Source: an optimization exercise on an open RTL-to-GDS flow (aim: small area). Production flows keep margins and buffers that such runs may drop. The RTL was checked by simulation tests, not by an equivalence proof against the original design. Not every run is shown, and edits may drop behaviour that the tests do not exercise. Power and IR drop assume default switching activity. The clock port is modelled as an ideal driver; clocking choices that lean on that would not hold on a real chip.

File: config.mk
export PLATFORM = sky130hd
export DESIGN_NAME = Core
export DESIGN_NICKNAME = Core
export VERILOG_FILES = /design/flow/design.v
export SDC_FILE = /design/flow/constraint.sdc
export NUM_CORES = 4
export LEC_CHECK = 0
export CAP_MARGIN = 20
export CORE_MARGIN = 2
export CORE_UTILIZATION = 40
export SLEW_MARGIN = 20
File: constraint.sdc
create_clock -name core_clock -period 8.0 [get_ports {clock}]
set_input_delay 1.6000 -clock core_clock [delete_from_list [all_inputs] [get_ports {clock}]]
set_output_delay 1.6000 -clock core_clock [all_outputs]
set_load 0.01 [all_outputs]
File: design.v
module Core (
  input  logic        clock,
  input  logic        reset,
  output logic [31:0] imem_addr,
  input  logic [31:0] imem_rdata,
  output logic        dmem_req,
  output logic [31:0] dmem_addr,
  input  logic [31:0] dmem_rdata,
  output logic        wb_valid,
  output logic [4:0]  wb_addr,
  output logic [31:0] wb_data
);
  localparam logic [1:0] C_LOAD = 2'b00;
  localparam logic [1:0] C_OPIMM = 2'b01;
  localparam logic [1:0] C_JAL = 2'b10;
  localparam logic [1:0] C_OP = 2'b11;
  logic [29:0] pc;
  logic        d_v;
  logic [1:0]  d_cls;
  logic [31:7] d_f;
  logic        e_v;
  logic [1:0]  e_cls;
  logic [4:0]  e_rd;
  logic [31:12] e_f;
  logic [31:0] e_a;       
  logic        m_v;
  logic        m_ld;
  logic [4:0]  m_rd;
  logic [31:0] m_res;
  logic        w_v;
  logic [4:0]  w_rd;
  logic [31:0] w_data;
  logic [31:0] rf [1:31];
  logic [4:0] d_rs1, d_rs2, d_rd;
  logic d_op, d_opimm, d_load, d_jal;
  assign d_rs1 = d_f[19:15];
  assign d_rs2 = d_f[24:20];
  assign d_rd  = d_f[11:7];
  assign d_op    = d_v & (d_cls == C_OP);
  assign d_opimm = d_v & (d_cls == C_OPIMM);
  assign d_load  = d_v & (d_cls == C_LOAD);
  assign d_jal   = d_v & (d_cls == C_JAL);
  logic e_load;
  assign e_load = e_v & (e_cls == C_LOAD);
  logic wbh1, wbh2, lu1, lu2;
  assign wbh1 = (d_rs1 == w_rd) & (d_rs1 != e_rd) & (d_rs1 != m_rd) & w_v & (w_rd != 5'd0);
  assign wbh2 = (d_rs2 == w_rd) & (d_rs2 != e_rd) & (d_rs2 != m_rd) & w_v & (w_rd != 5'd0);
  assign lu1  = e_load & (d_rs1 == e_rd);
  assign lu2  = e_load & (d_rs2 == e_rd);
  logic stall, flush;
  assign stall = (d_op & (wbh1 | wbh2 | lu1 | lu2)) | ((d_opimm | d_load) & (wbh1 | lu1));
  assign flush = e_v & (e_cls == C_JAL);
  logic [31:0] rs1_val;
  assign rs1_val = (d_rs1 == 5'd0) ? 32'd0 : rf[d_rs1];
  logic [4:0] e_rs1, e_rs2;
  logic e_op, e_opimm, e_jal;
  assign e_rs1 = e_f[19:15];
  assign e_rs2 = e_f[24:20];
  assign e_op    = e_v & (e_cls == C_OP);
  assign e_opimm = e_v & (e_cls == C_OPIMM);
  assign e_jal   = e_v & (e_cls == C_JAL);
  logic fa_m, fa_w, fb_m, fb_w;
  assign fa_m = (e_op | e_opimm) & (e_rs1 == m_rd) & (m_rd != 5'd0) & m_v;
  assign fa_w = (e_op | e_opimm) & (e_rs1 == w_rd) & (w_rd != 5'd0) & w_v & ~fa_m;
  assign fb_m = (e_rs2 == m_rd) & (m_rd != 5'd0) & m_v;
  assign fb_w = (e_rs2 == w_rd) & (w_rd != 5'd0) & w_v & ~fb_m;
  logic [31:0] rs2_val;
  assign rs2_val = (e_rs2 == 5'd0) ? 32'd0 : rf[e_rs2];
  logic [29:0] jal_off;   
  assign jal_off = {{12{e_f[31]}}, e_f[19:12], e_f[20], e_f[30:22]} - 30'd1;
  logic [31:0] op_a, op_b;
  always_comb begin
    if (fa_m)      op_a = m_res;
    else if (fa_w) op_a = w_data;
    else           op_a = e_a;
    if (e_cls == C_OP) begin
      if (fb_m)      op_b = m_res;
      else if (fb_w) op_b = w_data;
      else           op_b = rs2_val;
    end else if (e_cls == C_JAL) begin
      op_b = {jal_off, 2'b00};
    end else begin
      op_b = {{20{e_f[31]}}, e_f[31:20]};
    end
  end
  logic sub, slt, lt;
  logic [31:0] sum, alu;
  assign sub = (e_cls == C_OP) & (e_f[30] | e_f[13]);
  assign slt = (e_cls == C_OP) & e_f[13];
  assign sum = op_a + (sub ? ~op_b : op_b) + {31'd0, sub};
  assign lt  = (op_a[31] ^ op_b[31]) ? op_a[31] : sum[31];
  assign alu = slt ? {31'd0, lt} : sum;
  always_ff @(posedge clock) begin
    if (reset)
      pc <= 30'd0;
    else if (flush)
      pc <= sum[31:2];
    else if (!stall)
      pc <= pc + 30'd1;
  end
  always_ff @(posedge clock) begin
    d_v <= ~(reset | flush);
    if (!stall) begin
      d_cls <= imem_rdata[5:4];
      d_f   <= imem_rdata[31:7];
    end
  end
  logic e_go;
  assign e_go = d_v & ~stall & ~flush & ~reset;
  always_ff @(posedge clock) begin
    e_v   <= e_go;
    e_rd  <= e_go ? d_rd : 5'd0;
    e_cls <= d_cls;
    e_f   <= d_f[31:12];
    e_a   <= d_jal ? {pc, 2'b00} : rs1_val;
  end
  always_ff @(posedge clock) begin
    m_v   <= e_v;
    m_ld  <= (e_cls == C_LOAD);
    m_rd  <= e_rd;
    m_res <= e_jal ? e_a : alu;
  end
  always_ff @(posedge clock) begin
    w_v    <= m_v;
    w_rd   <= m_rd;
    w_data <= m_ld ? dmem_rdata : m_res;
  end
  logic [31:0] rf_wdata;
  assign rf_wdata = reset ? 32'd0 : w_data;
  genvar i;
  generate
    for (i = 1; i < 32; i++) begin : g_rf
      always_ff @(posedge clock) begin
        if (reset | (w_v & (w_rd == i)))
          rf[i] <= rf_wdata;
      end
    end
  endgenerate
  assign imem_addr = {pc, 2'b00};
  assign dmem_req  = m_v & m_ld;
  assign dmem_addr = m_res;
  assign wb_valid  = w_v;
  assign wb_addr   = w_rd;
  assign wb_data   = w_data;
endmodule
File: run.sh
#!/bin/bash
# synth_recipe.tcl (not shown) runs the flow's synth.tcl, then flattens the netlist and writes it again
# the make line also repeats each setting of config.mk as NAME=value (left out here)
make -C /OpenROAD-flow-scripts/flow DESIGN_CONFIG=/design/flow/config.mk WORK_HOME=/design/flow/orfs CLKGATE_MAP_FILE= SYNTH_SCRIPT=/design/flow/synth_recipe.tcl finish
==> run notes, run 1 <==
The run finished with no timing, DRC or antenna violations. In this run, distinct cell masters in the synthesized netlist total between 80 and 90. The multi-input combinational cells in the finished layout cover a total of 0.0180 sq mm. The total power divided by cell area is roughly 290 mW/mm^2. The area of the mapped netlist came out at around 0.053 sq mm.

The fraction of layout instances using a drive strength above 1 came out at 0.137. The I/O pin total came out at between 150 and 200. Setup slack on the critical path of the routed design comes to 0.741 ns. Of the total synthesized cell area, the portion taken by AND, OR, NAND and NOR gates is 0.0855. The kind of critical path is register to register. The critical path starts at e_f[21]. The number of DRC violations after detailed routing came out at 0. By area the synthesized netlist is led by edfxtp_1, a22oi_1, dfxtp_1.

The number of tap instances is ~1.8k. In the global route stage, overall resource usage came out at 0.358. The largest total area in the synthesized netlist belongs to edfxtp_1. The first global-routing pass estimated roughly 340 mm of wire. The kind of start point of the critical path is a register.

Among all cell types in the netlist, the one instantiated most often is edfxtp_1. The path with the worst hold slack has its endpoint at e_f[28]. The number of standard cells after synthesis came out at roughly 4.0k.

Along the worst path, the maximum fanout reaches 36. The worst reg2reg path endpoint is m_res[27]. The delay of the slowest critical-path stage is slightly below 0.9 ns. The source-to-sink clock delay at the later pin of the worst-skew pair came out at approximately 0.80 ns. For this design the static power due to leakage is 21.3 nW. Of all the cell area in the finished design, the clock network holds 0.0663. The multi-input logic cell count is approximately 2.5k. The required time at the endpoint of the critical path is approximately 8.7 ns. The aggregate global routing overflow came out at 0. Walking the worst path, the cells encountered are buf_4 -> inv_1 -> nor3_2 -> buf_4 -> a22oi_1 -> nand4_1 -> or3_1 -> o211ai_1 -> a31oi_1 -> o21a_1 -> nor3_1 -> a221oi_1 -> ha_1 -> a21o_1 -> or3_1 -> o22a_1 -> or4_1 -> a31o_2 -> nor2_1 -> o21ai_1 -> a41o_1 -> or2_1 -> o31ai_1. The per-cell via count in the routed design came out at about 7.3. The CTS sink count is ~1.2k. The XOR/XNOR share of the synthesized area came out at 0.0227. Setup repair after global routing left no endpoint under its margin. The post-synthesis share of cell area spent on full adders, half adders and majority gates came out at 0.00964. The worst hold path passes through 0 cells.

The non-clock buffering overhead in the final layout came out at 0.0524. In this run the number of H-tree levels came out at 3. For this run, the detailed router's first-pass iteration total came to 13.

The count of non-CTS inverters in the layout is 29. The count of buffering cells on the critical path with inverters included is 3. The library cell used most frequently in the layout, excluding fill and tap cells, is edfxtp_1. The number of resized instances in the post-cts repair step is 0. The starting utilization of the core area is 0.402. The maximum frequency from static timing analysis came out at about 0.14 GHz. The number of buffers inserted during clock tree synthesis came out at 118. After synthesis the netlist holds a flip-flop and latch count of ~1.2k.

The layout net count came out at approximately 4.3k. The initial antenna violation count is 13. The critical path runs through a total of 23 cells. The worst setup slack for register-to-register paths is between 0.7 and 0.8 ns. The clock tree buffer count of the final layout came out at roughly 150.

The kind of cell adding the most delay to the critical path is compound AO/OA/AOI/OAI gates. During synthesis, Yosys emitted a total of 34 warnings. The setup total negative slack is 0 ns. Dividing the detail-routed wire length by the instance count gives between 40 and 50 um. The quantity of hold-fixing buffers added after cts is 0. The detail route stage leaves a number of antenna-violating nets equal to 0.

The largest individual stage delay along the critical path comes from the cell dfxtp_2.
[run 1: state kept, by name, indices dropped and copies added, names as in the netlist]
register,cells
m_res,32
d_cls,2
m_ld,1
rf,992
e_f,20
e_rd,5
w_v,1
d_f,25
e_cls,2
m_rd,5
pc,30
e_v,1
w_data,32
m_v,1
e_a,32
w_rd,5
d_v,1
[run 1: through the flow]
step	cell area, sq um	hold WS, ns
finish	61600	0.340
detailed placement	57400	0.327
global route	61600	0.360
floorplan	52600	0.323
CTS	61500	0.341
global placement	57400	0.326
[run 1: report_power, final]
group          internal [mW]  switching (mW)  total (mW)
registers               8.09           0.879        8.97
clock network           3.39            2.56        5.95
logic                   1.03            1.87        2.90
[run 1: layer usage]
layer,global-route usage,routed length [um],part of all wire,vias to the layer above
met2,0.512,103000,0.41,4820
met5,0.00677,584,0.0023,-
li1,-,-,-,16800
met4,0.227,20200,0.081,22
met1,0.432,82900,0.33,21400
met3,0.167,43400,0.17,1318
Fig. 1: run 1, met1 routing
(1.5 px per um)
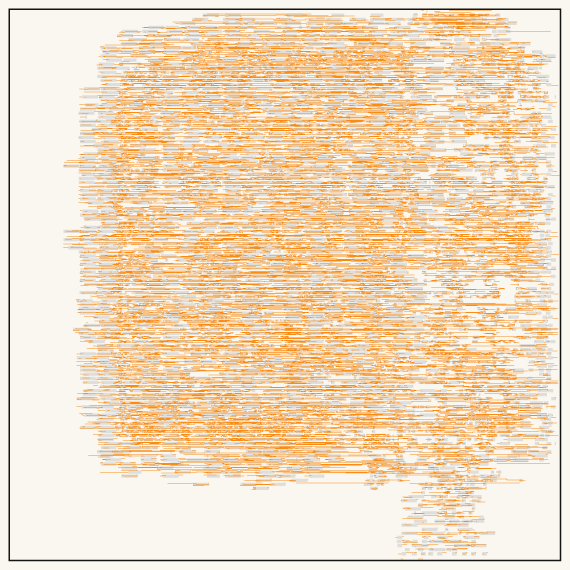
share of all routed wire	33%
nets with wire on the layer	4062
longest straight run	74.5 um
main direction	horizontal
met1 track demand over resource in global routing: 0.432
total detailed-routing wirelength: 250 mm
total via count after detailed routing: 44.4k

Fig. 2: run 1, met2 routing
(1 px per um)
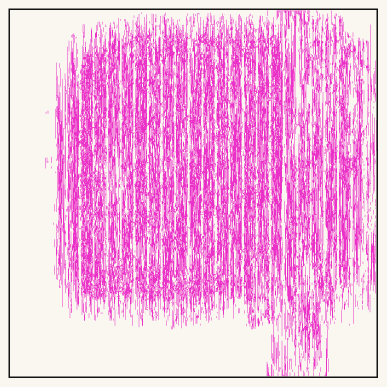
main direction	vertical
wire length on this layer	103 mm
share of all routed wire	41%
M2 GR Usage: 0.512

Fig. 3: run 1, the metal 3 layer
(1.5 px per um)
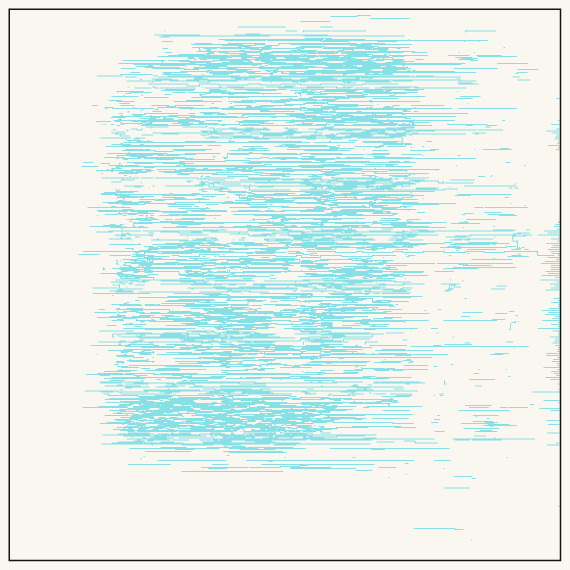
main direction	horizontal
share of all routed wire	17%
longest straight run	206 um
GR met3 Demand/Resource: 0.167

Fig. 4: run 1, met4 routing
(1.5 px per um)
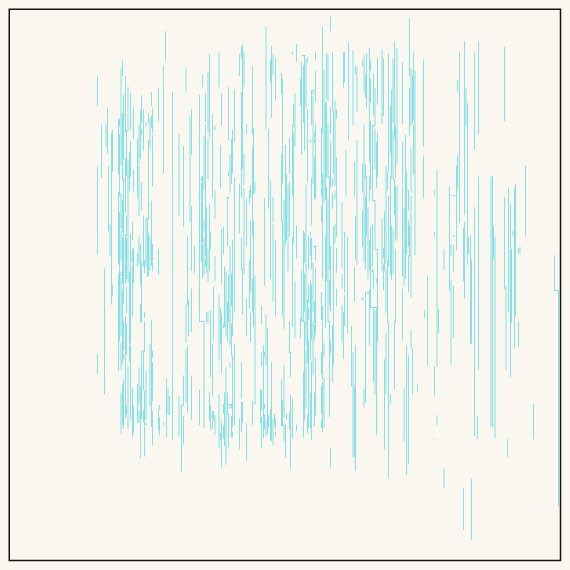
main direction	vertical
nets with wire on the layer	221
longest straight run	232 um

## Run 2: files that changed since run 1, shown whole
removed: run.sh
==> design.v <==
module rf_aoi222 (input logic a1, a2, b1, b2, c1, c2, output logic y);
  assign y = ~((a1 & a2) | (b1 & b2) | (c1 & c2));
endmodule
module rf_nand2 (input logic a, b, output logic y);
  assign y = ~(a & b);
endmodule
module rf_nand3 (input logic a, b, c, output logic y);
  assign y = ~(a & b & c);
endmodule
module rf_nand4 (input logic a, b, c, d, output logic y);
  assign y = ~(a & b & c & d);
endmodule
module rf_or2 (input logic a, b, output logic y);
  assign y = a | b;
endmodule
module rf_or3 (input logic a, b, c, output logic y);
  assign y = a | b | c;
endmodule
module rf_or4 (input logic a, b, c, d, output logic y);
  assign y = a | b | c | d;
endmodule
module rf_mux_bit #(parameter int N = 34) (
  input  logic [N-1:0] s,
  input  logic [N-1:0] d,
  output logic         y
);
  localparam int A3 = N / 3;                 
  localparam int G1 = A3 + N % 3;            
  localparam int G2 = (G1 + 3) / 4;          
  logic [G1-1:0] l1;                         
  logic [G2-1:0] l2;                         
  genvar g;
  generate
    for (g = 0; g < G1; g++) begin : g_l1
      if (g < A3) begin : g3
        rf_aoi222 u (.a1(s[3*g]), .a2(d[3*g]), .b1(s[3*g+1]), .b2(d[3*g+1]),
                     .c1(s[3*g+2]), .c2(d[3*g+2]), .y(l1[g]));
      end else begin : g1
        rf_nand2 u (.a(s[3*A3+g-A3]), .b(d[3*A3+g-A3]), .y(l1[g]));
      end
    end
    for (g = 0; g < G2; g++) begin : g_l2
      if (4 * g + 3 < G1) begin : g4
        rf_nand4 u (.a(l1[4*g]), .b(l1[4*g+1]), .c(l1[4*g+2]), .d(l1[4*g+3]), .y(l2[g]));
      end else if (4 * g + 2 < G1) begin : g3
        rf_nand3 u (.a(l1[4*g]), .b(l1[4*g+1]), .c(l1[4*g+2]), .y(l2[g]));
      end else begin : g2
        rf_nand2 u (.a(l1[4*g]), .b(l1[4*g+1]), .y(l2[g]));
      end
    end
    if (G2 == 4) begin : g_o4
      rf_or4 u (.a(l2[0]), .b(l2[1]), .c(l2[2]), .d(l2[3]), .y(y));
    end else if (G2 == 3) begin : g_o3
      rf_or3 u (.a(l2[0]), .b(l2[1]), .c(l2[2]), .y(y));
    end else begin : g_o2
      rf_or2 u (.a(l2[0]), .b(l2[1]), .y(y));
    end
  endgenerate
endmodule
module rf_mux #(parameter int N = 34) (
  input  logic [N-1:0]    s,
  input  logic [N*32-1:0] d,                 
  output logic [31:0]     y
);
  genvar b, i;
  generate
    for (b = 0; b < 32; b++) begin : g_bit
      logic [N-1:0] col;
      for (i = 0; i < N; i++) begin : g_col
        assign col[i] = d[32*i + b];
      end
      rf_mux_bit #(.N(N)) u (.s(s), .d(col), .y(y[b]));
    end
  endgenerate
endmodule
module Core (
  input  logic        clock,
  input  logic        reset,
  output logic [31:0] imem_addr,
  input  logic [31:0] imem_rdata,
  output logic        dmem_req,
  output logic [31:0] dmem_addr,
  input  logic [31:0] dmem_rdata,
  output logic        wb_valid,
  output logic [4:0]  wb_addr,
  output logic [31:0] wb_data
);
  localparam logic [1:0] C_LOAD = 2'b00;
  localparam logic [1:0] C_OPIMM = 2'b01;
  localparam logic [1:0] C_JAL = 2'b10;
  localparam logic [1:0] C_OP = 2'b11;
  logic [29:0] pc;
  logic        d_v;
  logic [1:0]  d_cls;
  logic [31:7] d_f;
  logic        e_v;
  logic [1:0]  e_cls;
  logic [4:0]  e_rd;
  logic [31:12] e_f;
  logic [31:0] e_a;       
  logic        m_v;
  logic        m_ld;
  logic [4:0]  m_rd;
  logic [31:0] m_res;
  logic        w_v;
  logic [4:0]  w_rd;
  logic [31:0] w_data;
  logic [31:0] rf [1:31];
  logic [4:0] d_rs1, d_rs2, d_rd;
  logic d_op, d_opimm, d_load, d_jal;
  assign d_rs1 = d_f[19:15];
  assign d_rs2 = d_f[24:20];
  assign d_rd  = d_f[11:7];
  assign d_op    = d_v & (d_cls == C_OP);
  assign d_opimm = d_v & (d_cls == C_OPIMM);
  assign d_load  = d_v & (d_cls == C_LOAD);
  assign d_jal   = d_v & (d_cls == C_JAL);
  logic e_load;
  assign e_load = e_v & (e_cls == C_LOAD);
  logic wbh1, wbh2, lu1, lu2;
  assign wbh1 = (d_rs1 == w_rd) & (d_rs1 != e_rd) & (d_rs1 != m_rd) & w_v & (w_rd != 5'd0);
  assign wbh2 = (d_rs2 == w_rd) & (d_rs2 != e_rd) & (d_rs2 != m_rd) & w_v & (w_rd != 5'd0);
  assign lu1  = e_load & (d_rs1 == e_rd);
  assign lu2  = e_load & (d_rs2 == e_rd);
  logic stall, flush;
  assign stall = (d_op & (wbh1 | wbh2 | lu1 | lu2)) | ((d_opimm | d_load) & (wbh1 | lu1));
  assign flush = e_v & (e_cls == C_JAL);
  logic fa_m, fa_w, fb_m, fb_w;
  assign fa_m = (d_op | d_opimm) & (d_rs1 == e_rd) & (e_rd != 5'd0) & e_v;
  assign fa_w = (d_op | d_opimm) & (d_rs1 == m_rd) & (m_rd != 5'd0) & m_v & ~fa_m;
  assign fb_m = d_op & (d_rs2 == e_rd) & (e_rd != 5'd0) & e_v;
  assign fb_w = d_op & (d_rs2 == m_rd) & (m_rd != 5'd0) & m_v & ~fb_m;
  logic [31:0]      alu, w_next;
  logic [33:0]      ra_s;
  logic [34*32-1:0] ra_d;
  logic [31:0]      rs1_val;
  always_comb begin
    for (int k = 1; k < 32; k++) begin
      ra_s[k-1] = (d_rs1 == k) & ~d_jal & ~fa_m & ~fa_w;
      ra_d[32*(k-1) +: 32] = rf[k];
    end
    ra_s[31] = d_jal;
    ra_d[32*31 +: 32] = {pc, 2'b00};
    ra_s[32] = fa_m;
    ra_d[32*32 +: 32] = alu;
    ra_s[33] = fa_w;
    ra_d[32*33 +: 32] = w_next;
  end
  rf_mux #(.N(34)) u_rd_a (.s(ra_s), .d(ra_d), .y(rs1_val));
  logic [4:0] e_rs2;
  logic e_jal;
  assign e_rs2 = e_f[24:20];
  assign e_jal = e_v & (e_cls == C_JAL);
  logic e_fbm, e_fbw;     
  logic [29:0] jal_off;   
  assign jal_off = {{12{e_f[31]}}, e_f[19:12], e_f[20], e_f[30:22]} - 30'd1;
  logic [31:0] op_a, op_b, imm;
  assign op_a = e_a;
  assign imm = (e_cls == C_JAL) ? {jal_off, 2'b00} : {{20{e_f[31]}}, e_f[31:20]};
  logic [33:0]      rb_s;
  logic [34*32-1:0] rb_d;
  always_comb begin
    for (int k = 1; k < 32; k++) begin
      rb_s[k-1] = (e_rs2 == k) & (e_cls == C_OP) & ~e_fbm & ~e_fbw;
      rb_d[32*(k-1) +: 32] = rf[k];
    end
    rb_s[31] = e_fbm;
    rb_d[32*31 +: 32] = m_res;
    rb_s[32] = e_fbw;
    rb_d[32*32 +: 32] = w_data;
    rb_s[33] = (e_cls != C_OP);
    rb_d[32*33 +: 32] = imm;
  end
  rf_mux #(.N(34)) u_rd_b (.s(rb_s), .d(rb_d), .y(op_b));
  logic sub, slt, lt;
  logic [31:0] sum;
  assign sub = (e_cls == C_OP) & (e_f[30] | e_f[13]);
  assign slt = (e_cls == C_OP) & e_f[13];
  assign sum = op_a + (sub ? ~op_b : op_b) + {31'd0, sub};
  assign lt  = (op_a[31] ^ op_b[31]) ? op_a[31] : sum[31];
  assign alu = slt ? {31'd0, lt} : sum;
  always_ff @(posedge clock) begin
    if (reset)
      pc <= 30'd0;
    else if (flush)
      pc <= sum[31:2];
    else if (!stall)
      pc <= pc + 30'd1;
  end
  always_ff @(posedge clock) begin
    d_v <= ~(reset | flush);
    if (!stall) begin
      d_cls <= imem_rdata[5:4];
      d_f   <= imem_rdata[31:7];
    end
  end
  logic e_go;
  assign e_go = d_v & ~stall & ~flush & ~reset;
  always_ff @(posedge clock) begin
    e_v   <= e_go;
    e_rd  <= e_go ? d_rd : 5'd0;
    e_cls <= d_cls;
    e_f   <= d_f[31:12];
    e_a   <= rs1_val;
    e_fbm <= fb_m;
    e_fbw <= fb_w;
  end
  always_ff @(posedge clock) begin
    m_v   <= e_v;
    m_ld  <= (e_cls == C_LOAD);
    m_rd  <= e_rd;
    m_res <= e_jal ? e_a : alu;
  end
  assign w_next = m_ld ? dmem_rdata : m_res;
  always_ff @(posedge clock) begin
    w_v    <= m_v;
    w_rd   <= m_rd;
    w_data <= w_next;
  end
  logic [31:0] rf_wdata;
  assign rf_wdata = reset ? 32'd0 : w_data;
  genvar i;
  generate
    for (i = 1; i < 32; i++) begin : g_rf
      always_ff @(posedge clock) begin
        if (reset | (w_v & (w_rd == i)))
          rf[i] <= rf_wdata;
      end
    end
  endgenerate
  assign imem_addr = {pc, 2'b00};
  assign dmem_req  = m_v & m_ld;
  assign dmem_addr = m_res;
  assign wb_valid  = w_v;
  assign wb_addr   = w_rd;
  assign wb_data   = w_data;
endmodule
==> flow/run.sh <==
#!/bin/bash
# Layout flow: the standard ORFS flow, with two changes of how the layout
# is built (the design, clock period and constraints are unchanged):
#  - ports are buffered with the smallest buffer cell instead of the default;
#  - clock tree synthesis clusters more sinks per leaf buffer and inserts no
#    dummy loads.
# Each tool's full output stays in orfs/logs/ (ORFS's own per-step logs) and
# the make output in flow_make.log, both in this work folder.
set -euo pipefail
export BUFFER_PORTS_ARGS="-buffer_cell sky130_fd_sc_hd__buf_1"
export CTS_ARGS="-sink_clustering_enable -repair_clock_nets -dont_use_dummy_load -sink_clustering_size 30 -sink_clustering_max_diameter 60 -buf_list sky130_fd_sc_hd__clkbuf_16"
bash standard.sh > flow_make.log 2>&1
==> standard.sh <==
#!/bin/bash
# synth_recipe.tcl (not shown) runs the flow's synth.tcl, then flattens the netlist and writes it again
# the make line also repeats each setting of config.mk as NAME=value (left out here)
make -C /OpenROAD-flow-scripts/flow DESIGN_CONFIG=/design/flow/config.mk WORK_HOME=/design/flow/orfs CLKGATE_MAP_FILE= SYNTH_SCRIPT=/design/flow/synth_recipe.tcl "${@:-finish}"
==> config.mk <==
export PLATFORM = sky130hd
export DESIGN_NAME = Core
export DESIGN_NICKNAME = Core
export VERILOG_FILES = /design/flow/design.v
export SDC_FILE = /design/flow/constraint.sdc
export NUM_CORES = 4
export LEC_CHECK = 0
export CAP_MARGIN = 20
export CORE_MARGIN = 2
export CORE_UTILIZATION = 50
export PLACE_DENSITY = 0.6
export SLEW_MARGIN = 20
export SYNTH_HIERARCHICAL = 1
Fig. 5: run 2, the metal 3 layer
(2 px per um)
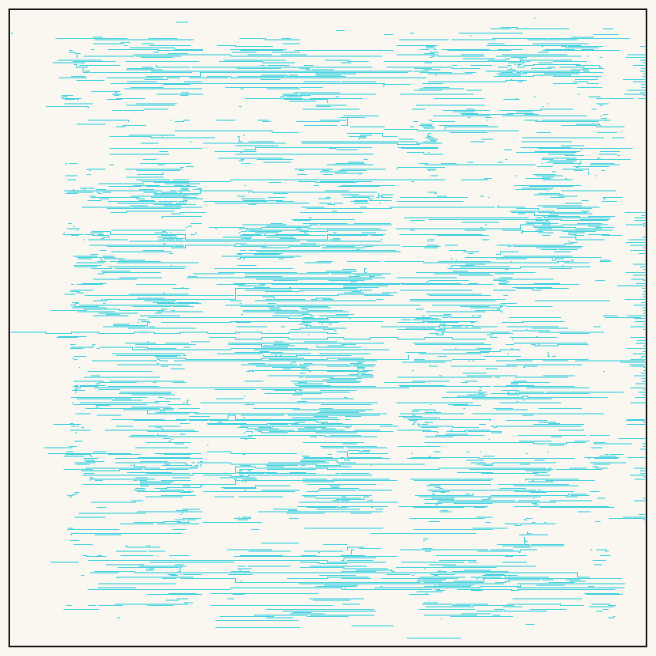
share of all routed wire	16%
wire length on this layer	30.8 mm
GR met3 Demand/Resource: 0.120
total via count after detailed routing: 38.2k

Fig. 6: run 2, met2 routing
(1.5 px per um)
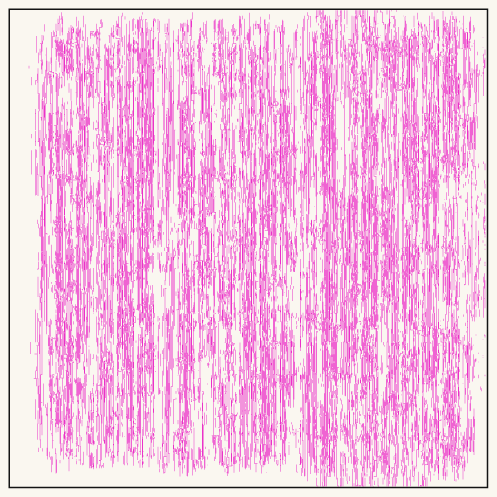
main direction	vertical
share of all routed wire	43%
nets with wire on the layer	3291
wire length on this layer	82.9 mm
total detailed-routing wirelength: 191 mm
M2 GR Usage: 0.543

==> run 2 against run 1 <==
Net effect: still clean; fmax is 2.2% higher; synthesized area down 6.3%; synthesized cell count decreased by 21%; clock power down 31%; first-iteration DRC count shrank 14%; clock-buffer cell count decreased by 55; critical path depth shrank 1; largest cell class unchanged.
==> run notes, run 2 <==
The leading cell type in the layout, fill and taps excluded is edfxtp_1. The total power divided by cell area came out at 276 mW/mm^2 (-4.5%). Traced cell by cell, the critical path runs through buf_4 -> nor4b_1 -> buf_4 -> nand2_1 -> nor2_2 -> buf_4 -> a222oi_1 -> nand4_1 -> or3_1 -> nand2_1 -> o21ai_0 -> fa_1 -> a211oi_1 -> o21ai_0 -> a22oi_1 -> and2_1 -> a21o_1 -> xor2_1 -> nor2_1 -> a222oi_1 -> nand4_1 -> or3_1. The average instance area after synthesis is about 15 sq um. The worst setup path is launched from a register. The number of resized instances in the post-cts repair step was 0 (unchanged). The cell area after placement was 0.0527 sq mm (-8.2%). The maximum fanout along the worst path came out at 33 (-8.3%). The met1 routed wirelength after detailed routing is 69.6 mm (-16%). The number of levels in the clock H-tree is 3 (unchanged).

The area of the mapped netlist is 0.0493 sq mm (-6.3%). The clock tree buffer count of the final layout came out at 93 (-37%). The internal power is 10.9 mW (-13%). The post-synthesis sequential element count came out at 1189 (+0.17%). The area fraction in and, or, nand and nor cells after synthesis came to 0.0808 (-0.00471). The biggest power consumer among the groups is sequential cells. The library cell with the highest instance count after synthesis is edfxtp_1. The final design instance area without fill was 0.0551 sq mm (-11%).

The final-layout clock-cell area share came out at 0.0422 (-0.0241). The count of distinct cell types in the synthesized netlist is 74 (-11%). The initial antenna violation count came out at 24 (+11). The largest individual stage delay along the critical path comes from the cell or3_1. The wire length per cell came out at 39.8 um (-3.6%). The flow ran to the end and the layout has no timing, DRC or antenna violations. The switching share of power was 0.287 (-0.0117). The net switching power came out at 4.36 mW (-18%). The required time at the endpoint of the critical path came out at 8.57 ns (-0.13 ns). The met2 layer wire length in the routed design came out at 82.9 mm (-19%). The non-clock buffering overhead in the final layout came out at 0.0343 (-0.0181). By area the synthesized netlist is led by edfxtp_1, a222oi_1, dfxtp_1. The setup total negative slack is 0 ns (unchanged). The maximum frequency from static timing analysis came out at 0.141 GHz (+2.2%). The post-synthesis share of cell area spent on full adders, half adders and majority gates came out at 0.00975 (+0.000118).

The number of tap instances came out at 1287 (-27%). The multi-input logic cell count is 1893 (-24%). The setup path with the least slack is of type register to register. The flip-flop count of the largest register after layout is 992 (unchanged). The fraction of layout instances using a drive strength above 1 is 0.124 (-0.0135).

The number of DRC violations after detailed routing is 0 (unchanged). The per-cell via count in the routed design came out at 7.96 (+8.5%). The yosys synthesis warning count came out at 8 (-76%). The top layer used by detailed routing is met5.

The I/O pin total came out at 169 (unchanged). The delay of the slowest critical-path stage is 0.60 ns (-0.27 ns). The layout net count is 3611 (-16%).

The power in combinational cells came out at 2.37 mW (-18%). The length of routed met3 wiring came out at 30.8 mm (-29%). The synthesized design spends more area on one cell type than any other, namely edfxtp_1.

The aggregate global routing overflow came out at 0 (unchanged). The wire length of the first global-routing pass is 263 mm (-22%). The count of TritonRoute iterations in the first routing pass is 14 (+1). The starting utilization of the core area came out at 0.503 (+0.101).

The count of non-CTS inverters in the layout came out at 13 (-55%). The clock network power is 4.08 mW (-31%). The worst relative slew slack is 0.222. The power drawn by the sequential cells is 8.78 mW (-2%).

The total leakage power came out at 18.4 nW (-14%). The area taken by multi-input logic gates came out at 0.0152 sq mm (-15%). The source-to-sink clock delay at the later pin of the worst-skew pair is 0.72 ns (-0.08 ns). The number of max-slew violations in the final report came out at 0.

The number of standard cells after synthesis came out at 3187 (-21%). The number of buffers inserted during clock tree synthesis came to 93 (-21%).
Fig. 7: run 2, met1 routing
(2 px per um)
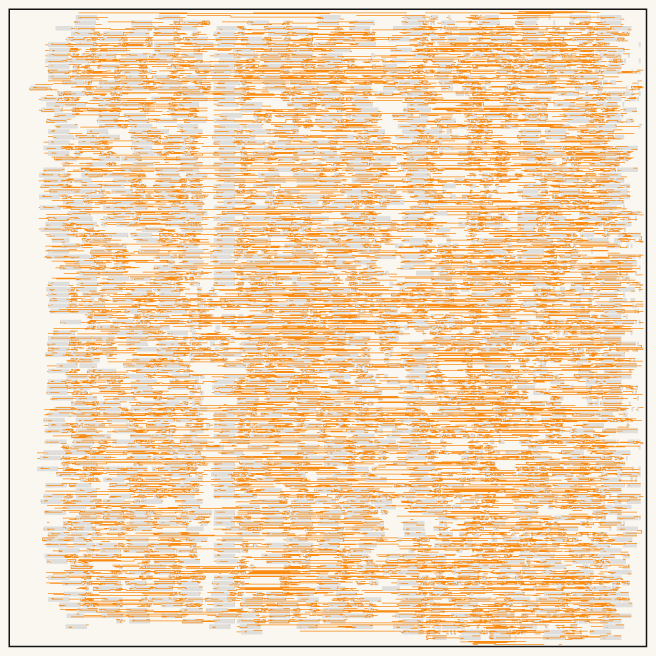
longest straight run	104 um
wire length on this layer	69.6 mm
main direction	horizontal
nets with wire on the layer	3461
share of all routed wire	36%
met1 track demand over resource in global routing: 0.492

==> run 2: cell types whose count changed after synthesis, moves of 37 or more <==
| cell | before | now |
|---|---|---|
| a21oi_1 | 151 | 38 |
| a221oi_1 | 156 | 0 |
| a222oi_1 | 62 | 704 |
| a22o_1 | 158 | 2 |
| a22oi_1 | 538 | 1 |
| buf_1 | 39 | 2 |
| clkbuf_1 | 230 | 44 |
| mux2i_1 | 58 | 1 |
| nand3_1 | 91 | 20 |
| nand4_1 | 169 | 208 |
| nor2_1 | 203 | 146 |
| o21ai_0 | 146 | 32 |
| or3_1 | 11 | 72 |
==> run 2: worst max-delay path, delay by kind of cell, from the launching register on <==
kind | cells | cell delay (ns)
AO/OA/AOI/OAI | 7 | 2.27
XOR/XNOR | 1 | 0.34
adder cells (fa/ha/maj) | 1 | 0.47
buffers and inverters | 3 | 1.08
flip-flops | 1 | 0.35
AND/OR/NAND/NOR | 10 | 2.45
==> run 2: final timing paths <==
check	from	endpoint	slack (ns)	depth (start not counted)
worst max-delay path	e_fbm	e_a[22]	0.90	22
worst min-delay path	d_f[30]	e_f[30]	0.34	0
worst max register to register	e_fbm	e_a[22]	0.90	22
worst min register to register	d_f[30]	e_f[30]	0.34	0
==> run 3, diff against run 2 <==
--- a/flow/run.sh
+++ b/flow/run.sh
@@ -10,3 +10,3 @@
 export BUFFER_PORTS_ARGS="-buffer_cell sky130_fd_sc_hd__buf_1"
-export CTS_ARGS="-sink_clustering_enable -repair_clock_nets -dont_use_dummy_load -sink_clustering_size 30 -sink_clustering_max_diameter 60 -buf_list sky130_fd_sc_hd__clkbuf_16"
+export CTS_ARGS="-sink_clustering_enable -repair_clock_nets -dont_use_dummy_load -sink_clustering_size 25 -sink_clustering_max_diameter 100 -buf_list sky130_fd_sc_hd__clkbuf_16"
 bash standard.sh > flow_make.log 2>&1
==> run 3 against run 2 <==
Net effect: still clean; non-clock buffer count fell by 1; cell area decreased by 1.9%; synthesized cell count did not move; critical endpoint unchanged; largest cell class unchanged; largest power group unchanged; highest routed layer unchanged.
==> run notes, run 3 <==
The run finished with no timing, DRC or antenna violations. The switching share of power is 0.295 (+0.00876). The maximum frequency from static timing analysis came out at 0.141 GHz (about the same). After legalization and detailed placement, the total HPWL measured between 100 and 150 mm. The length of routed met3 wiring came out at 30.0 mm (-2.5%).

The largest register by flop count is rf. Walking the worst path, the cells encountered are buf_4 -> nor4b_1 -> buf_4 -> nand2_1 -> nor2_2 -> buf_4 -> a222oi_1 -> nand4_1 -> or3_1 -> nand2_1 -> o21ai_0 -> fa_1 -> a211oi_1 -> o21ai_0 -> a22oi_1 -> and2_1 -> a21o_1 -> xor2_1 -> nor2_1 -> a222oi_1 -> nand4_1 -> or3_1. The maximum fanout along the worst path is 33 (unchanged).

The total leakage power came out at 17.9 nW (-2.7%). In this run the most used layer during global routing was met2. The path depth of the worst reg2reg path is 22 (unchanged). The I/O pin total came out at 169 (unchanged).

The starting utilization of the core area was 0.503 (unchanged). The width of the chip is roughly 320 um. STA classifies the critical path startpoint as a register. After floorplanning, the core was divided into ~120 placement rows. The area of the mapped netlist is 0.0493 sq mm (unchanged). The worst hold path stage count is 0 (unchanged). The delay of the slowest critical-path stage is 0.59 ns (about the same). The launch point of the critical path is e_fbm. The number of buffer cells added on primary ports is about 160. Routability-driven placement finished with a final weighted congestion of approximately 0.97. Across the run, the number of max-cap violations was 0. The sequential power share is 0.618. The wire length of the first global-routing pass is 263 mm (-0.26%). The count of TritonRoute iterations in the first routing pass is 14 (unchanged). The proportion of netlist area held by the largest area contributor is 0.621. The total power divided by cell area came out at 262 mW/mm^2 (-5.1%). The wire length per cell is 39.9 um (+0.36%).

Data arrives at the worst endpoint at approximately 7.7 ns. The pin count of the biggest net entering global routing is 57. The final critical path time including I/O delays and setup came out at about 7.1 ns. The synthesized design spends more area on one cell type than any other, namely edfxtp_1. Signal routing reaches up to met5.

The cell family contributing the most delay on the critical path is simple AND/OR/NAND/NOR gates. Counting along the longest clock path gives a buffer depth of 3. In the finished design, the share of the clock period the worst path needs comes to 0.887. The initial antenna violation count is 25 (+4.2%). In this run the most critical hold path is launched from d_f[31].

The cell area after placement came out at 0.0527 sq mm (unchanged). The post-synthesis sequential element count is 1189 (unchanged). For hold timing, the worst endpoint is e_f[31]. The number of DRC violations after detailed routing is 0 (unchanged). The met1 routed wirelength after detailed routing is 69.4 mm (-0.27%).

CTS placed an instance of clkbuf_16 at the clock tree root. The worst relative slew slack is 0.235 (+0.0129). The internal power was 10.0 mW (-8.0%). The required time at the endpoint of the critical path is 8.57 ns (about the same). In the post-synthesis netlist, the biggest area contributors are edfxtp_1, a222oi_1, dfxtp_1. The yosys synthesis warning count came out at 8 (unchanged). The count of buffering cells on the critical path with inverters included was 3 (unchanged).

The sequential-to-total area share from yosys stat is 0.690. The critical path capture point is e_a[22]. The largest individual stage delay along the critical path comes from the cell or3_1. The clock transition at the register clock pins on the worst setup and hold paths after CTS came out at around 0.1 ns. The setup total negative slack came out at 0 ns (unchanged). The logic gate share of total power came out at 0.167. The fraction of layout instances using a drive strength above 1 is 0.113 (-0.0104).

The quantity of hold-fixing buffers added after cts came out at 0. The worst register-to-register path ends at e_a[22]. By instance count, the leading cell after synthesis is edfxtp_1. The commonest register cell after synthesis is edfxtp_1.

The number of resized instances in the post-cts repair step came to 0 (unchanged). The net switching power is 4.19 mW (-4.0%). The per-cell via count in the routed design came out at 7.94 (-0.26%). Counting instances in the post-synthesis netlist gives the leading cell types as edfxtp_1, a222oi_1, nand4_1, dfxtp_1. The first routing iteration left 9136 violations. The average instance area after synthesis came to 15.5 sq um (unchanged).

The final design instance area without fill came out at 0.0541 sq mm (-1.9%). The worst setup timing slack at the placement stage is 1.23 ns. The count of distinct cell types in the synthesized netlist is 74 (unchanged). The layout net count came out at 3570 (-1.1%).

The worst setup path is of the register to register kind. The number of levels in the clock H-tree came out at 2 (-1). The worst reg2reg path startpoint is e_fbm.

The number of buffers inserted during clock tree synthesis is 53 (-43%). The leading cell type in the layout, fill and taps excluded is edfxtp_1. The worst hold margin came out at around 0.35 ns. The CTS sink count is between 1k and 1.5k. The number of global-route vias before repair is around 36k. The number of cells after detailed placement is 4699. The worst setup slack for register-to-register paths is 0.90 ns (about the same). The number of stages on the worst setup path is 22 (unchanged). The source-to-sink clock delay at the later pin of the worst-skew pair is 0.73 ns (about the same). The flip-flop count of the largest register after layout was 992 (unchanged). The number of standard cells after synthesis came out at 3187 (unchanged). The aggregate global routing overflow was 0 (unchanged). The number of max-slew violations in the final report came out at 0 (unchanged).

The met2 layer wire length in the routed design came to 82.6 mm (-0.27%). The utilization of the core after routing is 0.552. The met2 track demand over resource is 0.542 (-0.000924). The post-CTS repair timing setup buffer count is 0. The area growth from synthesis to final layout is 9.87%. IR analysis of the VDD net gives a maximum drop of between 0.15 and 0.2 mV.

The residual antenna-violating net count after detailed routing is 0.
[run 3: cell counts after synthesis]
No cell type changed its count.
[run 3: kinds of logic after synthesis]
| logic type | after synthesis | share of synthesized area |
|---|---|---|
| muxes | 43 | 0.00981 |
| and+or+nand+nor | 755 | 0.0808 |
| DFF | 1189 | 0.690 |
| adders and majority gates | 38 | 0.00975 |
| AOI/OAI and AO/OA | 926 | 0.175 |
| other | 1 | 0.0000761 |
| buffers and inverters | 108 | 0.0112 |
| xor gates and xnor gates | 127 | 0.0226 |
[run 3: area by class of cell]
class                   count  area [sq um]  share of cell area
diodes                      3          7.51            0.000139
multi-input cells        1893         15200               0.282
repair buffers            317          1870              0.0345
flip-flops and latches   1189         34000               0.628
well taps                1287          1610              0.0298
inverters                  13          48.8            0.000902
clock buffers              53          1330              0.0245
[run 3: power by group through the flow]
stage	Sequential [mW]	Clock [mW]	Combinational, mW
CTS	8.72	3.07	2.27
detailed placement	8.86	0	2.26
floorplan	8.68	0	1.27
finish	8.77	3.06	2.36
global placement	8.78	0	2.21
global route	8.85	3.26	2.48
Fig. 8: run 3, met2 routing
(1.5 px per um)
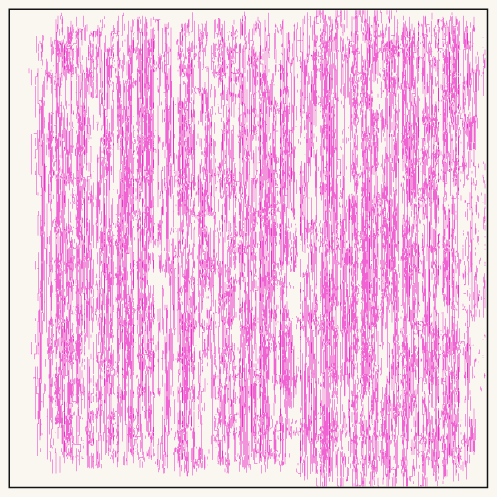
wire length on this layer	82.6 mm
nets with wire on the layer	3240
total via count after detailed routing: 37.7k
total detailed-routing wirelength: 190 mm

Fig. 9: run 3, the metal 3 layer
(2 px per um)
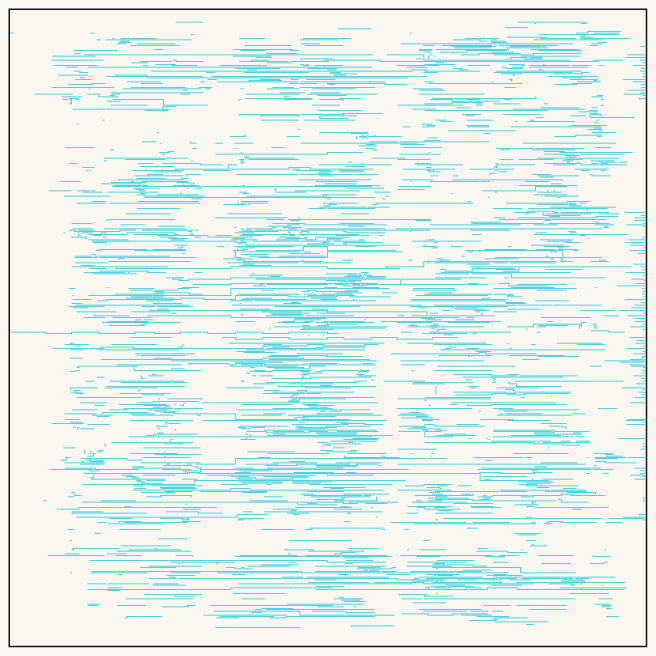
GR met3 Demand/Resource: 0.113

Fig. 10: run 3, met1 routing
(2 px per um)
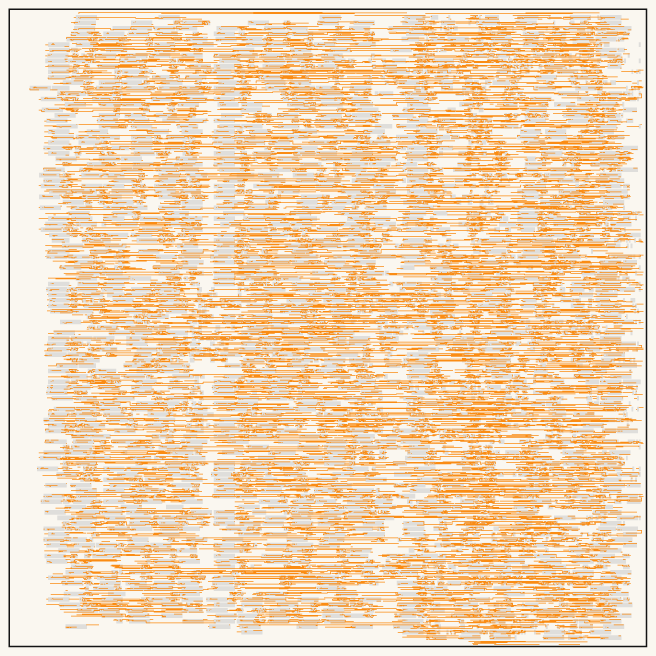
met1 track demand over resource in global routing: 0.495

==> run 4, diff against run 3 <==
--- a/config.mk
+++ b/config.mk
@@ -7,3 +7,3 @@
 export LEC_CHECK = 0
-export CAP_MARGIN = 20
+export CAP_MARGIN = 10
 export CORE_MARGIN = 2
@@ -11,3 +11,3 @@
 export PLACE_DENSITY = 0.6
-export SLEW_MARGIN = 20
+export SLEW_MARGIN = 10
 export SYNTH_HIERARCHICAL = 1
Fig. 11: run 4, met1 routing
(2 px per um)
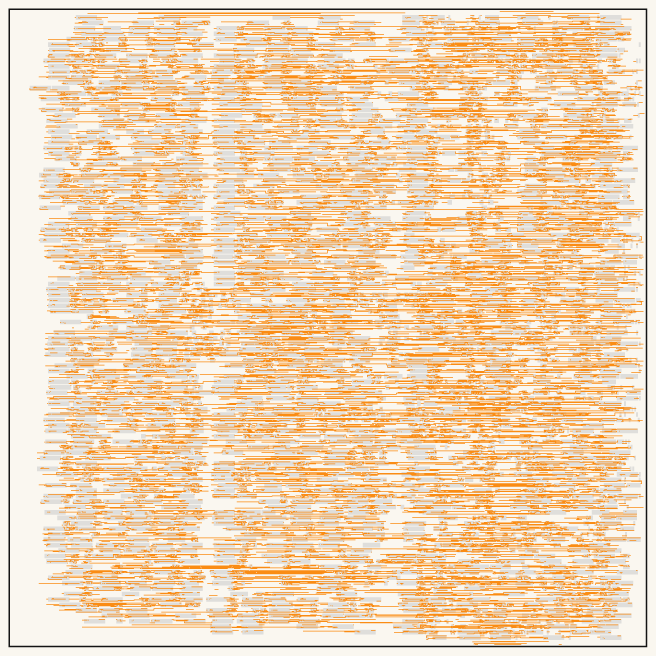
share of all routed wire	36%
main direction	horizontal
wire length on this layer	69.5 mm
total via count after detailed routing: 37.8k
met1 track demand over resource in global routing: 0.494
total detailed-routing wirelength: 190 mm

Fig. 12: run 4, the metal 3 layer
(2 px per um)
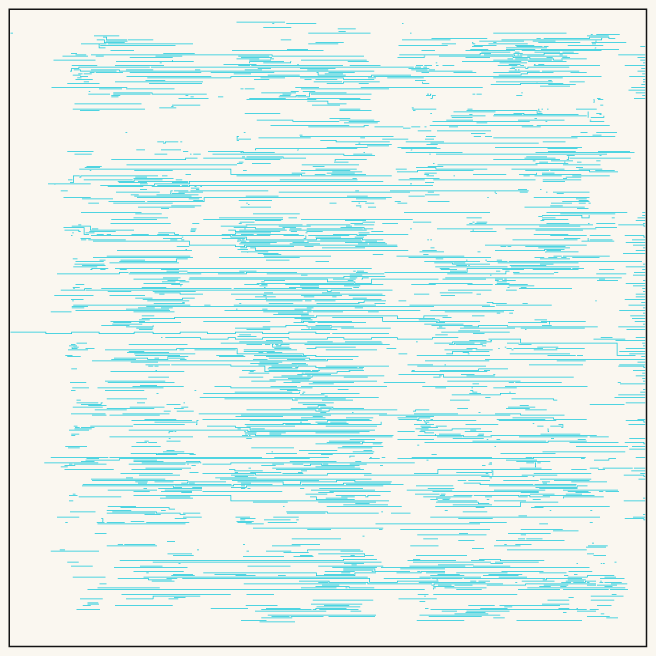
nets with wire on the layer	849
share of all routed wire	16%
longest straight run	168 um
GR met3 Demand/Resource: 0.112

Fig. 13: run 4, met4 routing
(2 px per um)
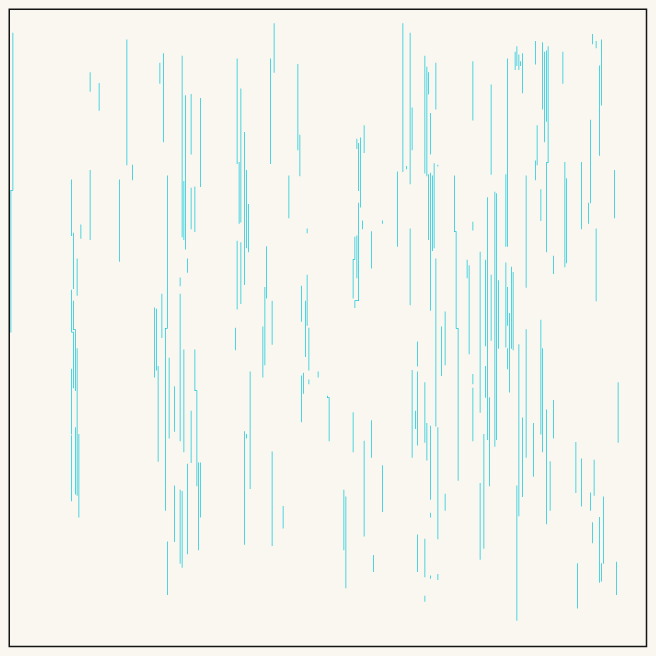
wire length on this layer	7110 um
main direction	vertical
share of all routed wire	3.7%
longest straight run	127 um
nets with wire on the layer	112

==> run 4 against run 3 <==
Net effect: synthesized cell count is the same; synthesized area unchanged; total power about the same; sequential power about the same.
==> run notes, run 4 <==
Ranked by instance count, the synthesized netlist is headed by edfxtp_1, a222oi_1, nand4_1, dfxtp_1. The placed wire-length estimate after detailed placement came out at 117 mm (about the same). The yosys synthesis warning count came out at 8 (unchanged).

CTS placed an instance of clkbuf_16 at the clock tree root. The multi-input logic cell count came to 1893 (unchanged). The post-synthesis sequential element count was 1189 (unchanged). The peak supply drop came out at 0.164 mV (-5.9%). The number of DRC violations after detailed routing came out at 0 (unchanged). The number of tap instances is 1287 (unchanged).

The non-clock buffering overhead in the final layout is 0.0348 (+0.000289). The worst relative slew slack came out at 0.136 (-0.0989). The wire length per cell came out at 40.1 um (+0.27%). The maximum fanout along the worst path is 33 (unchanged). By area, the class that comes first in the final layout consists of sequential cells.

The total leakage power is 17.9 nW (about the same). The layout net count came to 3571 (+0.028%). The I/O pin total is 169 (unchanged). The final hold violation count is 0.

The clock network power is 3.06 mW (about the same). The count of plain and timing-repair buffers in the layout came out at 318 (+0.32%). For this run, the leading register cell type out of synthesis is edfxtp_1. The area of the mapped netlist was 0.0493 sq mm (unchanged).

The aggregate global routing overflow came out at 0 (unchanged). The max-capacitance violation count was 0 (unchanged). The setup path with the least slack is of type register to register. The slowest stage cell on the critical path is or3_1. The quantity of hold-fixing buffers added after cts came out at 0 (unchanged).

The count of antenna diodes in the layout was 3 (unchanged). The sequential cell area came to 0.0340 sq mm (unchanged). The kind of start point of the critical path is a register.

The routability congestion estimate came out at 0.965 (unchanged). The initial DRC count came out at 9435 (+3.3%). The area taken by multi-input logic gates is 0.0152 sq mm (-0.21%). The wire length of the first global-routing pass came out at 262 mm (-0.21%). The number of resized instances in the post-cts repair step is 0 (unchanged). The worst path arrival time is 7.71 ns (+0.04 ns). Leaving out fill and tap cells, the most frequent cell in the layout is edfxtp_1. The post-CTS repair timing setup buffer count came out at 0 (unchanged). The final critical path time including I/O delays and setup is 7.14 ns (+0.0410 ns).

The initial antenna violation count is 21 (-16%). The residual antenna-violating net count after detailed routing came out at 0 (unchanged). The final design instance area without fill is 0.0541 sq mm (about the same).

The post-route fraction of the period consumed by the critical path came out at 0.892 (+0.00513). The number of buffer cells added on primary ports came out at 161 (unchanged). The count of non-CTS inverters in the layout is 13 (unchanged). The area growth from synthesis to final layout came out at 9.83% (about the same). The count of TritonRoute iterations in the first routing pass was 14 (unchanged). The utilization of the core after routing came out at 0.552 (about the same). The average instance area after synthesis is 15.5 sq um (unchanged). The number of global-route vias before repair came out at 35.9k (-0.10%). The proportion of netlist area held by the largest area contributor is 0.621 (unchanged). The number of cells after detailed placement came out at 4697 (-0.043%). The pin count of the biggest net entering global routing is 57 (unchanged).

The width of the chip came to 318 um (unchanged). The starting utilization of the core area is 0.503 (unchanged). The setup total negative slack came out at 0 ns (unchanged). The number of standard cells after synthesis came out at 3187 (unchanged). The count of sequential standard cells is 1189 (unchanged). The count of buffering cells on the critical path with inverters included came to 3 (unchanged). More flip-flops sit in one register than any other, and that register is rf.

The net switching power came out at 4.20 mW (+0.15%). The required time at the endpoint of the critical path came out at 8.58 ns (about the same). The global routing usage summed across all routing layers came out at 0.362. The proportion of cell area occupied by multi-input gates is 0.281 (-0.000510). In this design, the critical path's most frequently occurring cell is buf_4. The worst setup timing slack at the placement stage is 1.22 ns (-0.00733 ns). The number of buffers inserted during clock tree synthesis is 53 (unchanged). The kind of cell with the highest combined delay along the critical path is simple AND/OR/NAND/NOR gates.

The sequential portion of the cell area came out at 0.629 (about the same). The flip-flop count of the largest register after layout came out at 992 (unchanged). Ranked by total cell area, the synthesized netlist is headed by edfxtp_1, a222oi_1, dfxtp_1. The switching share of power was 0.296 (+0.000347). The clock transition at the register clock pins on the worst setup and hold paths after CTS is 0.10 ns (about the same). The library cell with the highest instance count after synthesis is edfxtp_1. The largest share of the power goes to sequential cells. The worst hold margin was 0.353 ns (-0.00118 ns).

The sequential power share was 0.618 (about the same). The count of distinct cell types in the synthesized netlist is 74 (unchanged). The run finished with no timing, DRC or antenna violations. The per-cell via count in the routed design came out at 7.95 (+0.18%). The maximum frequency from static timing analysis came to 0.140 GHz (-0.57%).

Summed over all instances, the cell type with the most area after synthesis is edfxtp_1. The fraction of layout instances using a drive strength above 1 is 0.113 (+0.000256). The CTS sink count is 1189 (unchanged). The clock tree buffer count of the final layout is 53 (unchanged). The placement row count is 115 (unchanged).

The largest buffer count on any clock path is 3 (unchanged). The source-to-sink clock delay at the later pin of the worst-skew pair is 0.72 ns (about the same). The power drawn by the sequential cells is 8.77 mW (about the same). The sequential-to-total area share from yosys stat is 0.690 (unchanged). The total power divided by cell area came out at 262 mW/mm^2 (about the same). The power in combinational cells came to 2.37 mW (about the same).
run 4: kinds of logic (layout without fill, tap and decap cells):
family | count (synthesis) | after routing | share of synthesized area
AOI/OAI and AO/OA | 926 | 926 | 0.175
xor gates and xnor gates | 127 | 127 | 0.0226
adders and majority gates | 38 | 38 | 0.00975
buffers and inverters | 108 | 384 | 0.0112
DFF | 1189 | 1189 | 0.690
muxes | 43 | 43 | 0.00981
other | 1 | 7 | 0.0000761
and+or+nand+nor | 755 | 755 | 0.0808
run 4: worst paths after layout:
path | from | slack [ns] | endpoint | cells past startpoint
worst max-delay path | e_fbm | 0.86 | e_a[22] | 22
worst min-delay path | d_f[29] | 0.35 | e_f[29] | 0
worst max register to register | e_fbm | 0.86 | e_a[22] | 22
worst min register to register | d_f[29] | 0.35 | e_f[29] | 0
run 4: routing by layer:
metal / up-vias / track usage / wire (um)
met5: - / 0 / 61
met4: 10 / 0.139 / 7110
met3: 477 / 0.112 / 30200
met2: 3445 / 0.544 / 83600
met1: 18900 / 0.494 / 69500
li1: 14900 / - / -
Fig. 14: run 4, met2 routing
(1.5 px per um)
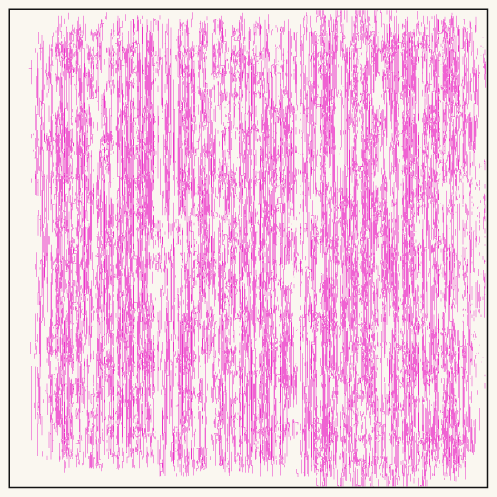

==> run 5, diff against run 4 <==
==> run.sh (new file) <==
#!/bin/bash
# synth_recipe.tcl (not shown) runs the flow's synth.tcl, then flattens the netlist and writes it again
# the make line also repeats each setting of config.mk as NAME=value (left out here)
make -C /OpenROAD-flow-scripts/flow DESIGN_CONFIG=/design/flow/config.mk WORK_HOME=/design/flow/orfs CLKGATE_MAP_FILE= SYNTH_SCRIPT=/design/flow/synth_recipe.tcl finish
--- a/config.mk
+++ b/config.mk
@@ -7,7 +7,9 @@
 export LEC_CHECK = 0
-export CAP_MARGIN = 10
+export CAP_MARGIN = 20
 export CORE_MARGIN = 2
 export CORE_UTILIZATION = 50
+export CTS_CLUSTER_DIAMETER = 60
+export CTS_CLUSTER_SIZE = 30
 export PLACE_DENSITY = 0.6
-export SLEW_MARGIN = 10
+export SLEW_MARGIN = 20
 export SYNTH_HIERARCHICAL = 1
removed: flow/run.sh
removed: standard.sh
Fig. 15: run 5, met2 routing
(1.5 px per um)
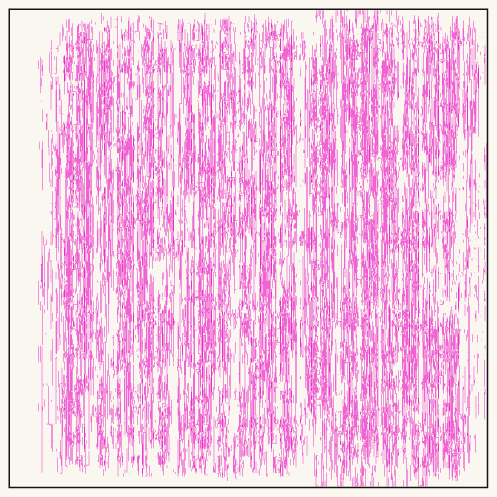
longest straight run	137 um
share of all routed wire	43%
main direction	vertical
nets with wire on the layer	3287
wire length on this layer	81.1 mm
total detailed-routing wirelength: 187 mm
total via count after detailed routing: 38.1k

Fig. 16: run 5, final layout
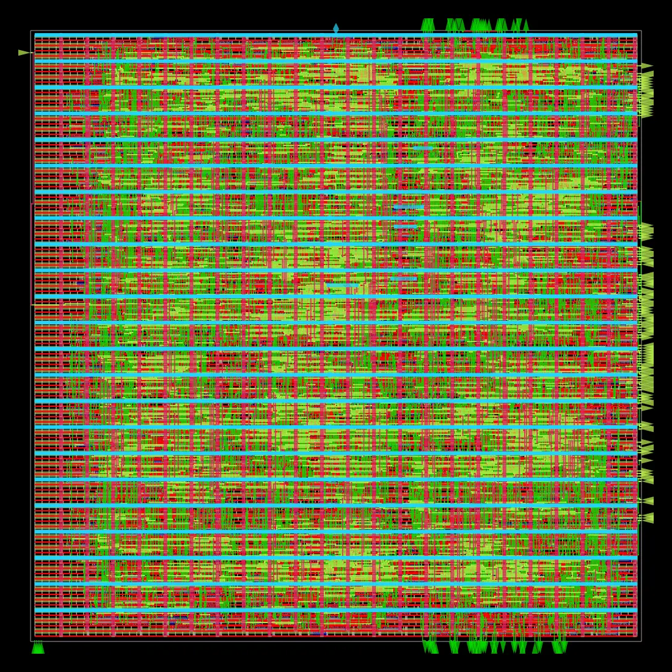
number of non-filler instances in the completed layout: 4855
height of the die: 318 um
full die area: 0.101 sq mm
number of cell rows: 115

==> run 5 against run 4 <==
Net effect: still clean; clock power rose by 61%; via count increased by 0.85%; die area unchanged.
==> run notes, run 5 <==
Leaving out fill and tap cells, the most frequent cell in the layout is edfxtp_1. The number of resized instances in the post-cts repair step came to 0 (unchanged). The number of max-slew violations in the final report is 0. The slowest stage of the critical path is the dfxtp_1 cell. The count of TritonRoute iterations in the first routing pass is 14 (unchanged).

The count of buffering cells on the critical path with inverters included was 2 (-1). The met2 layer wire length in the routed design came out at 81.1 mm (-3.0%). The kind of cell adding the most delay to the critical path is compound AO/OA/AOI/OAI gates. The CTS sink count is 1189 (unchanged). The worst hold path stage count came out at 0 (unchanged). The yosys synthesis warning count came to 8 (unchanged).

The mux contribution to synthesized area is 0.00981 (unchanged). The routability congestion estimate came to 1.05 (+8.8%). The initial DRC count is 10.3k (+9.0%).

The number of cells after detailed placement came out at 4690 (-0.15%). Of all cell types, the one taking the most synthesized area is edfxtp_1. The commonest cells after synthesis are edfxtp_1, a222oi_1, nand4_1, dfxtp_1. The placed wire-length estimate after detailed placement is 113 mm (-3.2%). The post-CTS repair timing setup buffer count came out at 0 (unchanged). In this run the critical register-to-register path is launched from e_fbm. The sequential-to-total area share from yosys stat came out at 0.690 (unchanged). The final design instance area without fill is 0.0569 sq mm (+5.1%). The area of the mapped netlist came out at 0.0493 sq mm (unchanged).

The worst setup timing slack at the placement stage was 0.989 ns (-0.232 ns). The run finished with no timing, DRC or antenna violations. The number of global-route vias before repair came out at 36.7k (+2.5%). The average instance area after synthesis is 15.5 sq um (unchanged). The switching share of power came out at 0.304 (+0.00841).

The path depth of the worst reg2reg path came to 21 (-4.5%). The per-cell via count in the routed design is 7.85 (-1.2%). The starting utilization of the core area is 0.503 (unchanged). The max-capacitance violation count is 0 (unchanged).

The maximum fanout along the worst path is 20 (-39%). The residual antenna-violating net count after detailed routing came out at 0 (unchanged). The path with the worst hold slack has its endpoint at e_f[13].

The worst hold margin is 0.344 ns (-0.00916 ns). The area fraction in and, or, nand and nor cells after synthesis was 0.0808 (unchanged). The worst setup slack for register-to-register paths came out at 0.59 ns (-0.27 ns). The XOR/XNOR share of the synthesized area came out at 0.0226 (unchanged). The worst reg2reg path endpoint is e_a[31]. The source-to-sink clock delay at the later pin of the worst-skew pair is 0.72 ns (about the same). The post-synthesis share of cell area spent on full adders, half adders and majority gates came out at 0.00975 (unchanged). The proportion of netlist area held by the largest area contributor came out at 0.621 (unchanged). The setup path with the least slack is of type register to register. The met1 routed wirelength after detailed routing is 66.4 mm (-4.5%). More flip-flops sit in one register than any other, and that register is rf.

The maximum frequency from static timing analysis was 0.135 GHz (-3.7%). The number of DRC violations after detailed routing is 0 (unchanged). The top layer used by detailed routing is met5. The post-synthesis sequential element count is 1189 (unchanged).

The sequential power share was 0.538 (-0.080). The quantity of hold-fixing buffers added after cts came out at 0 (unchanged). The layout net count came to 3593 (+0.62%). The pin count of the biggest net entering global routing came out at 65 (+14%).

The total leakage power is 19.2 nW (+7.2%). The aggregate global routing overflow is 0 (unchanged). The peak supply drop came out at 0.170 mV (+3.5%).

The final hold violation count is 0 (unchanged). The compound-cell area share of the yosys netlist came out at 0.175 (unchanged). The met2 track demand over resource came out at 0.532 (-0.0121). By area the synthesized netlist is led by edfxtp_1, a222oi_1, dfxtp_1.

The fraction of layout instances using a drive strength above 1 is 0.136 (+0.0230). The worst path arrival time is 8.00 ns (+0.29 ns). The worst relative slew slack is 0.206 (+0.0695).

The area taken by multi-input logic gates came out at 0.0152 sq mm (+0.23%). Following the worst setup path forward leads to its endpoint at e_a[31]. The wire length of the first global-routing pass came out at 260 mm (-0.64%). The utilization of the core after routing came out at 0.580 (+0.0284). The number of standard cells after synthesis is 3187 (unchanged). The tree is rooted in a clkbuf_16. The clock transition at the register clock pins on the worst setup and hold paths after CTS is 0.08 ns (-0.02 ns). The kind of start point of the critical path is a register. The wire length per cell is 38.4 um (-4.1%).

The global routing usage summed across all routing layers came out at 0.356 (-0.00574). The initial antenna violation count is 16 (-24%). The most used flip-flop cell after synthesis is edfxtp_1. The final critical path time including I/O delays and setup was 7.41 ns (+0.272 ns).

Setup repair after global routing left no endpoint under its margin.
Fig. 17: run 5, the metal 3 layer
(2 px per um)
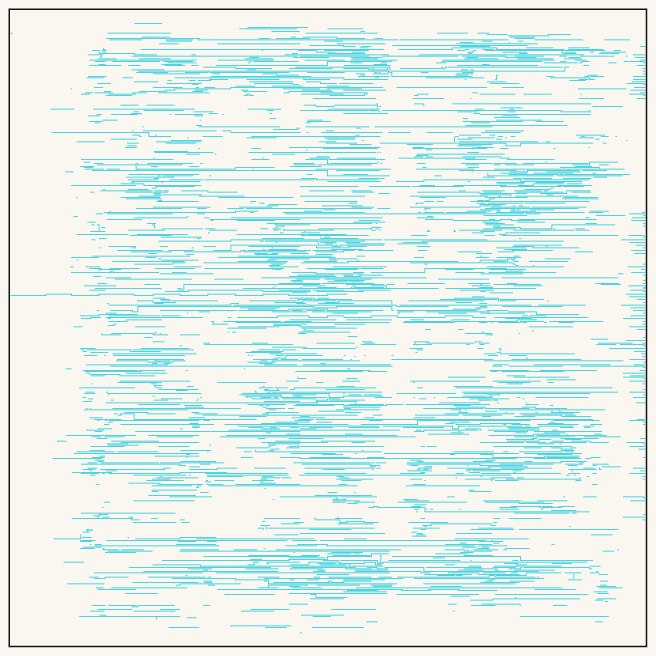
GR met3 Demand/Resource: 0.117

## run 5: final cells by class
cell class                 count  area share
antenna                        5    0.000220
multi-input combinational   1893       0.268
clock buffer                  85      0.0374
timing repair buffer         308      0.0479
clock inverter                75      0.0193
sequential                  1189       0.598
inverter                      13    0.000858
tap                         1287      0.0283
## run 5: power by group through the flow
stage / combinational (mW) / sequential [mW] / clock [mW]
5_1_grt: 2.73 / 8.87 / 5.21
3_3_place_gp: 2.42 / 8.80 / 0
4_1_cts: 2.50 / 8.74 / 4.97
3_5_place_dp: 2.49 / 8.88 / 0
6_report: 2.62 / 8.79 / 4.94
2_1_floorplan: 1.27 / 8.68 / 0
## run 5: worst register-to-register path, cell delays in order (launching register included)
cell	delay (ns)
dfxtp_1	0.94
nor4_1	0.11
buf_4	0.20
nand2_1	0.31
nor2_2	0.28
buf_4	0.35
a222oi_1	0.41
nand4_1	0.41
or3_1	0.50
xnor2_1	0.14
ha_1	0.43
a21oi_1	0.28
nor2_1	0.06
a2111oi_0	0.67
o21ai_0	0.27
a21oi_2	0.34
o31ai_4	0.14
xnor2_1	0.43
nor2_1	0.08
a222oi_1	0.34
nand4_1	0.26
or3_1	0.37
==> run 6, diff against run 5 <==
--- a/design.v
+++ b/design.v
@@ -138,3 +138,3 @@
     for (int k = 1; k < 32; k++) begin
-      ra_s[k-1] = (d_rs1 == k) & ~d_jal & ~fa_m & ~fa_w;
+      ra_s[k-1] = (d_rs1 == 5'(k)) & ~d_jal & ~fa_m & ~fa_w;
       ra_d[32*(k-1) +: 32] = rf[k];
@@ -163,3 +163,3 @@
     for (int k = 1; k < 32; k++) begin
-      rb_s[k-1] = (e_rs2 == k) & (e_cls == C_OP) & ~e_fbm & ~e_fbw;
+      rb_s[k-1] = (e_rs2 == 5'(k)) & (e_cls == C_OP) & ~e_fbm & ~e_fbw;
       rb_d[32*(k-1) +: 32] = rf[k];
@@ -178,3 +178,26 @@
   assign slt = (e_cls == C_OP) & e_f[13];
-  assign sum = op_a + (sub ? ~op_b : op_b) + {31'd0, sub};
+  logic [31:0] bx, g0, p0;
+  assign bx = sub ? ~op_b : op_b;
+  assign g0 = op_a & bx;
+  assign p0 = op_a ^ bx;
+  logic [31:0] G;       
+  always_comb begin
+    logic [31:0] g, p;
+    g = g0; p = p0;
+    g[0] = g0[0] | (p0[0] & sub);
+    for (int l = 0; l < 5; l++)
+      for (int i = 0; i < 32; i++)
+        if ((i + 1) % (2 << l) == 0) begin
+          g[i] = g[i] | (p[i] & g[i-(1<<l)]);
+          p[i] = p[i] & p[i-(1<<l)];
+        end
+    for (int l = 3; l >= 0; l--)
+      for (int i = 0; i < 32; i++)
+        if (i >= (3 << l) - 1 && (i + 1 - (3 << l)) % (2 << l) == 0) begin
+          g[i] = g[i] | (p[i] & g[i-(1<<l)]);
+          p[i] = p[i] & p[i-(1<<l)];
+        end
+    G = g;
+  end
+  assign sum = p0 ^ {G[30:0], sub};
   assign lt  = (op_a[31] ^ op_b[31]) ? op_a[31] : sum[31];
==> flow/run.sh (new file) <==
#!/bin/bash
# Layout flow: the standard ORFS flow, with two changes of how the layout
# is built (the design, clock period and constraints are unchanged):
#  - ports are buffered with the smallest buffer cell instead of the default;
#  - clock tree synthesis clusters more sinks per leaf buffer and inserts no
#    dummy loads.
# Each tool's full output stays in orfs/logs/ (ORFS's own per-step logs) and
# the make output in flow_make.log, both in this work folder.
set -euo pipefail
export BUFFER_PORTS_ARGS="-buffer_cell sky130_fd_sc_hd__buf_1"
export CTS_ARGS="-sink_clustering_enable -repair_clock_nets -dont_use_dummy_load -sink_clustering_size 25 -sink_clustering_max_diameter 100 -buf_list sky130_fd_sc_hd__clkbuf_16"
bash standard.sh > flow_make.log 2>&1
==> standard.sh (new file) <==
#!/bin/bash
# synth_recipe.tcl (not shown) runs the flow's synth.tcl, then flattens the netlist and writes it again
# the make line also repeats each setting of config.mk as NAME=value (left out here)
make -C /OpenROAD-flow-scripts/flow DESIGN_CONFIG=/design/flow/config.mk WORK_HOME=/design/flow/orfs CLKGATE_MAP_FILE= SYNTH_SCRIPT=/design/flow/synth_recipe.tcl "${@:-finish}"
--- a/config.mk
+++ b/config.mk
@@ -10,4 +10,2 @@
 export CORE_UTILIZATION = 50
-export CTS_CLUSTER_DIAMETER = 60
-export CTS_CLUSTER_SIZE = 30
 export PLACE_DENSITY = 0.6
removed: run.sh
Fig. 18: run 6, met2 routing
(1.5 px per um)
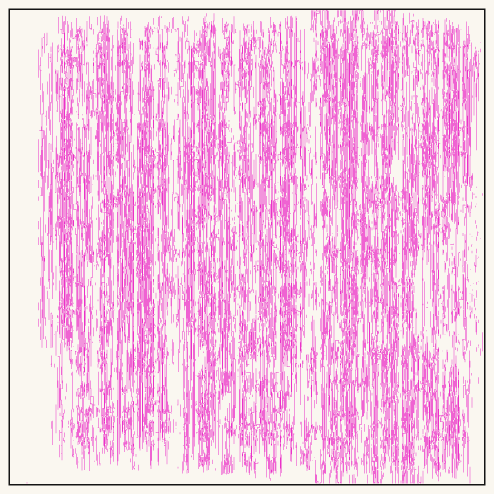
M2 GR Usage: 0.526
total via count after detailed routing: 36.3k
total detailed-routing wirelength: 180 mm

Fig. 19: run 6, the metal 3 layer
(2 px per um)
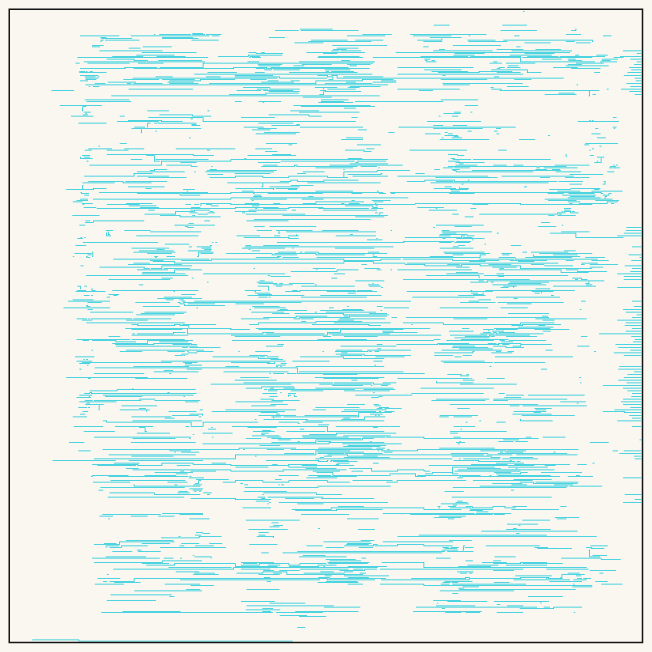
wire length on this layer	28.0 mm
main direction	horizontal
GR met3 Demand/Resource: 0.102

Fig. 20: run 6, final layout
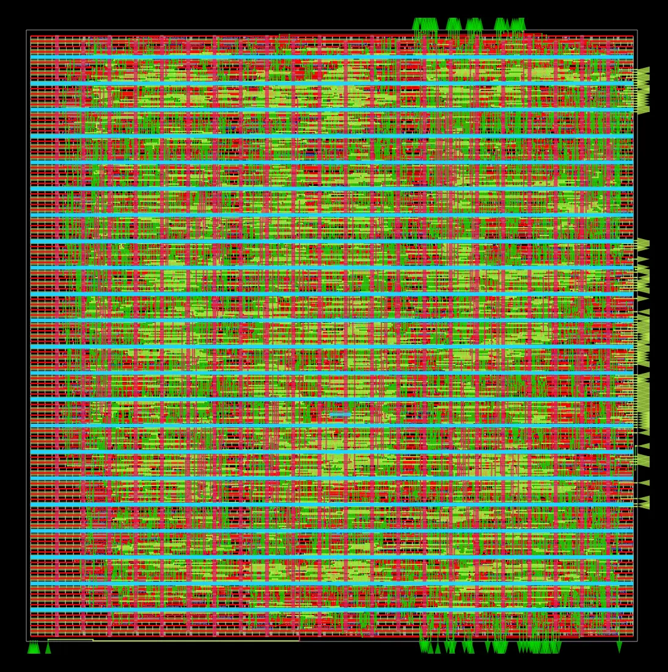
die width: 316 um
full die area: 0.0998 sq mm
number of cell rows: 114
number of ports placed on the die boundary: 169

==> run 6 against run 5 <==
Net effect: via count down 4.8%; clock-buffer cell count fell by 32; critical path depth up 4; sequential share of layout area increased by 3.9 points; fmax decreased by 3.6%; final cell count fell by 5.6%; sequential cell count did not move; register-to-register slack worse by 0.28 ns; first-iteration DRC count is 4.9% lower; sequential power hardly changed; cell area shrank 6.1%; clock power down 38%.
==> run notes, run 6 <==
The routability congestion estimate is 0.967 (-7.9%). The count of buffering cells on the critical path with inverters included came out at 1 (-1). The count of TritonRoute iterations in the first routing pass came to 14 (unchanged). The utilization of the core after routing is 0.553 (-0.0271).

The residual antenna-violating net count after detailed routing is 0 (unchanged). The critical path ends at e_a[31]. The startpoint identified for the worst register-to-register timing path is e_cls[0]. The aggregate global routing overflow came out at 0 (unchanged).

The proportion of netlist area held by the largest area contributor is 0.629 (+0.00772). The power drawn by the sequential cells came out at 8.79 mW (about the same). The initial DRC count came out at 9781 (-4.9%). The highest layer touched by signal routing is met5.

The path depth of the worst reg2reg path is 25 (+19%). The initial antenna violation count came out at 16 (unchanged). The final design instance area without fill was 0.0534 sq mm (-6.1%). The maximum frequency from static timing analysis came out at 0.130 GHz (-3.6%). The kind of start point of the critical path is a register. The switching share of power came out at 0.286 (-0.0178). The number of cells after detailed placement came out at 4524 (-3.5%).

The biggest power consumer among the groups is sequential cells. The worst hold margin came out at 0.354 ns (+0.0102 ns). The pin count of the biggest net entering global routing came out at 61 (-6.2%). The number of standard cells after synthesis is 3025 (-5.1%).

The number of DRC violations after detailed routing came out at 0 (unchanged). The area of the mapped netlist came out at 0.0486 sq mm (-1.2%). The clock transition at the register clock pins on the worst setup and hold paths after CTS is 0.11 ns (+0.03 ns). The peak supply drop is 0.181 mV (+6.4%). The slowest stage of the critical path belongs to the cell o31ai_1. The per-cell via count in the routed design came out at 7.92 (+0.87%). The met1 routed wirelength after detailed routing came out at 64.9 mm (-2.2%). The starting utilization of the core area is 0.504 (+0.00115).

The final hold violation count came out at 0 (unchanged). The largest total area in the synthesized netlist belongs to edfxtp_1. By startpoint and endpoint, the worst setup path is classified as register to register. The wire length per cell is 39.3 um (+2.3%). The maximum fanout along the worst path is 21 (+5.0%). The met2 layer wire length in the routed design came to 79.2 mm (-2.3%). The worst setup slack for register-to-register paths was 0.31 ns (-0.28 ns). The yosys synthesis warning count came out at 8 (unchanged). The global routing usage summed across all routing layers came out at 0.349 (-0.00701). The root buffer cell chosen for the clock tree is clkbuf_16.

The source-to-sink clock delay at the later pin of the worst-skew pair is 0.69 ns (-0.03 ns). The total leakage power is 17.9 nW (-6.7%). The average instance area after synthesis came to 16.1 sq um (+4.1%). The worst setup timing slack at the placement stage is -0.0788 ns (-1.07 ns). The run finished with no timing, DRC or antenna violations.

The worst path arrival time is 8.25 ns (+0.25 ns). The kind of cell adding the most delay to the critical path is compound AO/OA/AOI/OAI gates. The commonest cells after synthesis are edfxtp_1, a222oi_1, nand4_1, dfxtp_1, nand2_1. The clock network power was 3.06 mW (-38%). In this run the critical register-to-register path is captured at e_a[31]. The CTS sink count is 1189 (unchanged). The placed wire-length estimate after detailed placement is 113 mm (-0.59%). The max-capacitance violation count is 0 (unchanged). For this run, the leading register cell type out of synthesis is edfxtp_1. The number of max-slew violations in the final report came out at 0 (unchanged). The power in combinational cells is 2.13 mW (-19%).
run 6: worst min path at each step:
stage / startpoint / endpoint / slack [ns] / cells past startpoint
2_1_floorplan: d_f[12] / e_f[12] / 0.32 / 0
3_3_place_gp: d_f[14] / e_f[14] / 0.34 / 0
3_5_place_dp: d_f[12] / e_f[12] / 0.33 / 0
4_1_cts: d_f[26] / e_f[26] / 0.35 / 0
5_1_grt: d_f[26] / e_f[26] / 0.36 / 0
6_report: d_f[14] / e_f[14] / 0.35 / 0
run 6: cell families (layout without fill, tap and decap cells):
group | Yosys count | after routing | share of synthesized area
buffers and inverters | 92 | 366 | 0.0104
flip-flops | 1189 | 1189 | 0.699
multiplexers | 65 | 65 | 0.0150
XOR/XNOR | 122 | 122 | 0.0220
adder cells (fa/ha/maj) | 50 | 50 | 0.0153
other | 1 | 7 | 0.0000771
AO/OA/AOI/OAI | 825 | 825 | 0.162
AND/OR/NAND/NOR | 681 | 681 | 0.0765
run 6: area by class of cell:
type,instances,area [sq um]
fill,7646,43100
sequential,1189,34000
multi-input combinational,1747,14800
timing repair buffer,304,1690
tap,1276,1600
clock buffer,53,1330
inverter,9,33.8
antenna,3,7.51
==> run 7, diff against run 6 <==
--- a/config.mk
+++ b/config.mk
@@ -9,4 +9,4 @@
 export CORE_MARGIN = 2
-export CORE_UTILIZATION = 50
-export PLACE_DENSITY = 0.6
+export CORE_UTILIZATION = 58
+export PLACE_DENSITY = 0.68
 export SLEW_MARGIN = 20
Fig. 21: run 7, met2 routing
(1.5 px per um)
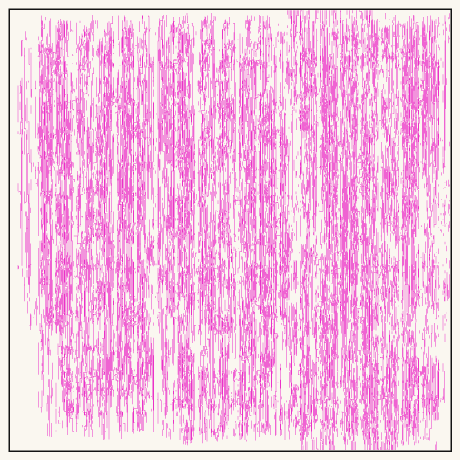
longest straight run	94.0 um
wire length on this layer	74.6 mm
share of all routed wire	43%
nets with wire on the layer	3168
main direction	vertical
M2 GR Usage: 0.582
total detailed-routing wirelength: 174 mm
total via count after detailed routing: 36.5k

Fig. 22: run 7, met4 routing
(2 px per um)
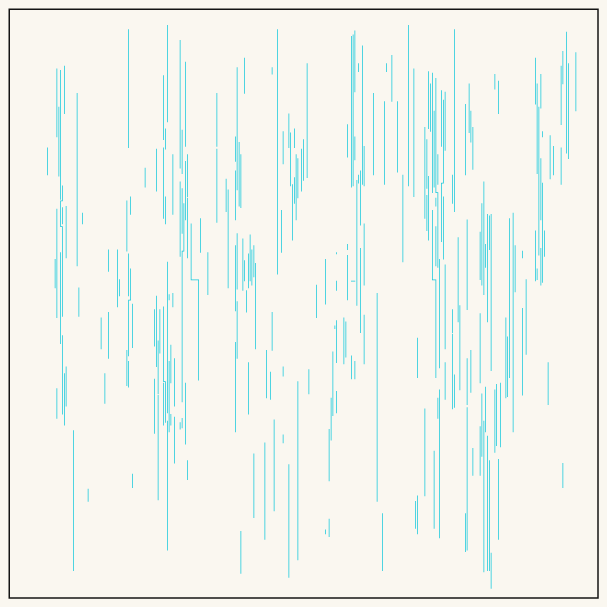

==> run 7 against run 6 <==
Net effect: sequential share of layout area up 0.41 points; cell area down 0.65%; via count up 0.62%; first-iteration DRC count down 3.6%; highest routed layer unchanged; clock power about the same; routed wire length down 3.6%; sequential power about the same; synthesized cell count unchanged; critical path depth up 3; sequential cell count unchanged; still clean on timing, DRC and antenna; fmax up 3.3%; largest cell class unchanged.
==> run notes, run 7 <==
The final-layout clock-cell area share came out at 0.0250 (+0.000161). The wire length per cell came out at 39.6 um (+0.71%). The number of standard cells after synthesis is 3025 (unchanged). The clock network power came to 3.03 mW (about the same). The placement row count came out at 106 (-7.0%). The aggregate global routing overflow came out at 0 (unchanged).

The number of tap instances came out at 1080 (-15%). The largest total area in the synthesized netlist belongs to edfxtp_1. The per-cell via count in the routed design is 8.33 (+5.1%). The met1 routed wirelength after detailed routing came out at 60.1 mm (-7.3%). The initial antenna violation count came out at 19 (+3).

The multi-input logic cell count was 1747 (unchanged). The starting utilization of the core area is 0.584 (+0.0803). The largest share of the power goes to sequential cells. The final hold violation count came to 0 (unchanged). The tree is rooted in a clkbuf_16. The number of max-slew violations in the final report is 0 (unchanged).

The power in combinational cells came out at 2.13 mW (about the same). The hold path startpoint is d_f[30]. The routability congestion estimate was 0.958 (-0.97%). The die area came to 0.0862 sq mm (-14%). The worst hold path stage count was 0 (unchanged). The number of cells after detailed placement is 4325 (-4.4%). The initial DRC count was 9431 (-3.6%).

The residual antenna-violating net count after detailed routing is 0 (unchanged). The number of DRC violations after detailed routing came out at 0 (unchanged). The average instance area after synthesis is 16.1 sq um (unchanged). After synthesis, the most frequently instantiated cells are edfxtp_1, a222oi_1, nand4_1, dfxtp_1, nand2_1. The maximum fanout along the worst path is 11 (-48%). The worst setup timing slack at the placement stage is 0.693 ns (+0.772 ns).

Among all stages on the critical path, the largest delay is contributed by or3_1. The switching share of power came out at 0.285 (-0.000804). The hold-critical path endpoint is e_f[30]. STA classifies the critical path startpoint as a register. The clock tree buffer count of the final layout came out at 53 (unchanged).

The sequential cell area came out at 0.0340 sq mm (about the same). The flow ran to the end and the layout has no timing, DRC or antenna violations. The maximum frequency from static timing analysis is 0.134 GHz (+3.3%). The yosys synthesis warning count was 8 (unchanged). The global routing usage summed across all routing layers is 0.390 (+0.0408). The count of antenna diodes in the layout is 9 (+6). The pin count of the biggest net entering global routing came out at 76 (+25%). The width of the chip is 294 um (-7.1%). The global routing met3 resource utilization is 0.126 (+0.0242).

The final design instance area without fill came out at 0.0531 sq mm (-0.65%). The placed wire-length estimate after detailed placement came to 106 mm (-5.5%). The total leakage power came out at 17.9 nW (about the same). The CTS sink count is 1189 (unchanged). The non-clock buffering overhead in the final layout is 0.0311 (-0.000595). The power drawn by the sequential cells is 8.80 mW (about the same). The proportion of netlist area held by the largest area contributor is 0.629 (unchanged). The kind of cell adding the most delay to the critical path is compound AO/OA/AOI/OAI gates. The utilization of the core after routing is 0.637 (+0.0840). The count of non-CTS inverters in the layout is 9 (unchanged). The count of sequential standard cells is 1189 (unchanged). The source-to-sink clock delay at the later pin of the worst-skew pair came to 0.68 ns (about the same).

In this run the top signal layer used is met5. The clock transition at the register clock pins on the worst setup and hold paths after CTS was 0.10 ns (about the same). The critical path ends at e_a[31]. The count of TritonRoute iterations in the first routing pass came out at 14 (unchanged). The area taken by multi-input logic gates is 0.0147 sq mm (-0.48%). The proportion of cell area occupied by multi-input gates came out at 0.277 (+0.000454). The count of buffering cells on the critical path with inverters included is 3 (+2). The worst setup slack for register-to-register paths came out at 0.56 ns (+0.25 ns). Ranked by total area, the top cell class in this layout is sequential cells. The filler cell count in the final layout came out at 5975 (-22%).
Fig. 23: run 7, met1 routing
(2 px per um)
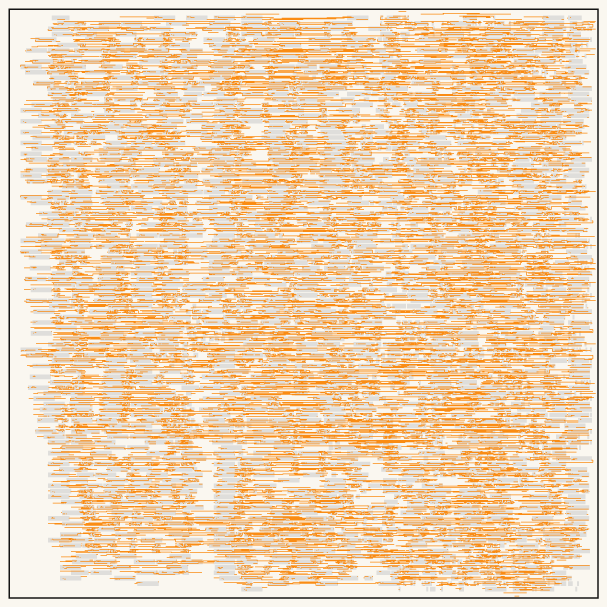
met1 track demand over resource in global routing: 0.530

==> run 7: cell count changes in the layout (fill, tap and decap cells not counted), moves of 2 or more <==
| cell | change |
|---|---|
| a21o_1 | +2 |
| a21o_4 | -3 |
| buf_4 | -3 |
| diode_2 | +6 |
| nor2_2 | +12 |
| nor2_4 | -12 |
| nor2b_2 | -5 |
| nor2b_4 | +5 |
==> run 7: worst register-to-register path, delay by kind of cell (launching register included) <==
kind                     cells  cell delay (ns)
AO/OA/AOI/OAI                9             2.69
AND/OR/NAND/NOR             12             2.54
adder cells (fa/ha/maj)      2             0.76
buffers and inverters        3             0.54
XOR/XNOR                     2             0.43
flip-flops                   1             0.37
==> run 7: logic make-up (layout without fill, tap and decap cells) <==
| family | after synthesis | in the layout | share of synthesized area |
|---|---|---|---|
| other cells | 1 | 13 | 0.0000771 |
| xor+xnor | 122 | 122 | 0.0220 |
| simple gates | 681 | 681 | 0.0765 |
| fa+ha+maj | 50 | 50 | 0.0153 |
| compound gates | 825 | 825 | 0.162 |
| buf+inv | 92 | 362 | 0.0104 |
| flops | 1189 | 1189 | 0.699 |
| mux | 65 | 65 | 0.0150 |
==> run 8, diff against run 7 <==
--- a/flow/run.sh
+++ b/flow/run.sh
@@ -10,3 +10,3 @@
 export BUFFER_PORTS_ARGS="-buffer_cell sky130_fd_sc_hd__buf_1"
-export CTS_ARGS="-sink_clustering_enable -repair_clock_nets -dont_use_dummy_load -sink_clustering_size 25 -sink_clustering_max_diameter 100 -buf_list sky130_fd_sc_hd__clkbuf_16"
+export CTS_ARGS="-sink_clustering_enable -repair_clock_nets -dont_use_dummy_load -sink_clustering_size 28 -sink_clustering_max_diameter 100 -buf_list sky130_fd_sc_hd__clkbuf_16"
 bash standard.sh > flow_make.log 2>&1
--- a/config.mk
+++ b/config.mk
@@ -9,4 +9,4 @@
 export CORE_MARGIN = 2
-export CORE_UTILIZATION = 58
-export PLACE_DENSITY = 0.68
+export CORE_UTILIZATION = 62
+export PLACE_DENSITY = 0.72
 export SLEW_MARGIN = 20
Fig. 24: run 8, met1 routing
(2 px per um)
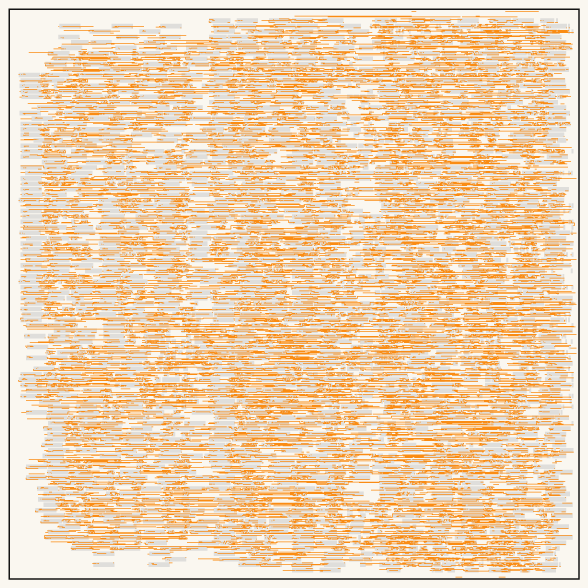
share of all routed wire	34%
main direction	horizontal
total detailed-routing wirelength: 169 mm
met1 track demand over resource in global routing: 0.552
total via count after detailed routing: 36.6k

Fig. 25: run 8, the metal 3 layer
(2 px per um)
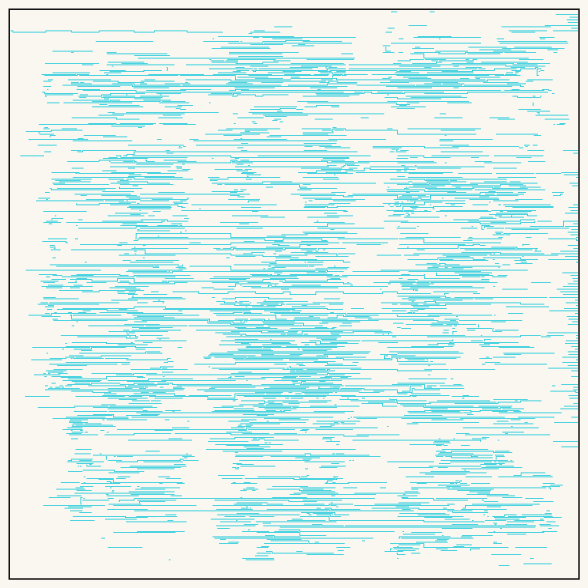
GR met3 Demand/Resource: 0.146

Fig. 26: run 8, met2 routing
(1.5 px per um)
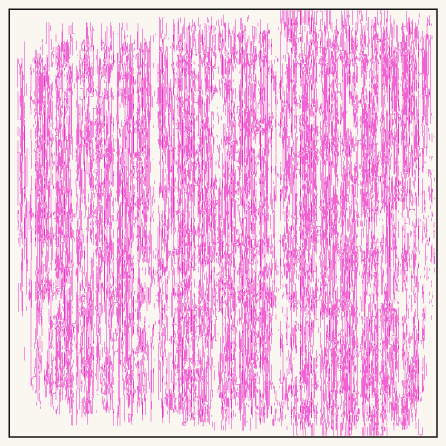
share of all routed wire	43%
nets with wire on the layer	3137
M2 GR Usage: 0.587

==> run 8 against run 7 <==
Net effect: die area is 6.4% lower; via count rose by 0.14%; largest cell class unchanged; largest power group unchanged; synthesized cell count unchanged; non-clock buffer count is 12 lower; synthesized area is the same; critical endpoint unchanged.
==> run notes, run 8 <==
The number of stages on the worst setup path came out at 27. The main combinational cell family by area after synthesis is compound AO/OA/AOI/OAI gates. The initial DRC count was 10.3k (+9.2%). The sequential cell area is 0.0340 sq mm (unchanged).

The clock tree buffer count of the final layout is 48 (-9.4%). The placement row count is 102 (-3.8%). The worst setup path is launched from a register. The count of buffering cells on the critical path with inverters included came out at 2 (-1). The mux contribution to synthesized area is 0.0150 (unchanged).

The biggest cell category by area in the final layout is sequential cells. The global routing usage summed across all routing layers came out at 0.403 (+0.0127). The post-synthesis share of cell area spent on full adders, half adders and majority gates came out at 0.0153 (unchanged). The startpoint identified for the worst hold timing path is d_f[29]. In the layout the commonest cells are edfxtp_1, a222oi_1, nand4_1. The pin count of the biggest net entering global routing is 76 (unchanged). Following the worst setup path forward leads to its endpoint at e_a[31].

The worst hold path stage count came out at 0 (unchanged). The final-layout clock-cell area share is 0.0227 (-0.00226). The group that draws the most power in this run is sequential cells. The maximum fanout along the worst path is 12 (+1).

The proportion of cell area occupied by multi-input gates came out at 0.279 (+0.00181). The area fraction in and, or, nand and nor cells after synthesis was 0.0765 (unchanged). By count the netlist is led by edfxtp_1, a222oi_1, nand4_1, dfxtp_1, nand2_1.

The clock transition at the register clock pins on the worst setup and hold paths after CTS came out at 0.11 ns (about the same). The CTS sink count is 1189 (unchanged). The placed wire-length estimate after detailed placement is 104 mm (-2.7%). The power in combinational cells came out at 2.10 mW (about the same). By area the synthesized netlist is led by edfxtp_1, a222oi_1, dfxtp_1. The worst setup timing slack at the placement stage came to 0.430 ns (-0.263 ns).

The net switching power is approximately 3.9 mW. The worst setup slack for register-to-register paths is 0.42 ns (-0.14 ns). The library cell used as clock root buffer is clkbuf_16. The path with the worst hold slack has its endpoint at e_f[29].

The proportion of netlist area held by the largest area contributor is 0.629 (unchanged). The XOR/XNOR share of the synthesized area was 0.0220 (unchanged). The non-clock buffering overhead in the final layout came to 0.0298 (-0.00135).

The width of the chip came out at 284 um (-3.2%). The aggregate global routing overflow is 0 (unchanged). The number of max-slew violations in the final report came to 0 (unchanged). On the critical path the largest part of the delay comes from simple AND/OR/NAND/NOR gates. The slowest stage of the critical path belongs to the cell or3_1. The power drawn by the sequential cells was 8.81 mW (about the same). The filler cell count in the final layout came out at 5322 (-11%). The total leakage power came out at 17.8 nW (-0.61%). The starting utilization of the core area came out at 0.627 (+0.0429). IR analysis of the VDD net gives a maximum drop of slightly below 0.2 mV. The run finished with no timing, DRC or antenna violations. The count of sequential standard cells was 1189 (unchanged). The number of standard cells after synthesis came to 3025 (unchanged). The required time at the endpoint of the critical path came out at between 8 and 9 ns.

The initial antenna violation count came out at 21 (+2). The final hold violation count came out at 0 (unchanged). The count of non-CTS inverters in the layout is 9 (unchanged). After detailed routing, no signal wire sits above met5. The multi-input logic cell count came out at 1747 (unchanged).

The die area came out at 0.0807 sq mm (-6.4%). The routability congestion estimate is 1.02 (+6.2%). The length of routed met3 wiring came out at 31.5 mm. The residual antenna-violating net count after detailed routing came out at 0 (unchanged).

The cell type with the largest total area after synthesis is edfxtp_1. The compound-cell area share of the yosys netlist is 0.162 (unchanged). The count of TritonRoute iterations in the first routing pass came to 15 (+1). The count of antenna diodes in the layout came out at 5 (-4). The number of tap instances was 1040 (-3.7%). The yosys synthesis warning count is 8 (unchanged). The source-to-sink clock delay at the later pin of the worst-skew pair came out at 0.68 ns (about the same). The met1 routed wirelength after detailed routing is 56.7 mm (-5.8%). The switching share of power came out at 0.284 (-0.00103). The area taken by multi-input logic gates came out at 0.0147 sq mm (+0.21%).

In this run the tightest slew margin relative to its limit is 0.249. The clock network power is 2.89 mW (-5%). The floorplan step set the die height to about 280 um.
-- run 8: changes by cell type in the layout (fill, tap and decap cells not counted), moves of 4 or more --
cell and delta:
a21o_2 -9, clkbuf_16 -5, a21o_1 +9, a31o_4 +5
buf_4 -14, a31o_2 -5, diode_2 -4
-- run 8: through the flow --
stage	util	cells	total power, mW	instance area, sq um	hold WS (ns)
after detailed placement	0.664	4273	10.9	51500	0.329
final	0.681	4326	13.8	52900	0.351
after global routing	0.681	4321	14.1	52800	0.359
after floorplan	-	3028	9.81	48700	0.323
after CTS	0.679	4321	13.6	52700	0.353
after global placement	0.663	4271	10.7	51400	0.337
-- run 8: cell families (layout without fill, tap and decap cells) --
| kind of cell | after synthesis | after routing |
|---|---|---|
| AO/OA/AOI/OAI | 825 | 825 |
| flip-flops | 1189 | 1189 |
| AND/OR/NAND/NOR | 681 | 681 |
| multiplexers | 65 | 65 |
| adder cells (fa/ha/maj) | 50 | 50 |
| XOR/XNOR | 122 | 122 |
| buffers and inverters | 92 | 345 |
| other | 1 | 9 |
==> run 9, diff against run 8 <==
--- a/config.mk
+++ b/config.mk
@@ -9,4 +9,4 @@
 export CORE_MARGIN = 2
-export CORE_UTILIZATION = 62
-export PLACE_DENSITY = 0.72
+export CORE_UTILIZATION = 66
+export PLACE_DENSITY = 0.76
 export SLEW_MARGIN = 20
Fig. 27: run 9, met4 routing
(2 px per um)
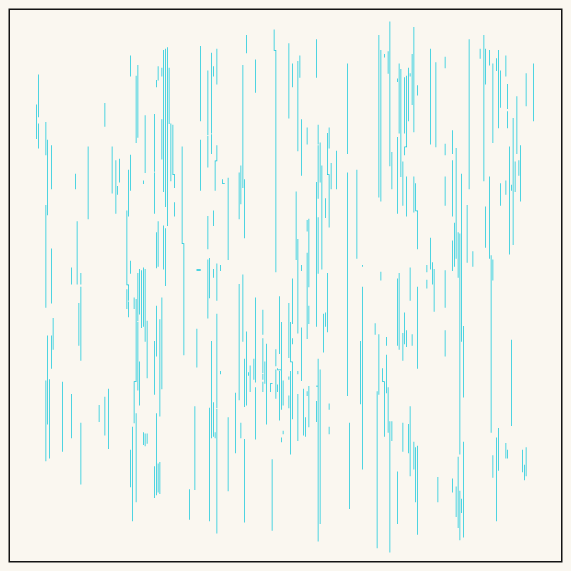
total via count after detailed routing: 36.9k
total detailed-routing wirelength: 167 mm

Fig. 28: run 9, met1 routing
(2 px per um)
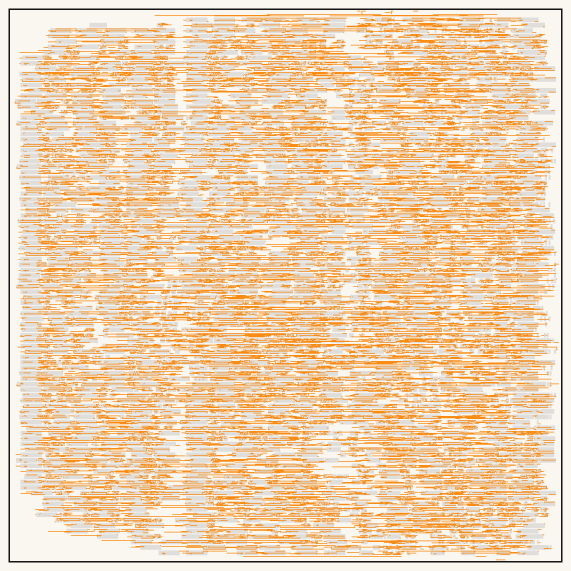
met1 track demand over resource in global routing: 0.577

Fig. 29: run 9, final layout
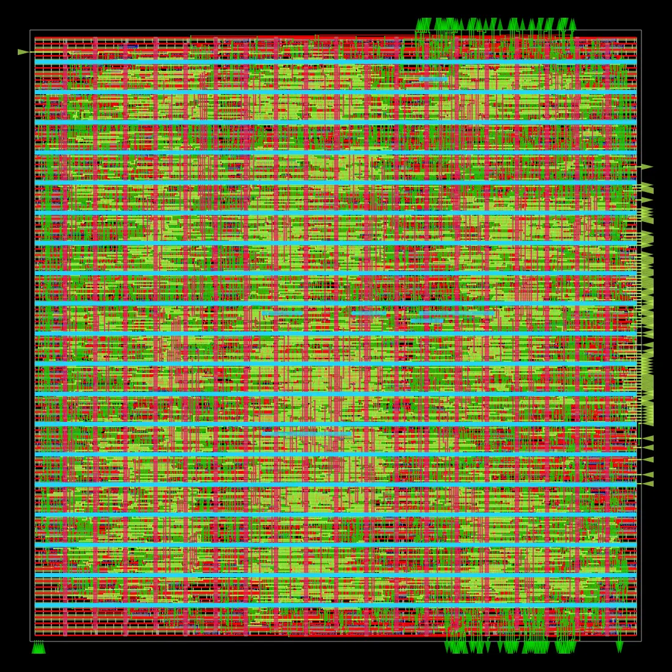
die width: 275 um
height of the die: 275 um
number of cell rows: 99

==> run 9 against run 8 <==
Net effect: highest routed layer unchanged; clock-buffer cell count unchanged; clock power fell by 1%; utilization grew 4.5 points; sequential power barely moved; die area decreased by 6.0%; non-clock buffer count grew 30; hold slack got worse by 0.0016 ns; still clean.
==> run notes, run 9 <==
The slowest stage cell on the critical path is dfxtp_1. The share of flip-flops with an asynchronous set or reset after synthesis came out at 0. By count the netlist is led by edfxtp_1, a222oi_1, nand4_1, dfxtp_1, nand2_1. CTS placed an instance of clkbuf_16 at the clock tree root. The worst setup slack for register-to-register paths is 0.70 ns (+0.28 ns). The met2 layer wire length in the routed design is between 70 and 80 mm. The number of standard cells after synthesis came out at 3025 (unchanged). The average instance area after synthesis came out at approximately 16 sq um.

The filler cell count in the final layout is 4596 (-14%). The worst relative slew slack is 0.200 (-0.0492). The aggregate global routing overflow came to 0 (unchanged).

The total chip power is 13.8 mW (-0.15%). The quantity of hold-fixing buffers added after cts came out at 0. The first global-routing pass estimated 234 mm of wire. In this run the critical register-to-register path is captured at e_a[31]. The worst setup timing slack at the placement stage came out at 0.882 ns (+0.452 ns).

The residual antenna-violating net count after detailed routing is 0 (unchanged). The compound-cell area share of the yosys netlist is 0.162 (unchanged). The maximum fanout along the worst path is 11 (-1). The I/O pin total came out at 169. The required time at the endpoint of the critical path is 8.52 ns (-0.03 ns). The final hold violation count is 0 (unchanged). In the layout the commonest cells are edfxtp_1, a222oi_1, nand4_1.

The number of stages on the worst setup path was 25 (-7.4%). The count of distinct cell types in the synthesized netlist came out at 54. In this run, synthesis inferred between 1k and 1.5k flip-flops with an integrated enable.

The number of failing setup endpoints in the final timing report is 0. The flow ran to the end and the layout has no timing, DRC or antenna violations. The utilization of the core after routing came out at 0.726 (+0.0448).

The pin count of the biggest net entering global routing came out at 76 (unchanged). By area, the combinational part of the netlist is dominated by compound AO/OA/AOI/OAI gates. The routability congestion estimate came to 0.995 (-2.1%). The count of buffering cells on the critical path with inverters included came out at 1 (-1). The wire length per cell is about 39 um. Using the TritonRoute via totals, the vias-per-cell ratio works out to 8.64. The most critical setup path has its endpoint at e_a[31]. The area fraction in and, or, nand and nor cells after synthesis came to 0.0765 (unchanged). The layer flagged by global routing as most heavily used is met2. Across the routed clock network, the largest skew measured is 0.0679 ns.

The mux contribution to synthesized area was 0.0150 (unchanged). The length of routed met3 wiring is 32.8 mm (+4.2%). The total leakage power came out at 17.9 nW (+0.93%). The clock transition at the register clock pins on the worst setup and hold paths after CTS is 0.10 ns (about the same). The worst hold margin came out at 0.349 ns (-0.00157 ns). The slew of the pin with the lowest slew margin is around 1.2 ns. After layout, the worst setup slack is 0.702 ns.

The placed wire-length estimate after detailed placement came out at 104 mm (+0.80%). The final design instance area without fill is 0.0530 sq mm (+0.21%). The initial antenna violation count is 15 (-29%). Of the cells placed in the final design, the portion with a size suffix greater than 1 is 0.123. The yosys synthesis warning count was 8 (unchanged).

The global routing met3 resource utilization is 0.172 (+0.0253). The die area is 0.0759 sq mm (-6.0%). The met1 routed wirelength after detailed routing was 54.0 mm (-4.7%). The class of the worst hold path is register to register.

After clock tree synthesis, the repair step resized 0 gates. The worst setup path is of the register to register kind. The XOR/XNOR share of the synthesized area came out at 0.0220 (unchanged). The total area inside the core boundary comes to about 0.073 sq mm. The proportion of netlist area held by the largest area contributor is 0.629 (unchanged). For this run, the register share of the synthesized area comes to 0.699.

rf holds more flip-flops than any other register. Ranked by total cell area, the synthesized netlist is headed by edfxtp_1, a222oi_1, dfxtp_1. The CTS sink count came out at 1189 (unchanged). The count of TritonRoute iterations in the first routing pass came to 19 (+4). The peak supply drop is 0.225 mV (+14%).

The global routing usage summed across all routing layers is 0.429 (+0.0261). The initial DRC count came out at 10.9k (+5.7%). The critical path starts at e_fbw.

The kind of start point of the critical path is a register. The source-to-sink clock delay at the later pin of the worst-skew pair was 0.68 ns (about the same). The number of max-slew violations in the final report came out at 0 (unchanged). The met2 track demand over resource came out at 0.623 (+0.0363). The starting utilization of the core area is 0.667 (+0.0398). In this run the most critical hold path is launched from d_f[26]. After synthesis the netlist holds a flip-flop and latch count of between 1k and 1.5k. The kind of cell adding the most delay to the critical path is compound AO/OA/AOI/OAI gates. The number of cells after detailed placement came out at 4222 (-1.2%).

The clock tree from TritonCTS is done. The worst reg2reg path startpoint is e_fbw. Among all cell types in the netlist, the one instantiated most often is edfxtp_1. The post-synthesis share of cell area spent on full adders, half adders and majority gates is 0.0153 (unchanged). After detailed routing, the number of remaining DRC violations is 0. The cell type with the largest total area after synthesis is edfxtp_1. Signal routing reaches up to met5. The cell area after placement is 0.0516 sq mm (+0.22%). The post-CTS repair timing setup buffer count is 0. The flip-flop count of the largest register after layout is between 900 and 1k. The final cell count without fillers is 4273 (-1.2%).
[run 9: power breakdown]
part           switching, mW  leakage [nW]  internal, mW  total, mW
sequential             0.732          11.8          8.09       8.82
clock                   1.77         0.592          1.08       2.85
combinational           1.40          5.52         0.706       2.10
[run 9: area by class of cell]
cell class	count	area, sq um	area share
Antenna cell	3	7.51	0.000142
Inverter	9	33.8	0.000638
Sequential cell	1189	34000	0.642
Timing Repair Buffer	318	1790	0.0337
Clock buffer	48	1200	0.0227
Multi-Input combinational cell	1747	14700	0.278
Tap cell	959	1200	0.0227
[run 9: how the worst min path moves through the flow]
stage                          to  slack [ns]  cells past startpoint
final                     e_f[26]        0.35                      0
after global routing      e_f[14]        0.36                      0
after CTS                 e_f[25]        0.35                      0
after detailed placement  e_f[12]        0.33                      0
after global placement    e_f[14]        0.34                      0
after floorplan           e_f[12]        0.32                      0
[run 9: cell families (layout without fill, tap and decap cells)]
logic type	after synthesis	in the layout
flops	1189	1189
compound gates	825	825
simple gates	681	681
xor+xnor	122	122
buf+inv	92	375
mux	65	65
fa+ha+maj	50	50
other cells	1	7
Fig. 30: run 9, met2 routing
(1.5 px per um)
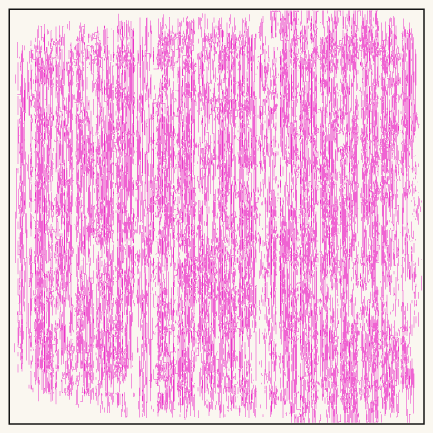

==> run 10, diff against run 9 <==
--- a/flow/run.sh
+++ b/flow/run.sh
@@ -10,3 +10,3 @@
 export BUFFER_PORTS_ARGS="-buffer_cell sky130_fd_sc_hd__buf_1"
-export CTS_ARGS="-sink_clustering_enable -repair_clock_nets -dont_use_dummy_load -sink_clustering_size 28 -sink_clustering_max_diameter 100 -buf_list sky130_fd_sc_hd__clkbuf_16"
+export CTS_ARGS="-sink_clustering_enable -repair_clock_nets -dont_use_dummy_load -sink_clustering_size 30 -sink_clustering_max_diameter 100 -buf_list sky130_fd_sc_hd__clkbuf_16"
 bash standard.sh > flow_make.log 2>&1
--- a/config.mk
+++ b/config.mk
@@ -9,4 +9,4 @@
 export CORE_MARGIN = 2
-export CORE_UTILIZATION = 66
-export PLACE_DENSITY = 0.76
+export CORE_UTILIZATION = 62
+export PLACE_DENSITY = 0.72
 export SLEW_MARGIN = 20
Fig. 31: run 10, met2 routing
(1.5 px per um)
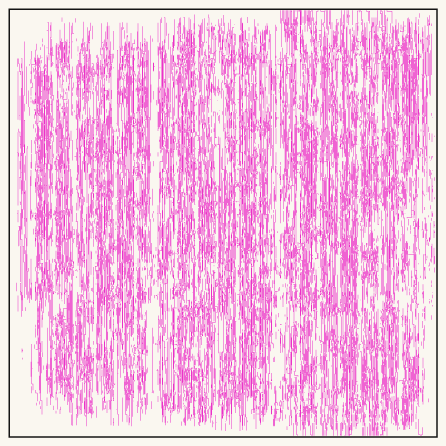
total via count after detailed routing: 36.7k
M2 GR Usage: 0.587

Fig. 32: run 10, the metal 3 layer
(2 px per um)
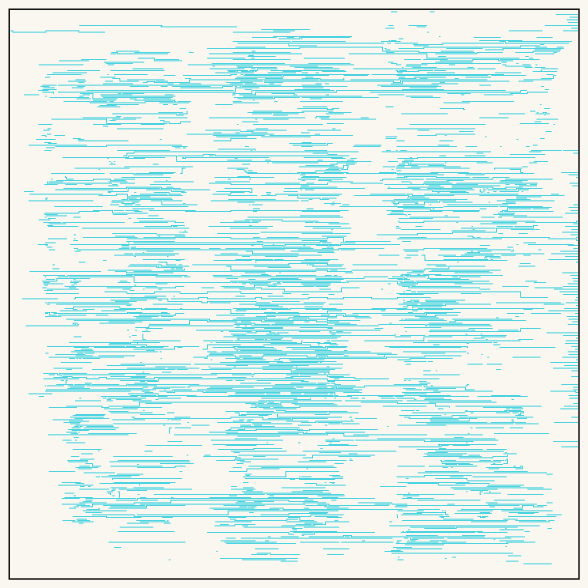
longest straight run	119 um
wire length on this layer	31.1 mm
share of all routed wire	18%
main direction	horizontal
GR met3 Demand/Resource: 0.142
total detailed-routing wirelength: 169 mm

==> run 10 against run 9 <==
Net effect: still clean; clock-buffer cell count down 3; global-route usage fell by 2.5 points; utilization down 4.6 points; synthesized cell count unchanged; sequential share of layout area grew 0.22 points; critical path depth stayed put; hold slack improved by 0.0063 ns; routed wire length grew 1.4%; cell area decreased by 0.34%; via count fell by 0.61%; critical endpoint unchanged.
==> run notes, run 10 <==
The flow ran to the end and the layout has no timing, DRC or antenna violations. The slew of the pin with the lowest slew margin came out at 1.12 ns (-0.0785 ns). The worst reg2reg path startpoint is e_cls[1]. The aggregate global routing overflow is 0 (unchanged). The worst relative slew slack is 0.252 (+0.0523).

Tracing the worst setup path back leads to its startpoint at e_cls[1]. The residual antenna-violating net count after detailed routing is 0 (unchanged). The die area came to 0.0807 sq mm (+6.4%). The proportion of cell area occupied by multi-input gates was 0.279 (+0.000920). The placed wire-length estimate after detailed placement is 104 mm (-0.80%).

The compound-cell area share of the yosys netlist is 0.162 (unchanged). The post-layout worst setup margin is 0.347 ns (-0.356 ns). TritonCTS built the clock tree.

The number of resized instances in the post-cts repair step is 0 (unchanged). The pin count of the biggest net entering global routing is 76 (unchanged). The utilization of the core after routing is 0.680 (-0.0457). The peak supply drop came out at 0.198 mV (-12%).

The count of antenna diodes in the layout is 7 (+4). The count of sequential standard cells is 1189 (unchanged). The initial DRC count is 10.3k (-5.5%). The routability congestion estimate was 1.02 (+2.2%). The width of the chip came out at 284 um (+3.1%).

The final hold violation count is 0 (unchanged). Among all cell classes, the greatest summed area belongs to sequential cells. The sequential cell area is 0.0340 sq mm (unchanged). The kind of start point of the critical path is a register. The worst hold margin is 0.356 ns (+0.00631 ns). The number of standard cells after synthesis is 3025 (unchanged). The required time at the endpoint of the critical path came out at 8.54 ns (+0.02 ns). The post-synthesis sequential element count was 1189 (unchanged). The count of plain and timing-repair buffers in the layout came to 288 (-9.4%). The cell sitting at the root of the clock tree is a clkbuf_16. The biggest power consumer among the groups is sequential cells. The logic gate share of total power came to 0.153 (about the same).

The clock transition at the register clock pins on the worst setup and hold paths after CTS came out at 0.12 ns (+0.02 ns). The number of cells after detailed placement came out at 4273 (+1.2%). The cell type with the largest total area after synthesis is edfxtp_1. The sequential power share was 0.642 (+0.002). The area of the placeable core came out at 0.0776 sq mm (+6.4%). The number of synthesized flops with an enable pin came out at 1019 (unchanged). The number of DRC violations after detailed routing is 0 (unchanged). The final-layout clock-cell area share is 0.0213 (-0.00135). The library cell with the highest instance count after synthesis is edfxtp_1. The total chip power came out at 13.7 mW (-0.44%). The yosys synthesis warning count came out at 8 (unchanged). The number of tap instances is 1040 (+8.4%). The filler cell count in the final layout is 5335 (+16%). The clock share of power is 0.205 (-0.002). The global routing usage summed across all routing layers is 0.403 (-0.0254). The most critical setup path has its endpoint at e_a[31].

The kind of critical path is register to register. The count of non-CTS inverters in the layout came out at 9 (unchanged). The total leakage power was 17.7 nW (-1.1%). The count of TritonRoute iterations in the first routing pass came out at 14 (-5). The min-delay analysis places its worst path in the category register to register.

In the layout the commonest cells are edfxtp_1, a222oi_1, nand4_1. The wire length of the first global-routing pass is 237 mm (+1.2%). The fraction of layout instances using a drive strength above 1 is 0.114 (-0.00853).

The post-CTS repair timing setup buffer count came out at 0 (unchanged). The post-synthesis share of cell area spent on full adders, half adders and majority gates is 0.0153 (unchanged). The multi-input logic cell count is 1747 (unchanged). The worst hold path stage count came to 0 (unchanged). The XOR/XNOR share of the synthesized area is 0.0220 (unchanged).

The power in combinational cells is 2.10 mW (about the same). The worst setup slack for register-to-register paths is 0.35 ns (-0.36 ns). The initial antenna violation count is 24 (+9). The count of distinct cell types in the synthesized netlist was 54 (unchanged). The vertical die dimension was 284 um (+3.1%). The mux contribution to synthesized area is 0.0150 (unchanged). The per-cell via count in the routed design was 8.49 (-1.8%).

The hold-critical path endpoint is e_f[29]. The area growth from synthesis to final layout came out at 8.49%. The internal power came to 9.81 mW (-0.66%).

The I/O pin total is 169 (unchanged). After synthesis, the most frequently instantiated cells are edfxtp_1, a222oi_1, nand4_1, dfxtp_1, nand2_1. The flip-flop count of the largest register after layout came out at 992 (unchanged). Setup repair after global routing left no endpoint under its margin.

The switching share of power was 0.285 (+0.00161). The area taken by multi-input logic gates came out at 0.0147 sq mm (about the same). The endpoint identified for the worst register-to-register timing path is e_a[31]. The number of max-slew violations in the final report came to 0 (unchanged).

The worst-case clock skew came to 0.0588 ns (-0.00912 ns). The number of failing setup endpoints in the final timing report is 0 (unchanged). The quantity of hold-fixing buffers added after cts was 0 (unchanged). The clock tree buffer count of the final layout is 45 (-6.3%). The worst setup timing slack at the placement stage came out at 0.430 ns (-0.452 ns).

The proportion of netlist area held by the largest area contributor is 0.629 (unchanged). The area fraction in and, or, nand and nor cells after synthesis is 0.0765 (unchanged). The net switching power is 3.91 mW (+0.12%).

The wire length per cell came out at 39.1 um (+0.13%). The average instance area after synthesis is 16.1 sq um (unchanged). By area the synthesized netlist is led by edfxtp_1, a222oi_1, dfxtp_1. By area, the combinational part of the netlist is dominated by compound AO/OA/AOI/OAI gates. The non-clock buffering overhead in the final layout is 0.0298 (-0.00394). The startpoint identified for the worst hold timing path is d_f[29].
Fig. 33: run 10, final layout
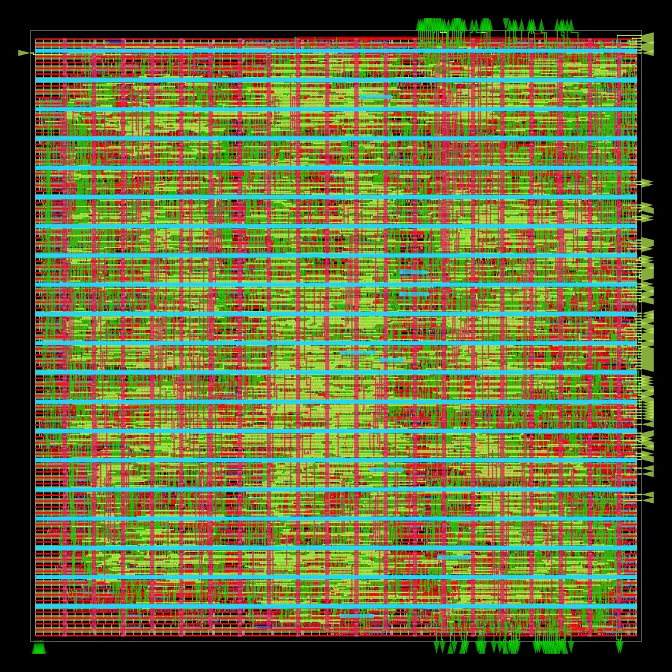
number of non-filler instances in the completed layout: 4325
number of cell rows: 102

==> run 10: cell counts after synthesis <==
Identical to the previous run, type by type.
==> run 10: worst max-delay path, cell delays in order (launching register included) <==
cell and delay (ns):
dfxtp_1 0.45, nand2_1 0.38, nor4b_1 0.43, buf_4 0.21, nand2_1 0.19, nor2_2 0.73, a222oi_1 0.28, nand4_1 0.21
or3_1 0.19, o21ai_0 0.13, fa_1 0.51, a211oi_1 0.25, nor2_1 0.09, o31a_1 0.35, a211o_1 0.42, a31o_2 0.35
a31oi_1 0.15, nand3_1 0.17, o31ai_1 0.36, fa_1 0.26, xor2_1 0.25, xnor2_1 0.14, and2_1 0.19, a222oi_1 0.31
nand4_1 0.20, or3_1 0.36
==> run 10: layer usage <==
| metal | wire, um | track usage | vias up | part of all wire |
|---|---|---|---|---|
| met2 | 72800 | 0.587 | 3859 | 0.43 |
| li1 | - | - | 14300 | - |
| met3 | 31100 | 0.142 | 615 | 0.18 |
| met5 | 101 | 0 | - | 0.00060 |
| met4 | 7730 | 0.158 | 16 | 0.046 |
| met1 | 57200 | 0.560 | 18000 | 0.34 |

==> what the ideal ports hide <==
In the flow no input, the clock included, has a driving cell. The finished layouts below were timed again as built, in two steps.
Step 1: set_driving_cell puts a clkbuf_16 on clock and a buf_2 on each other input, an assumption about the parent block.
Step 2, shift: input delay + t, output delay - t, t = (earliest + latest rising clock arrival at the registers) / 2. This alone moves slack from input paths to output paths.
Slacks: ideal / step 1 / step 2; pairs: ideal / step 1.
run | t (ns) | slack for setup (ns) | worst hold slack (ns)
run 1 | 0.845 | 0.741 / 0.741 / 0.741 | 0.340 / 0.340 / 0.340
run 2 | 0.744 | 0.898 / 0.898 / 0.898 | 0.344 / 0.344 / 0.344
run 3 | 0.760 | 0.905 / 0.905 / 0.905 | 0.354 / 0.354 / 0.354
run 4 | 0.760 | 0.864 / 0.864 / 0.864 | 0.353 / 0.353 / 0.353
run 5 | 0.774 | 0.592 / 0.592 / 0.592 | 0.344 / 0.344 / 0.344
run 6 | 0.742 | 0.313 / 0.313 / 0.313 | 0.354 / 0.354 / 0.354
run 7 | 0.720 | 0.558 / 0.558 / 0.558 | 0.353 / 0.353 / 0.353
run 8 | 0.713 | 0.418 / 0.418 / 0.418 | 0.351 / 0.351 / 0.351
run 9 | 0.715 | 0.702 / 0.702 / 0.702 | 0.349 / 0.349 / 0.349
run 10 | 0.722 | 0.347 / 0.347 / 0.347 | 0.356 / 0.356 / 0.356
After both steps every run listed still meets setup and hold.
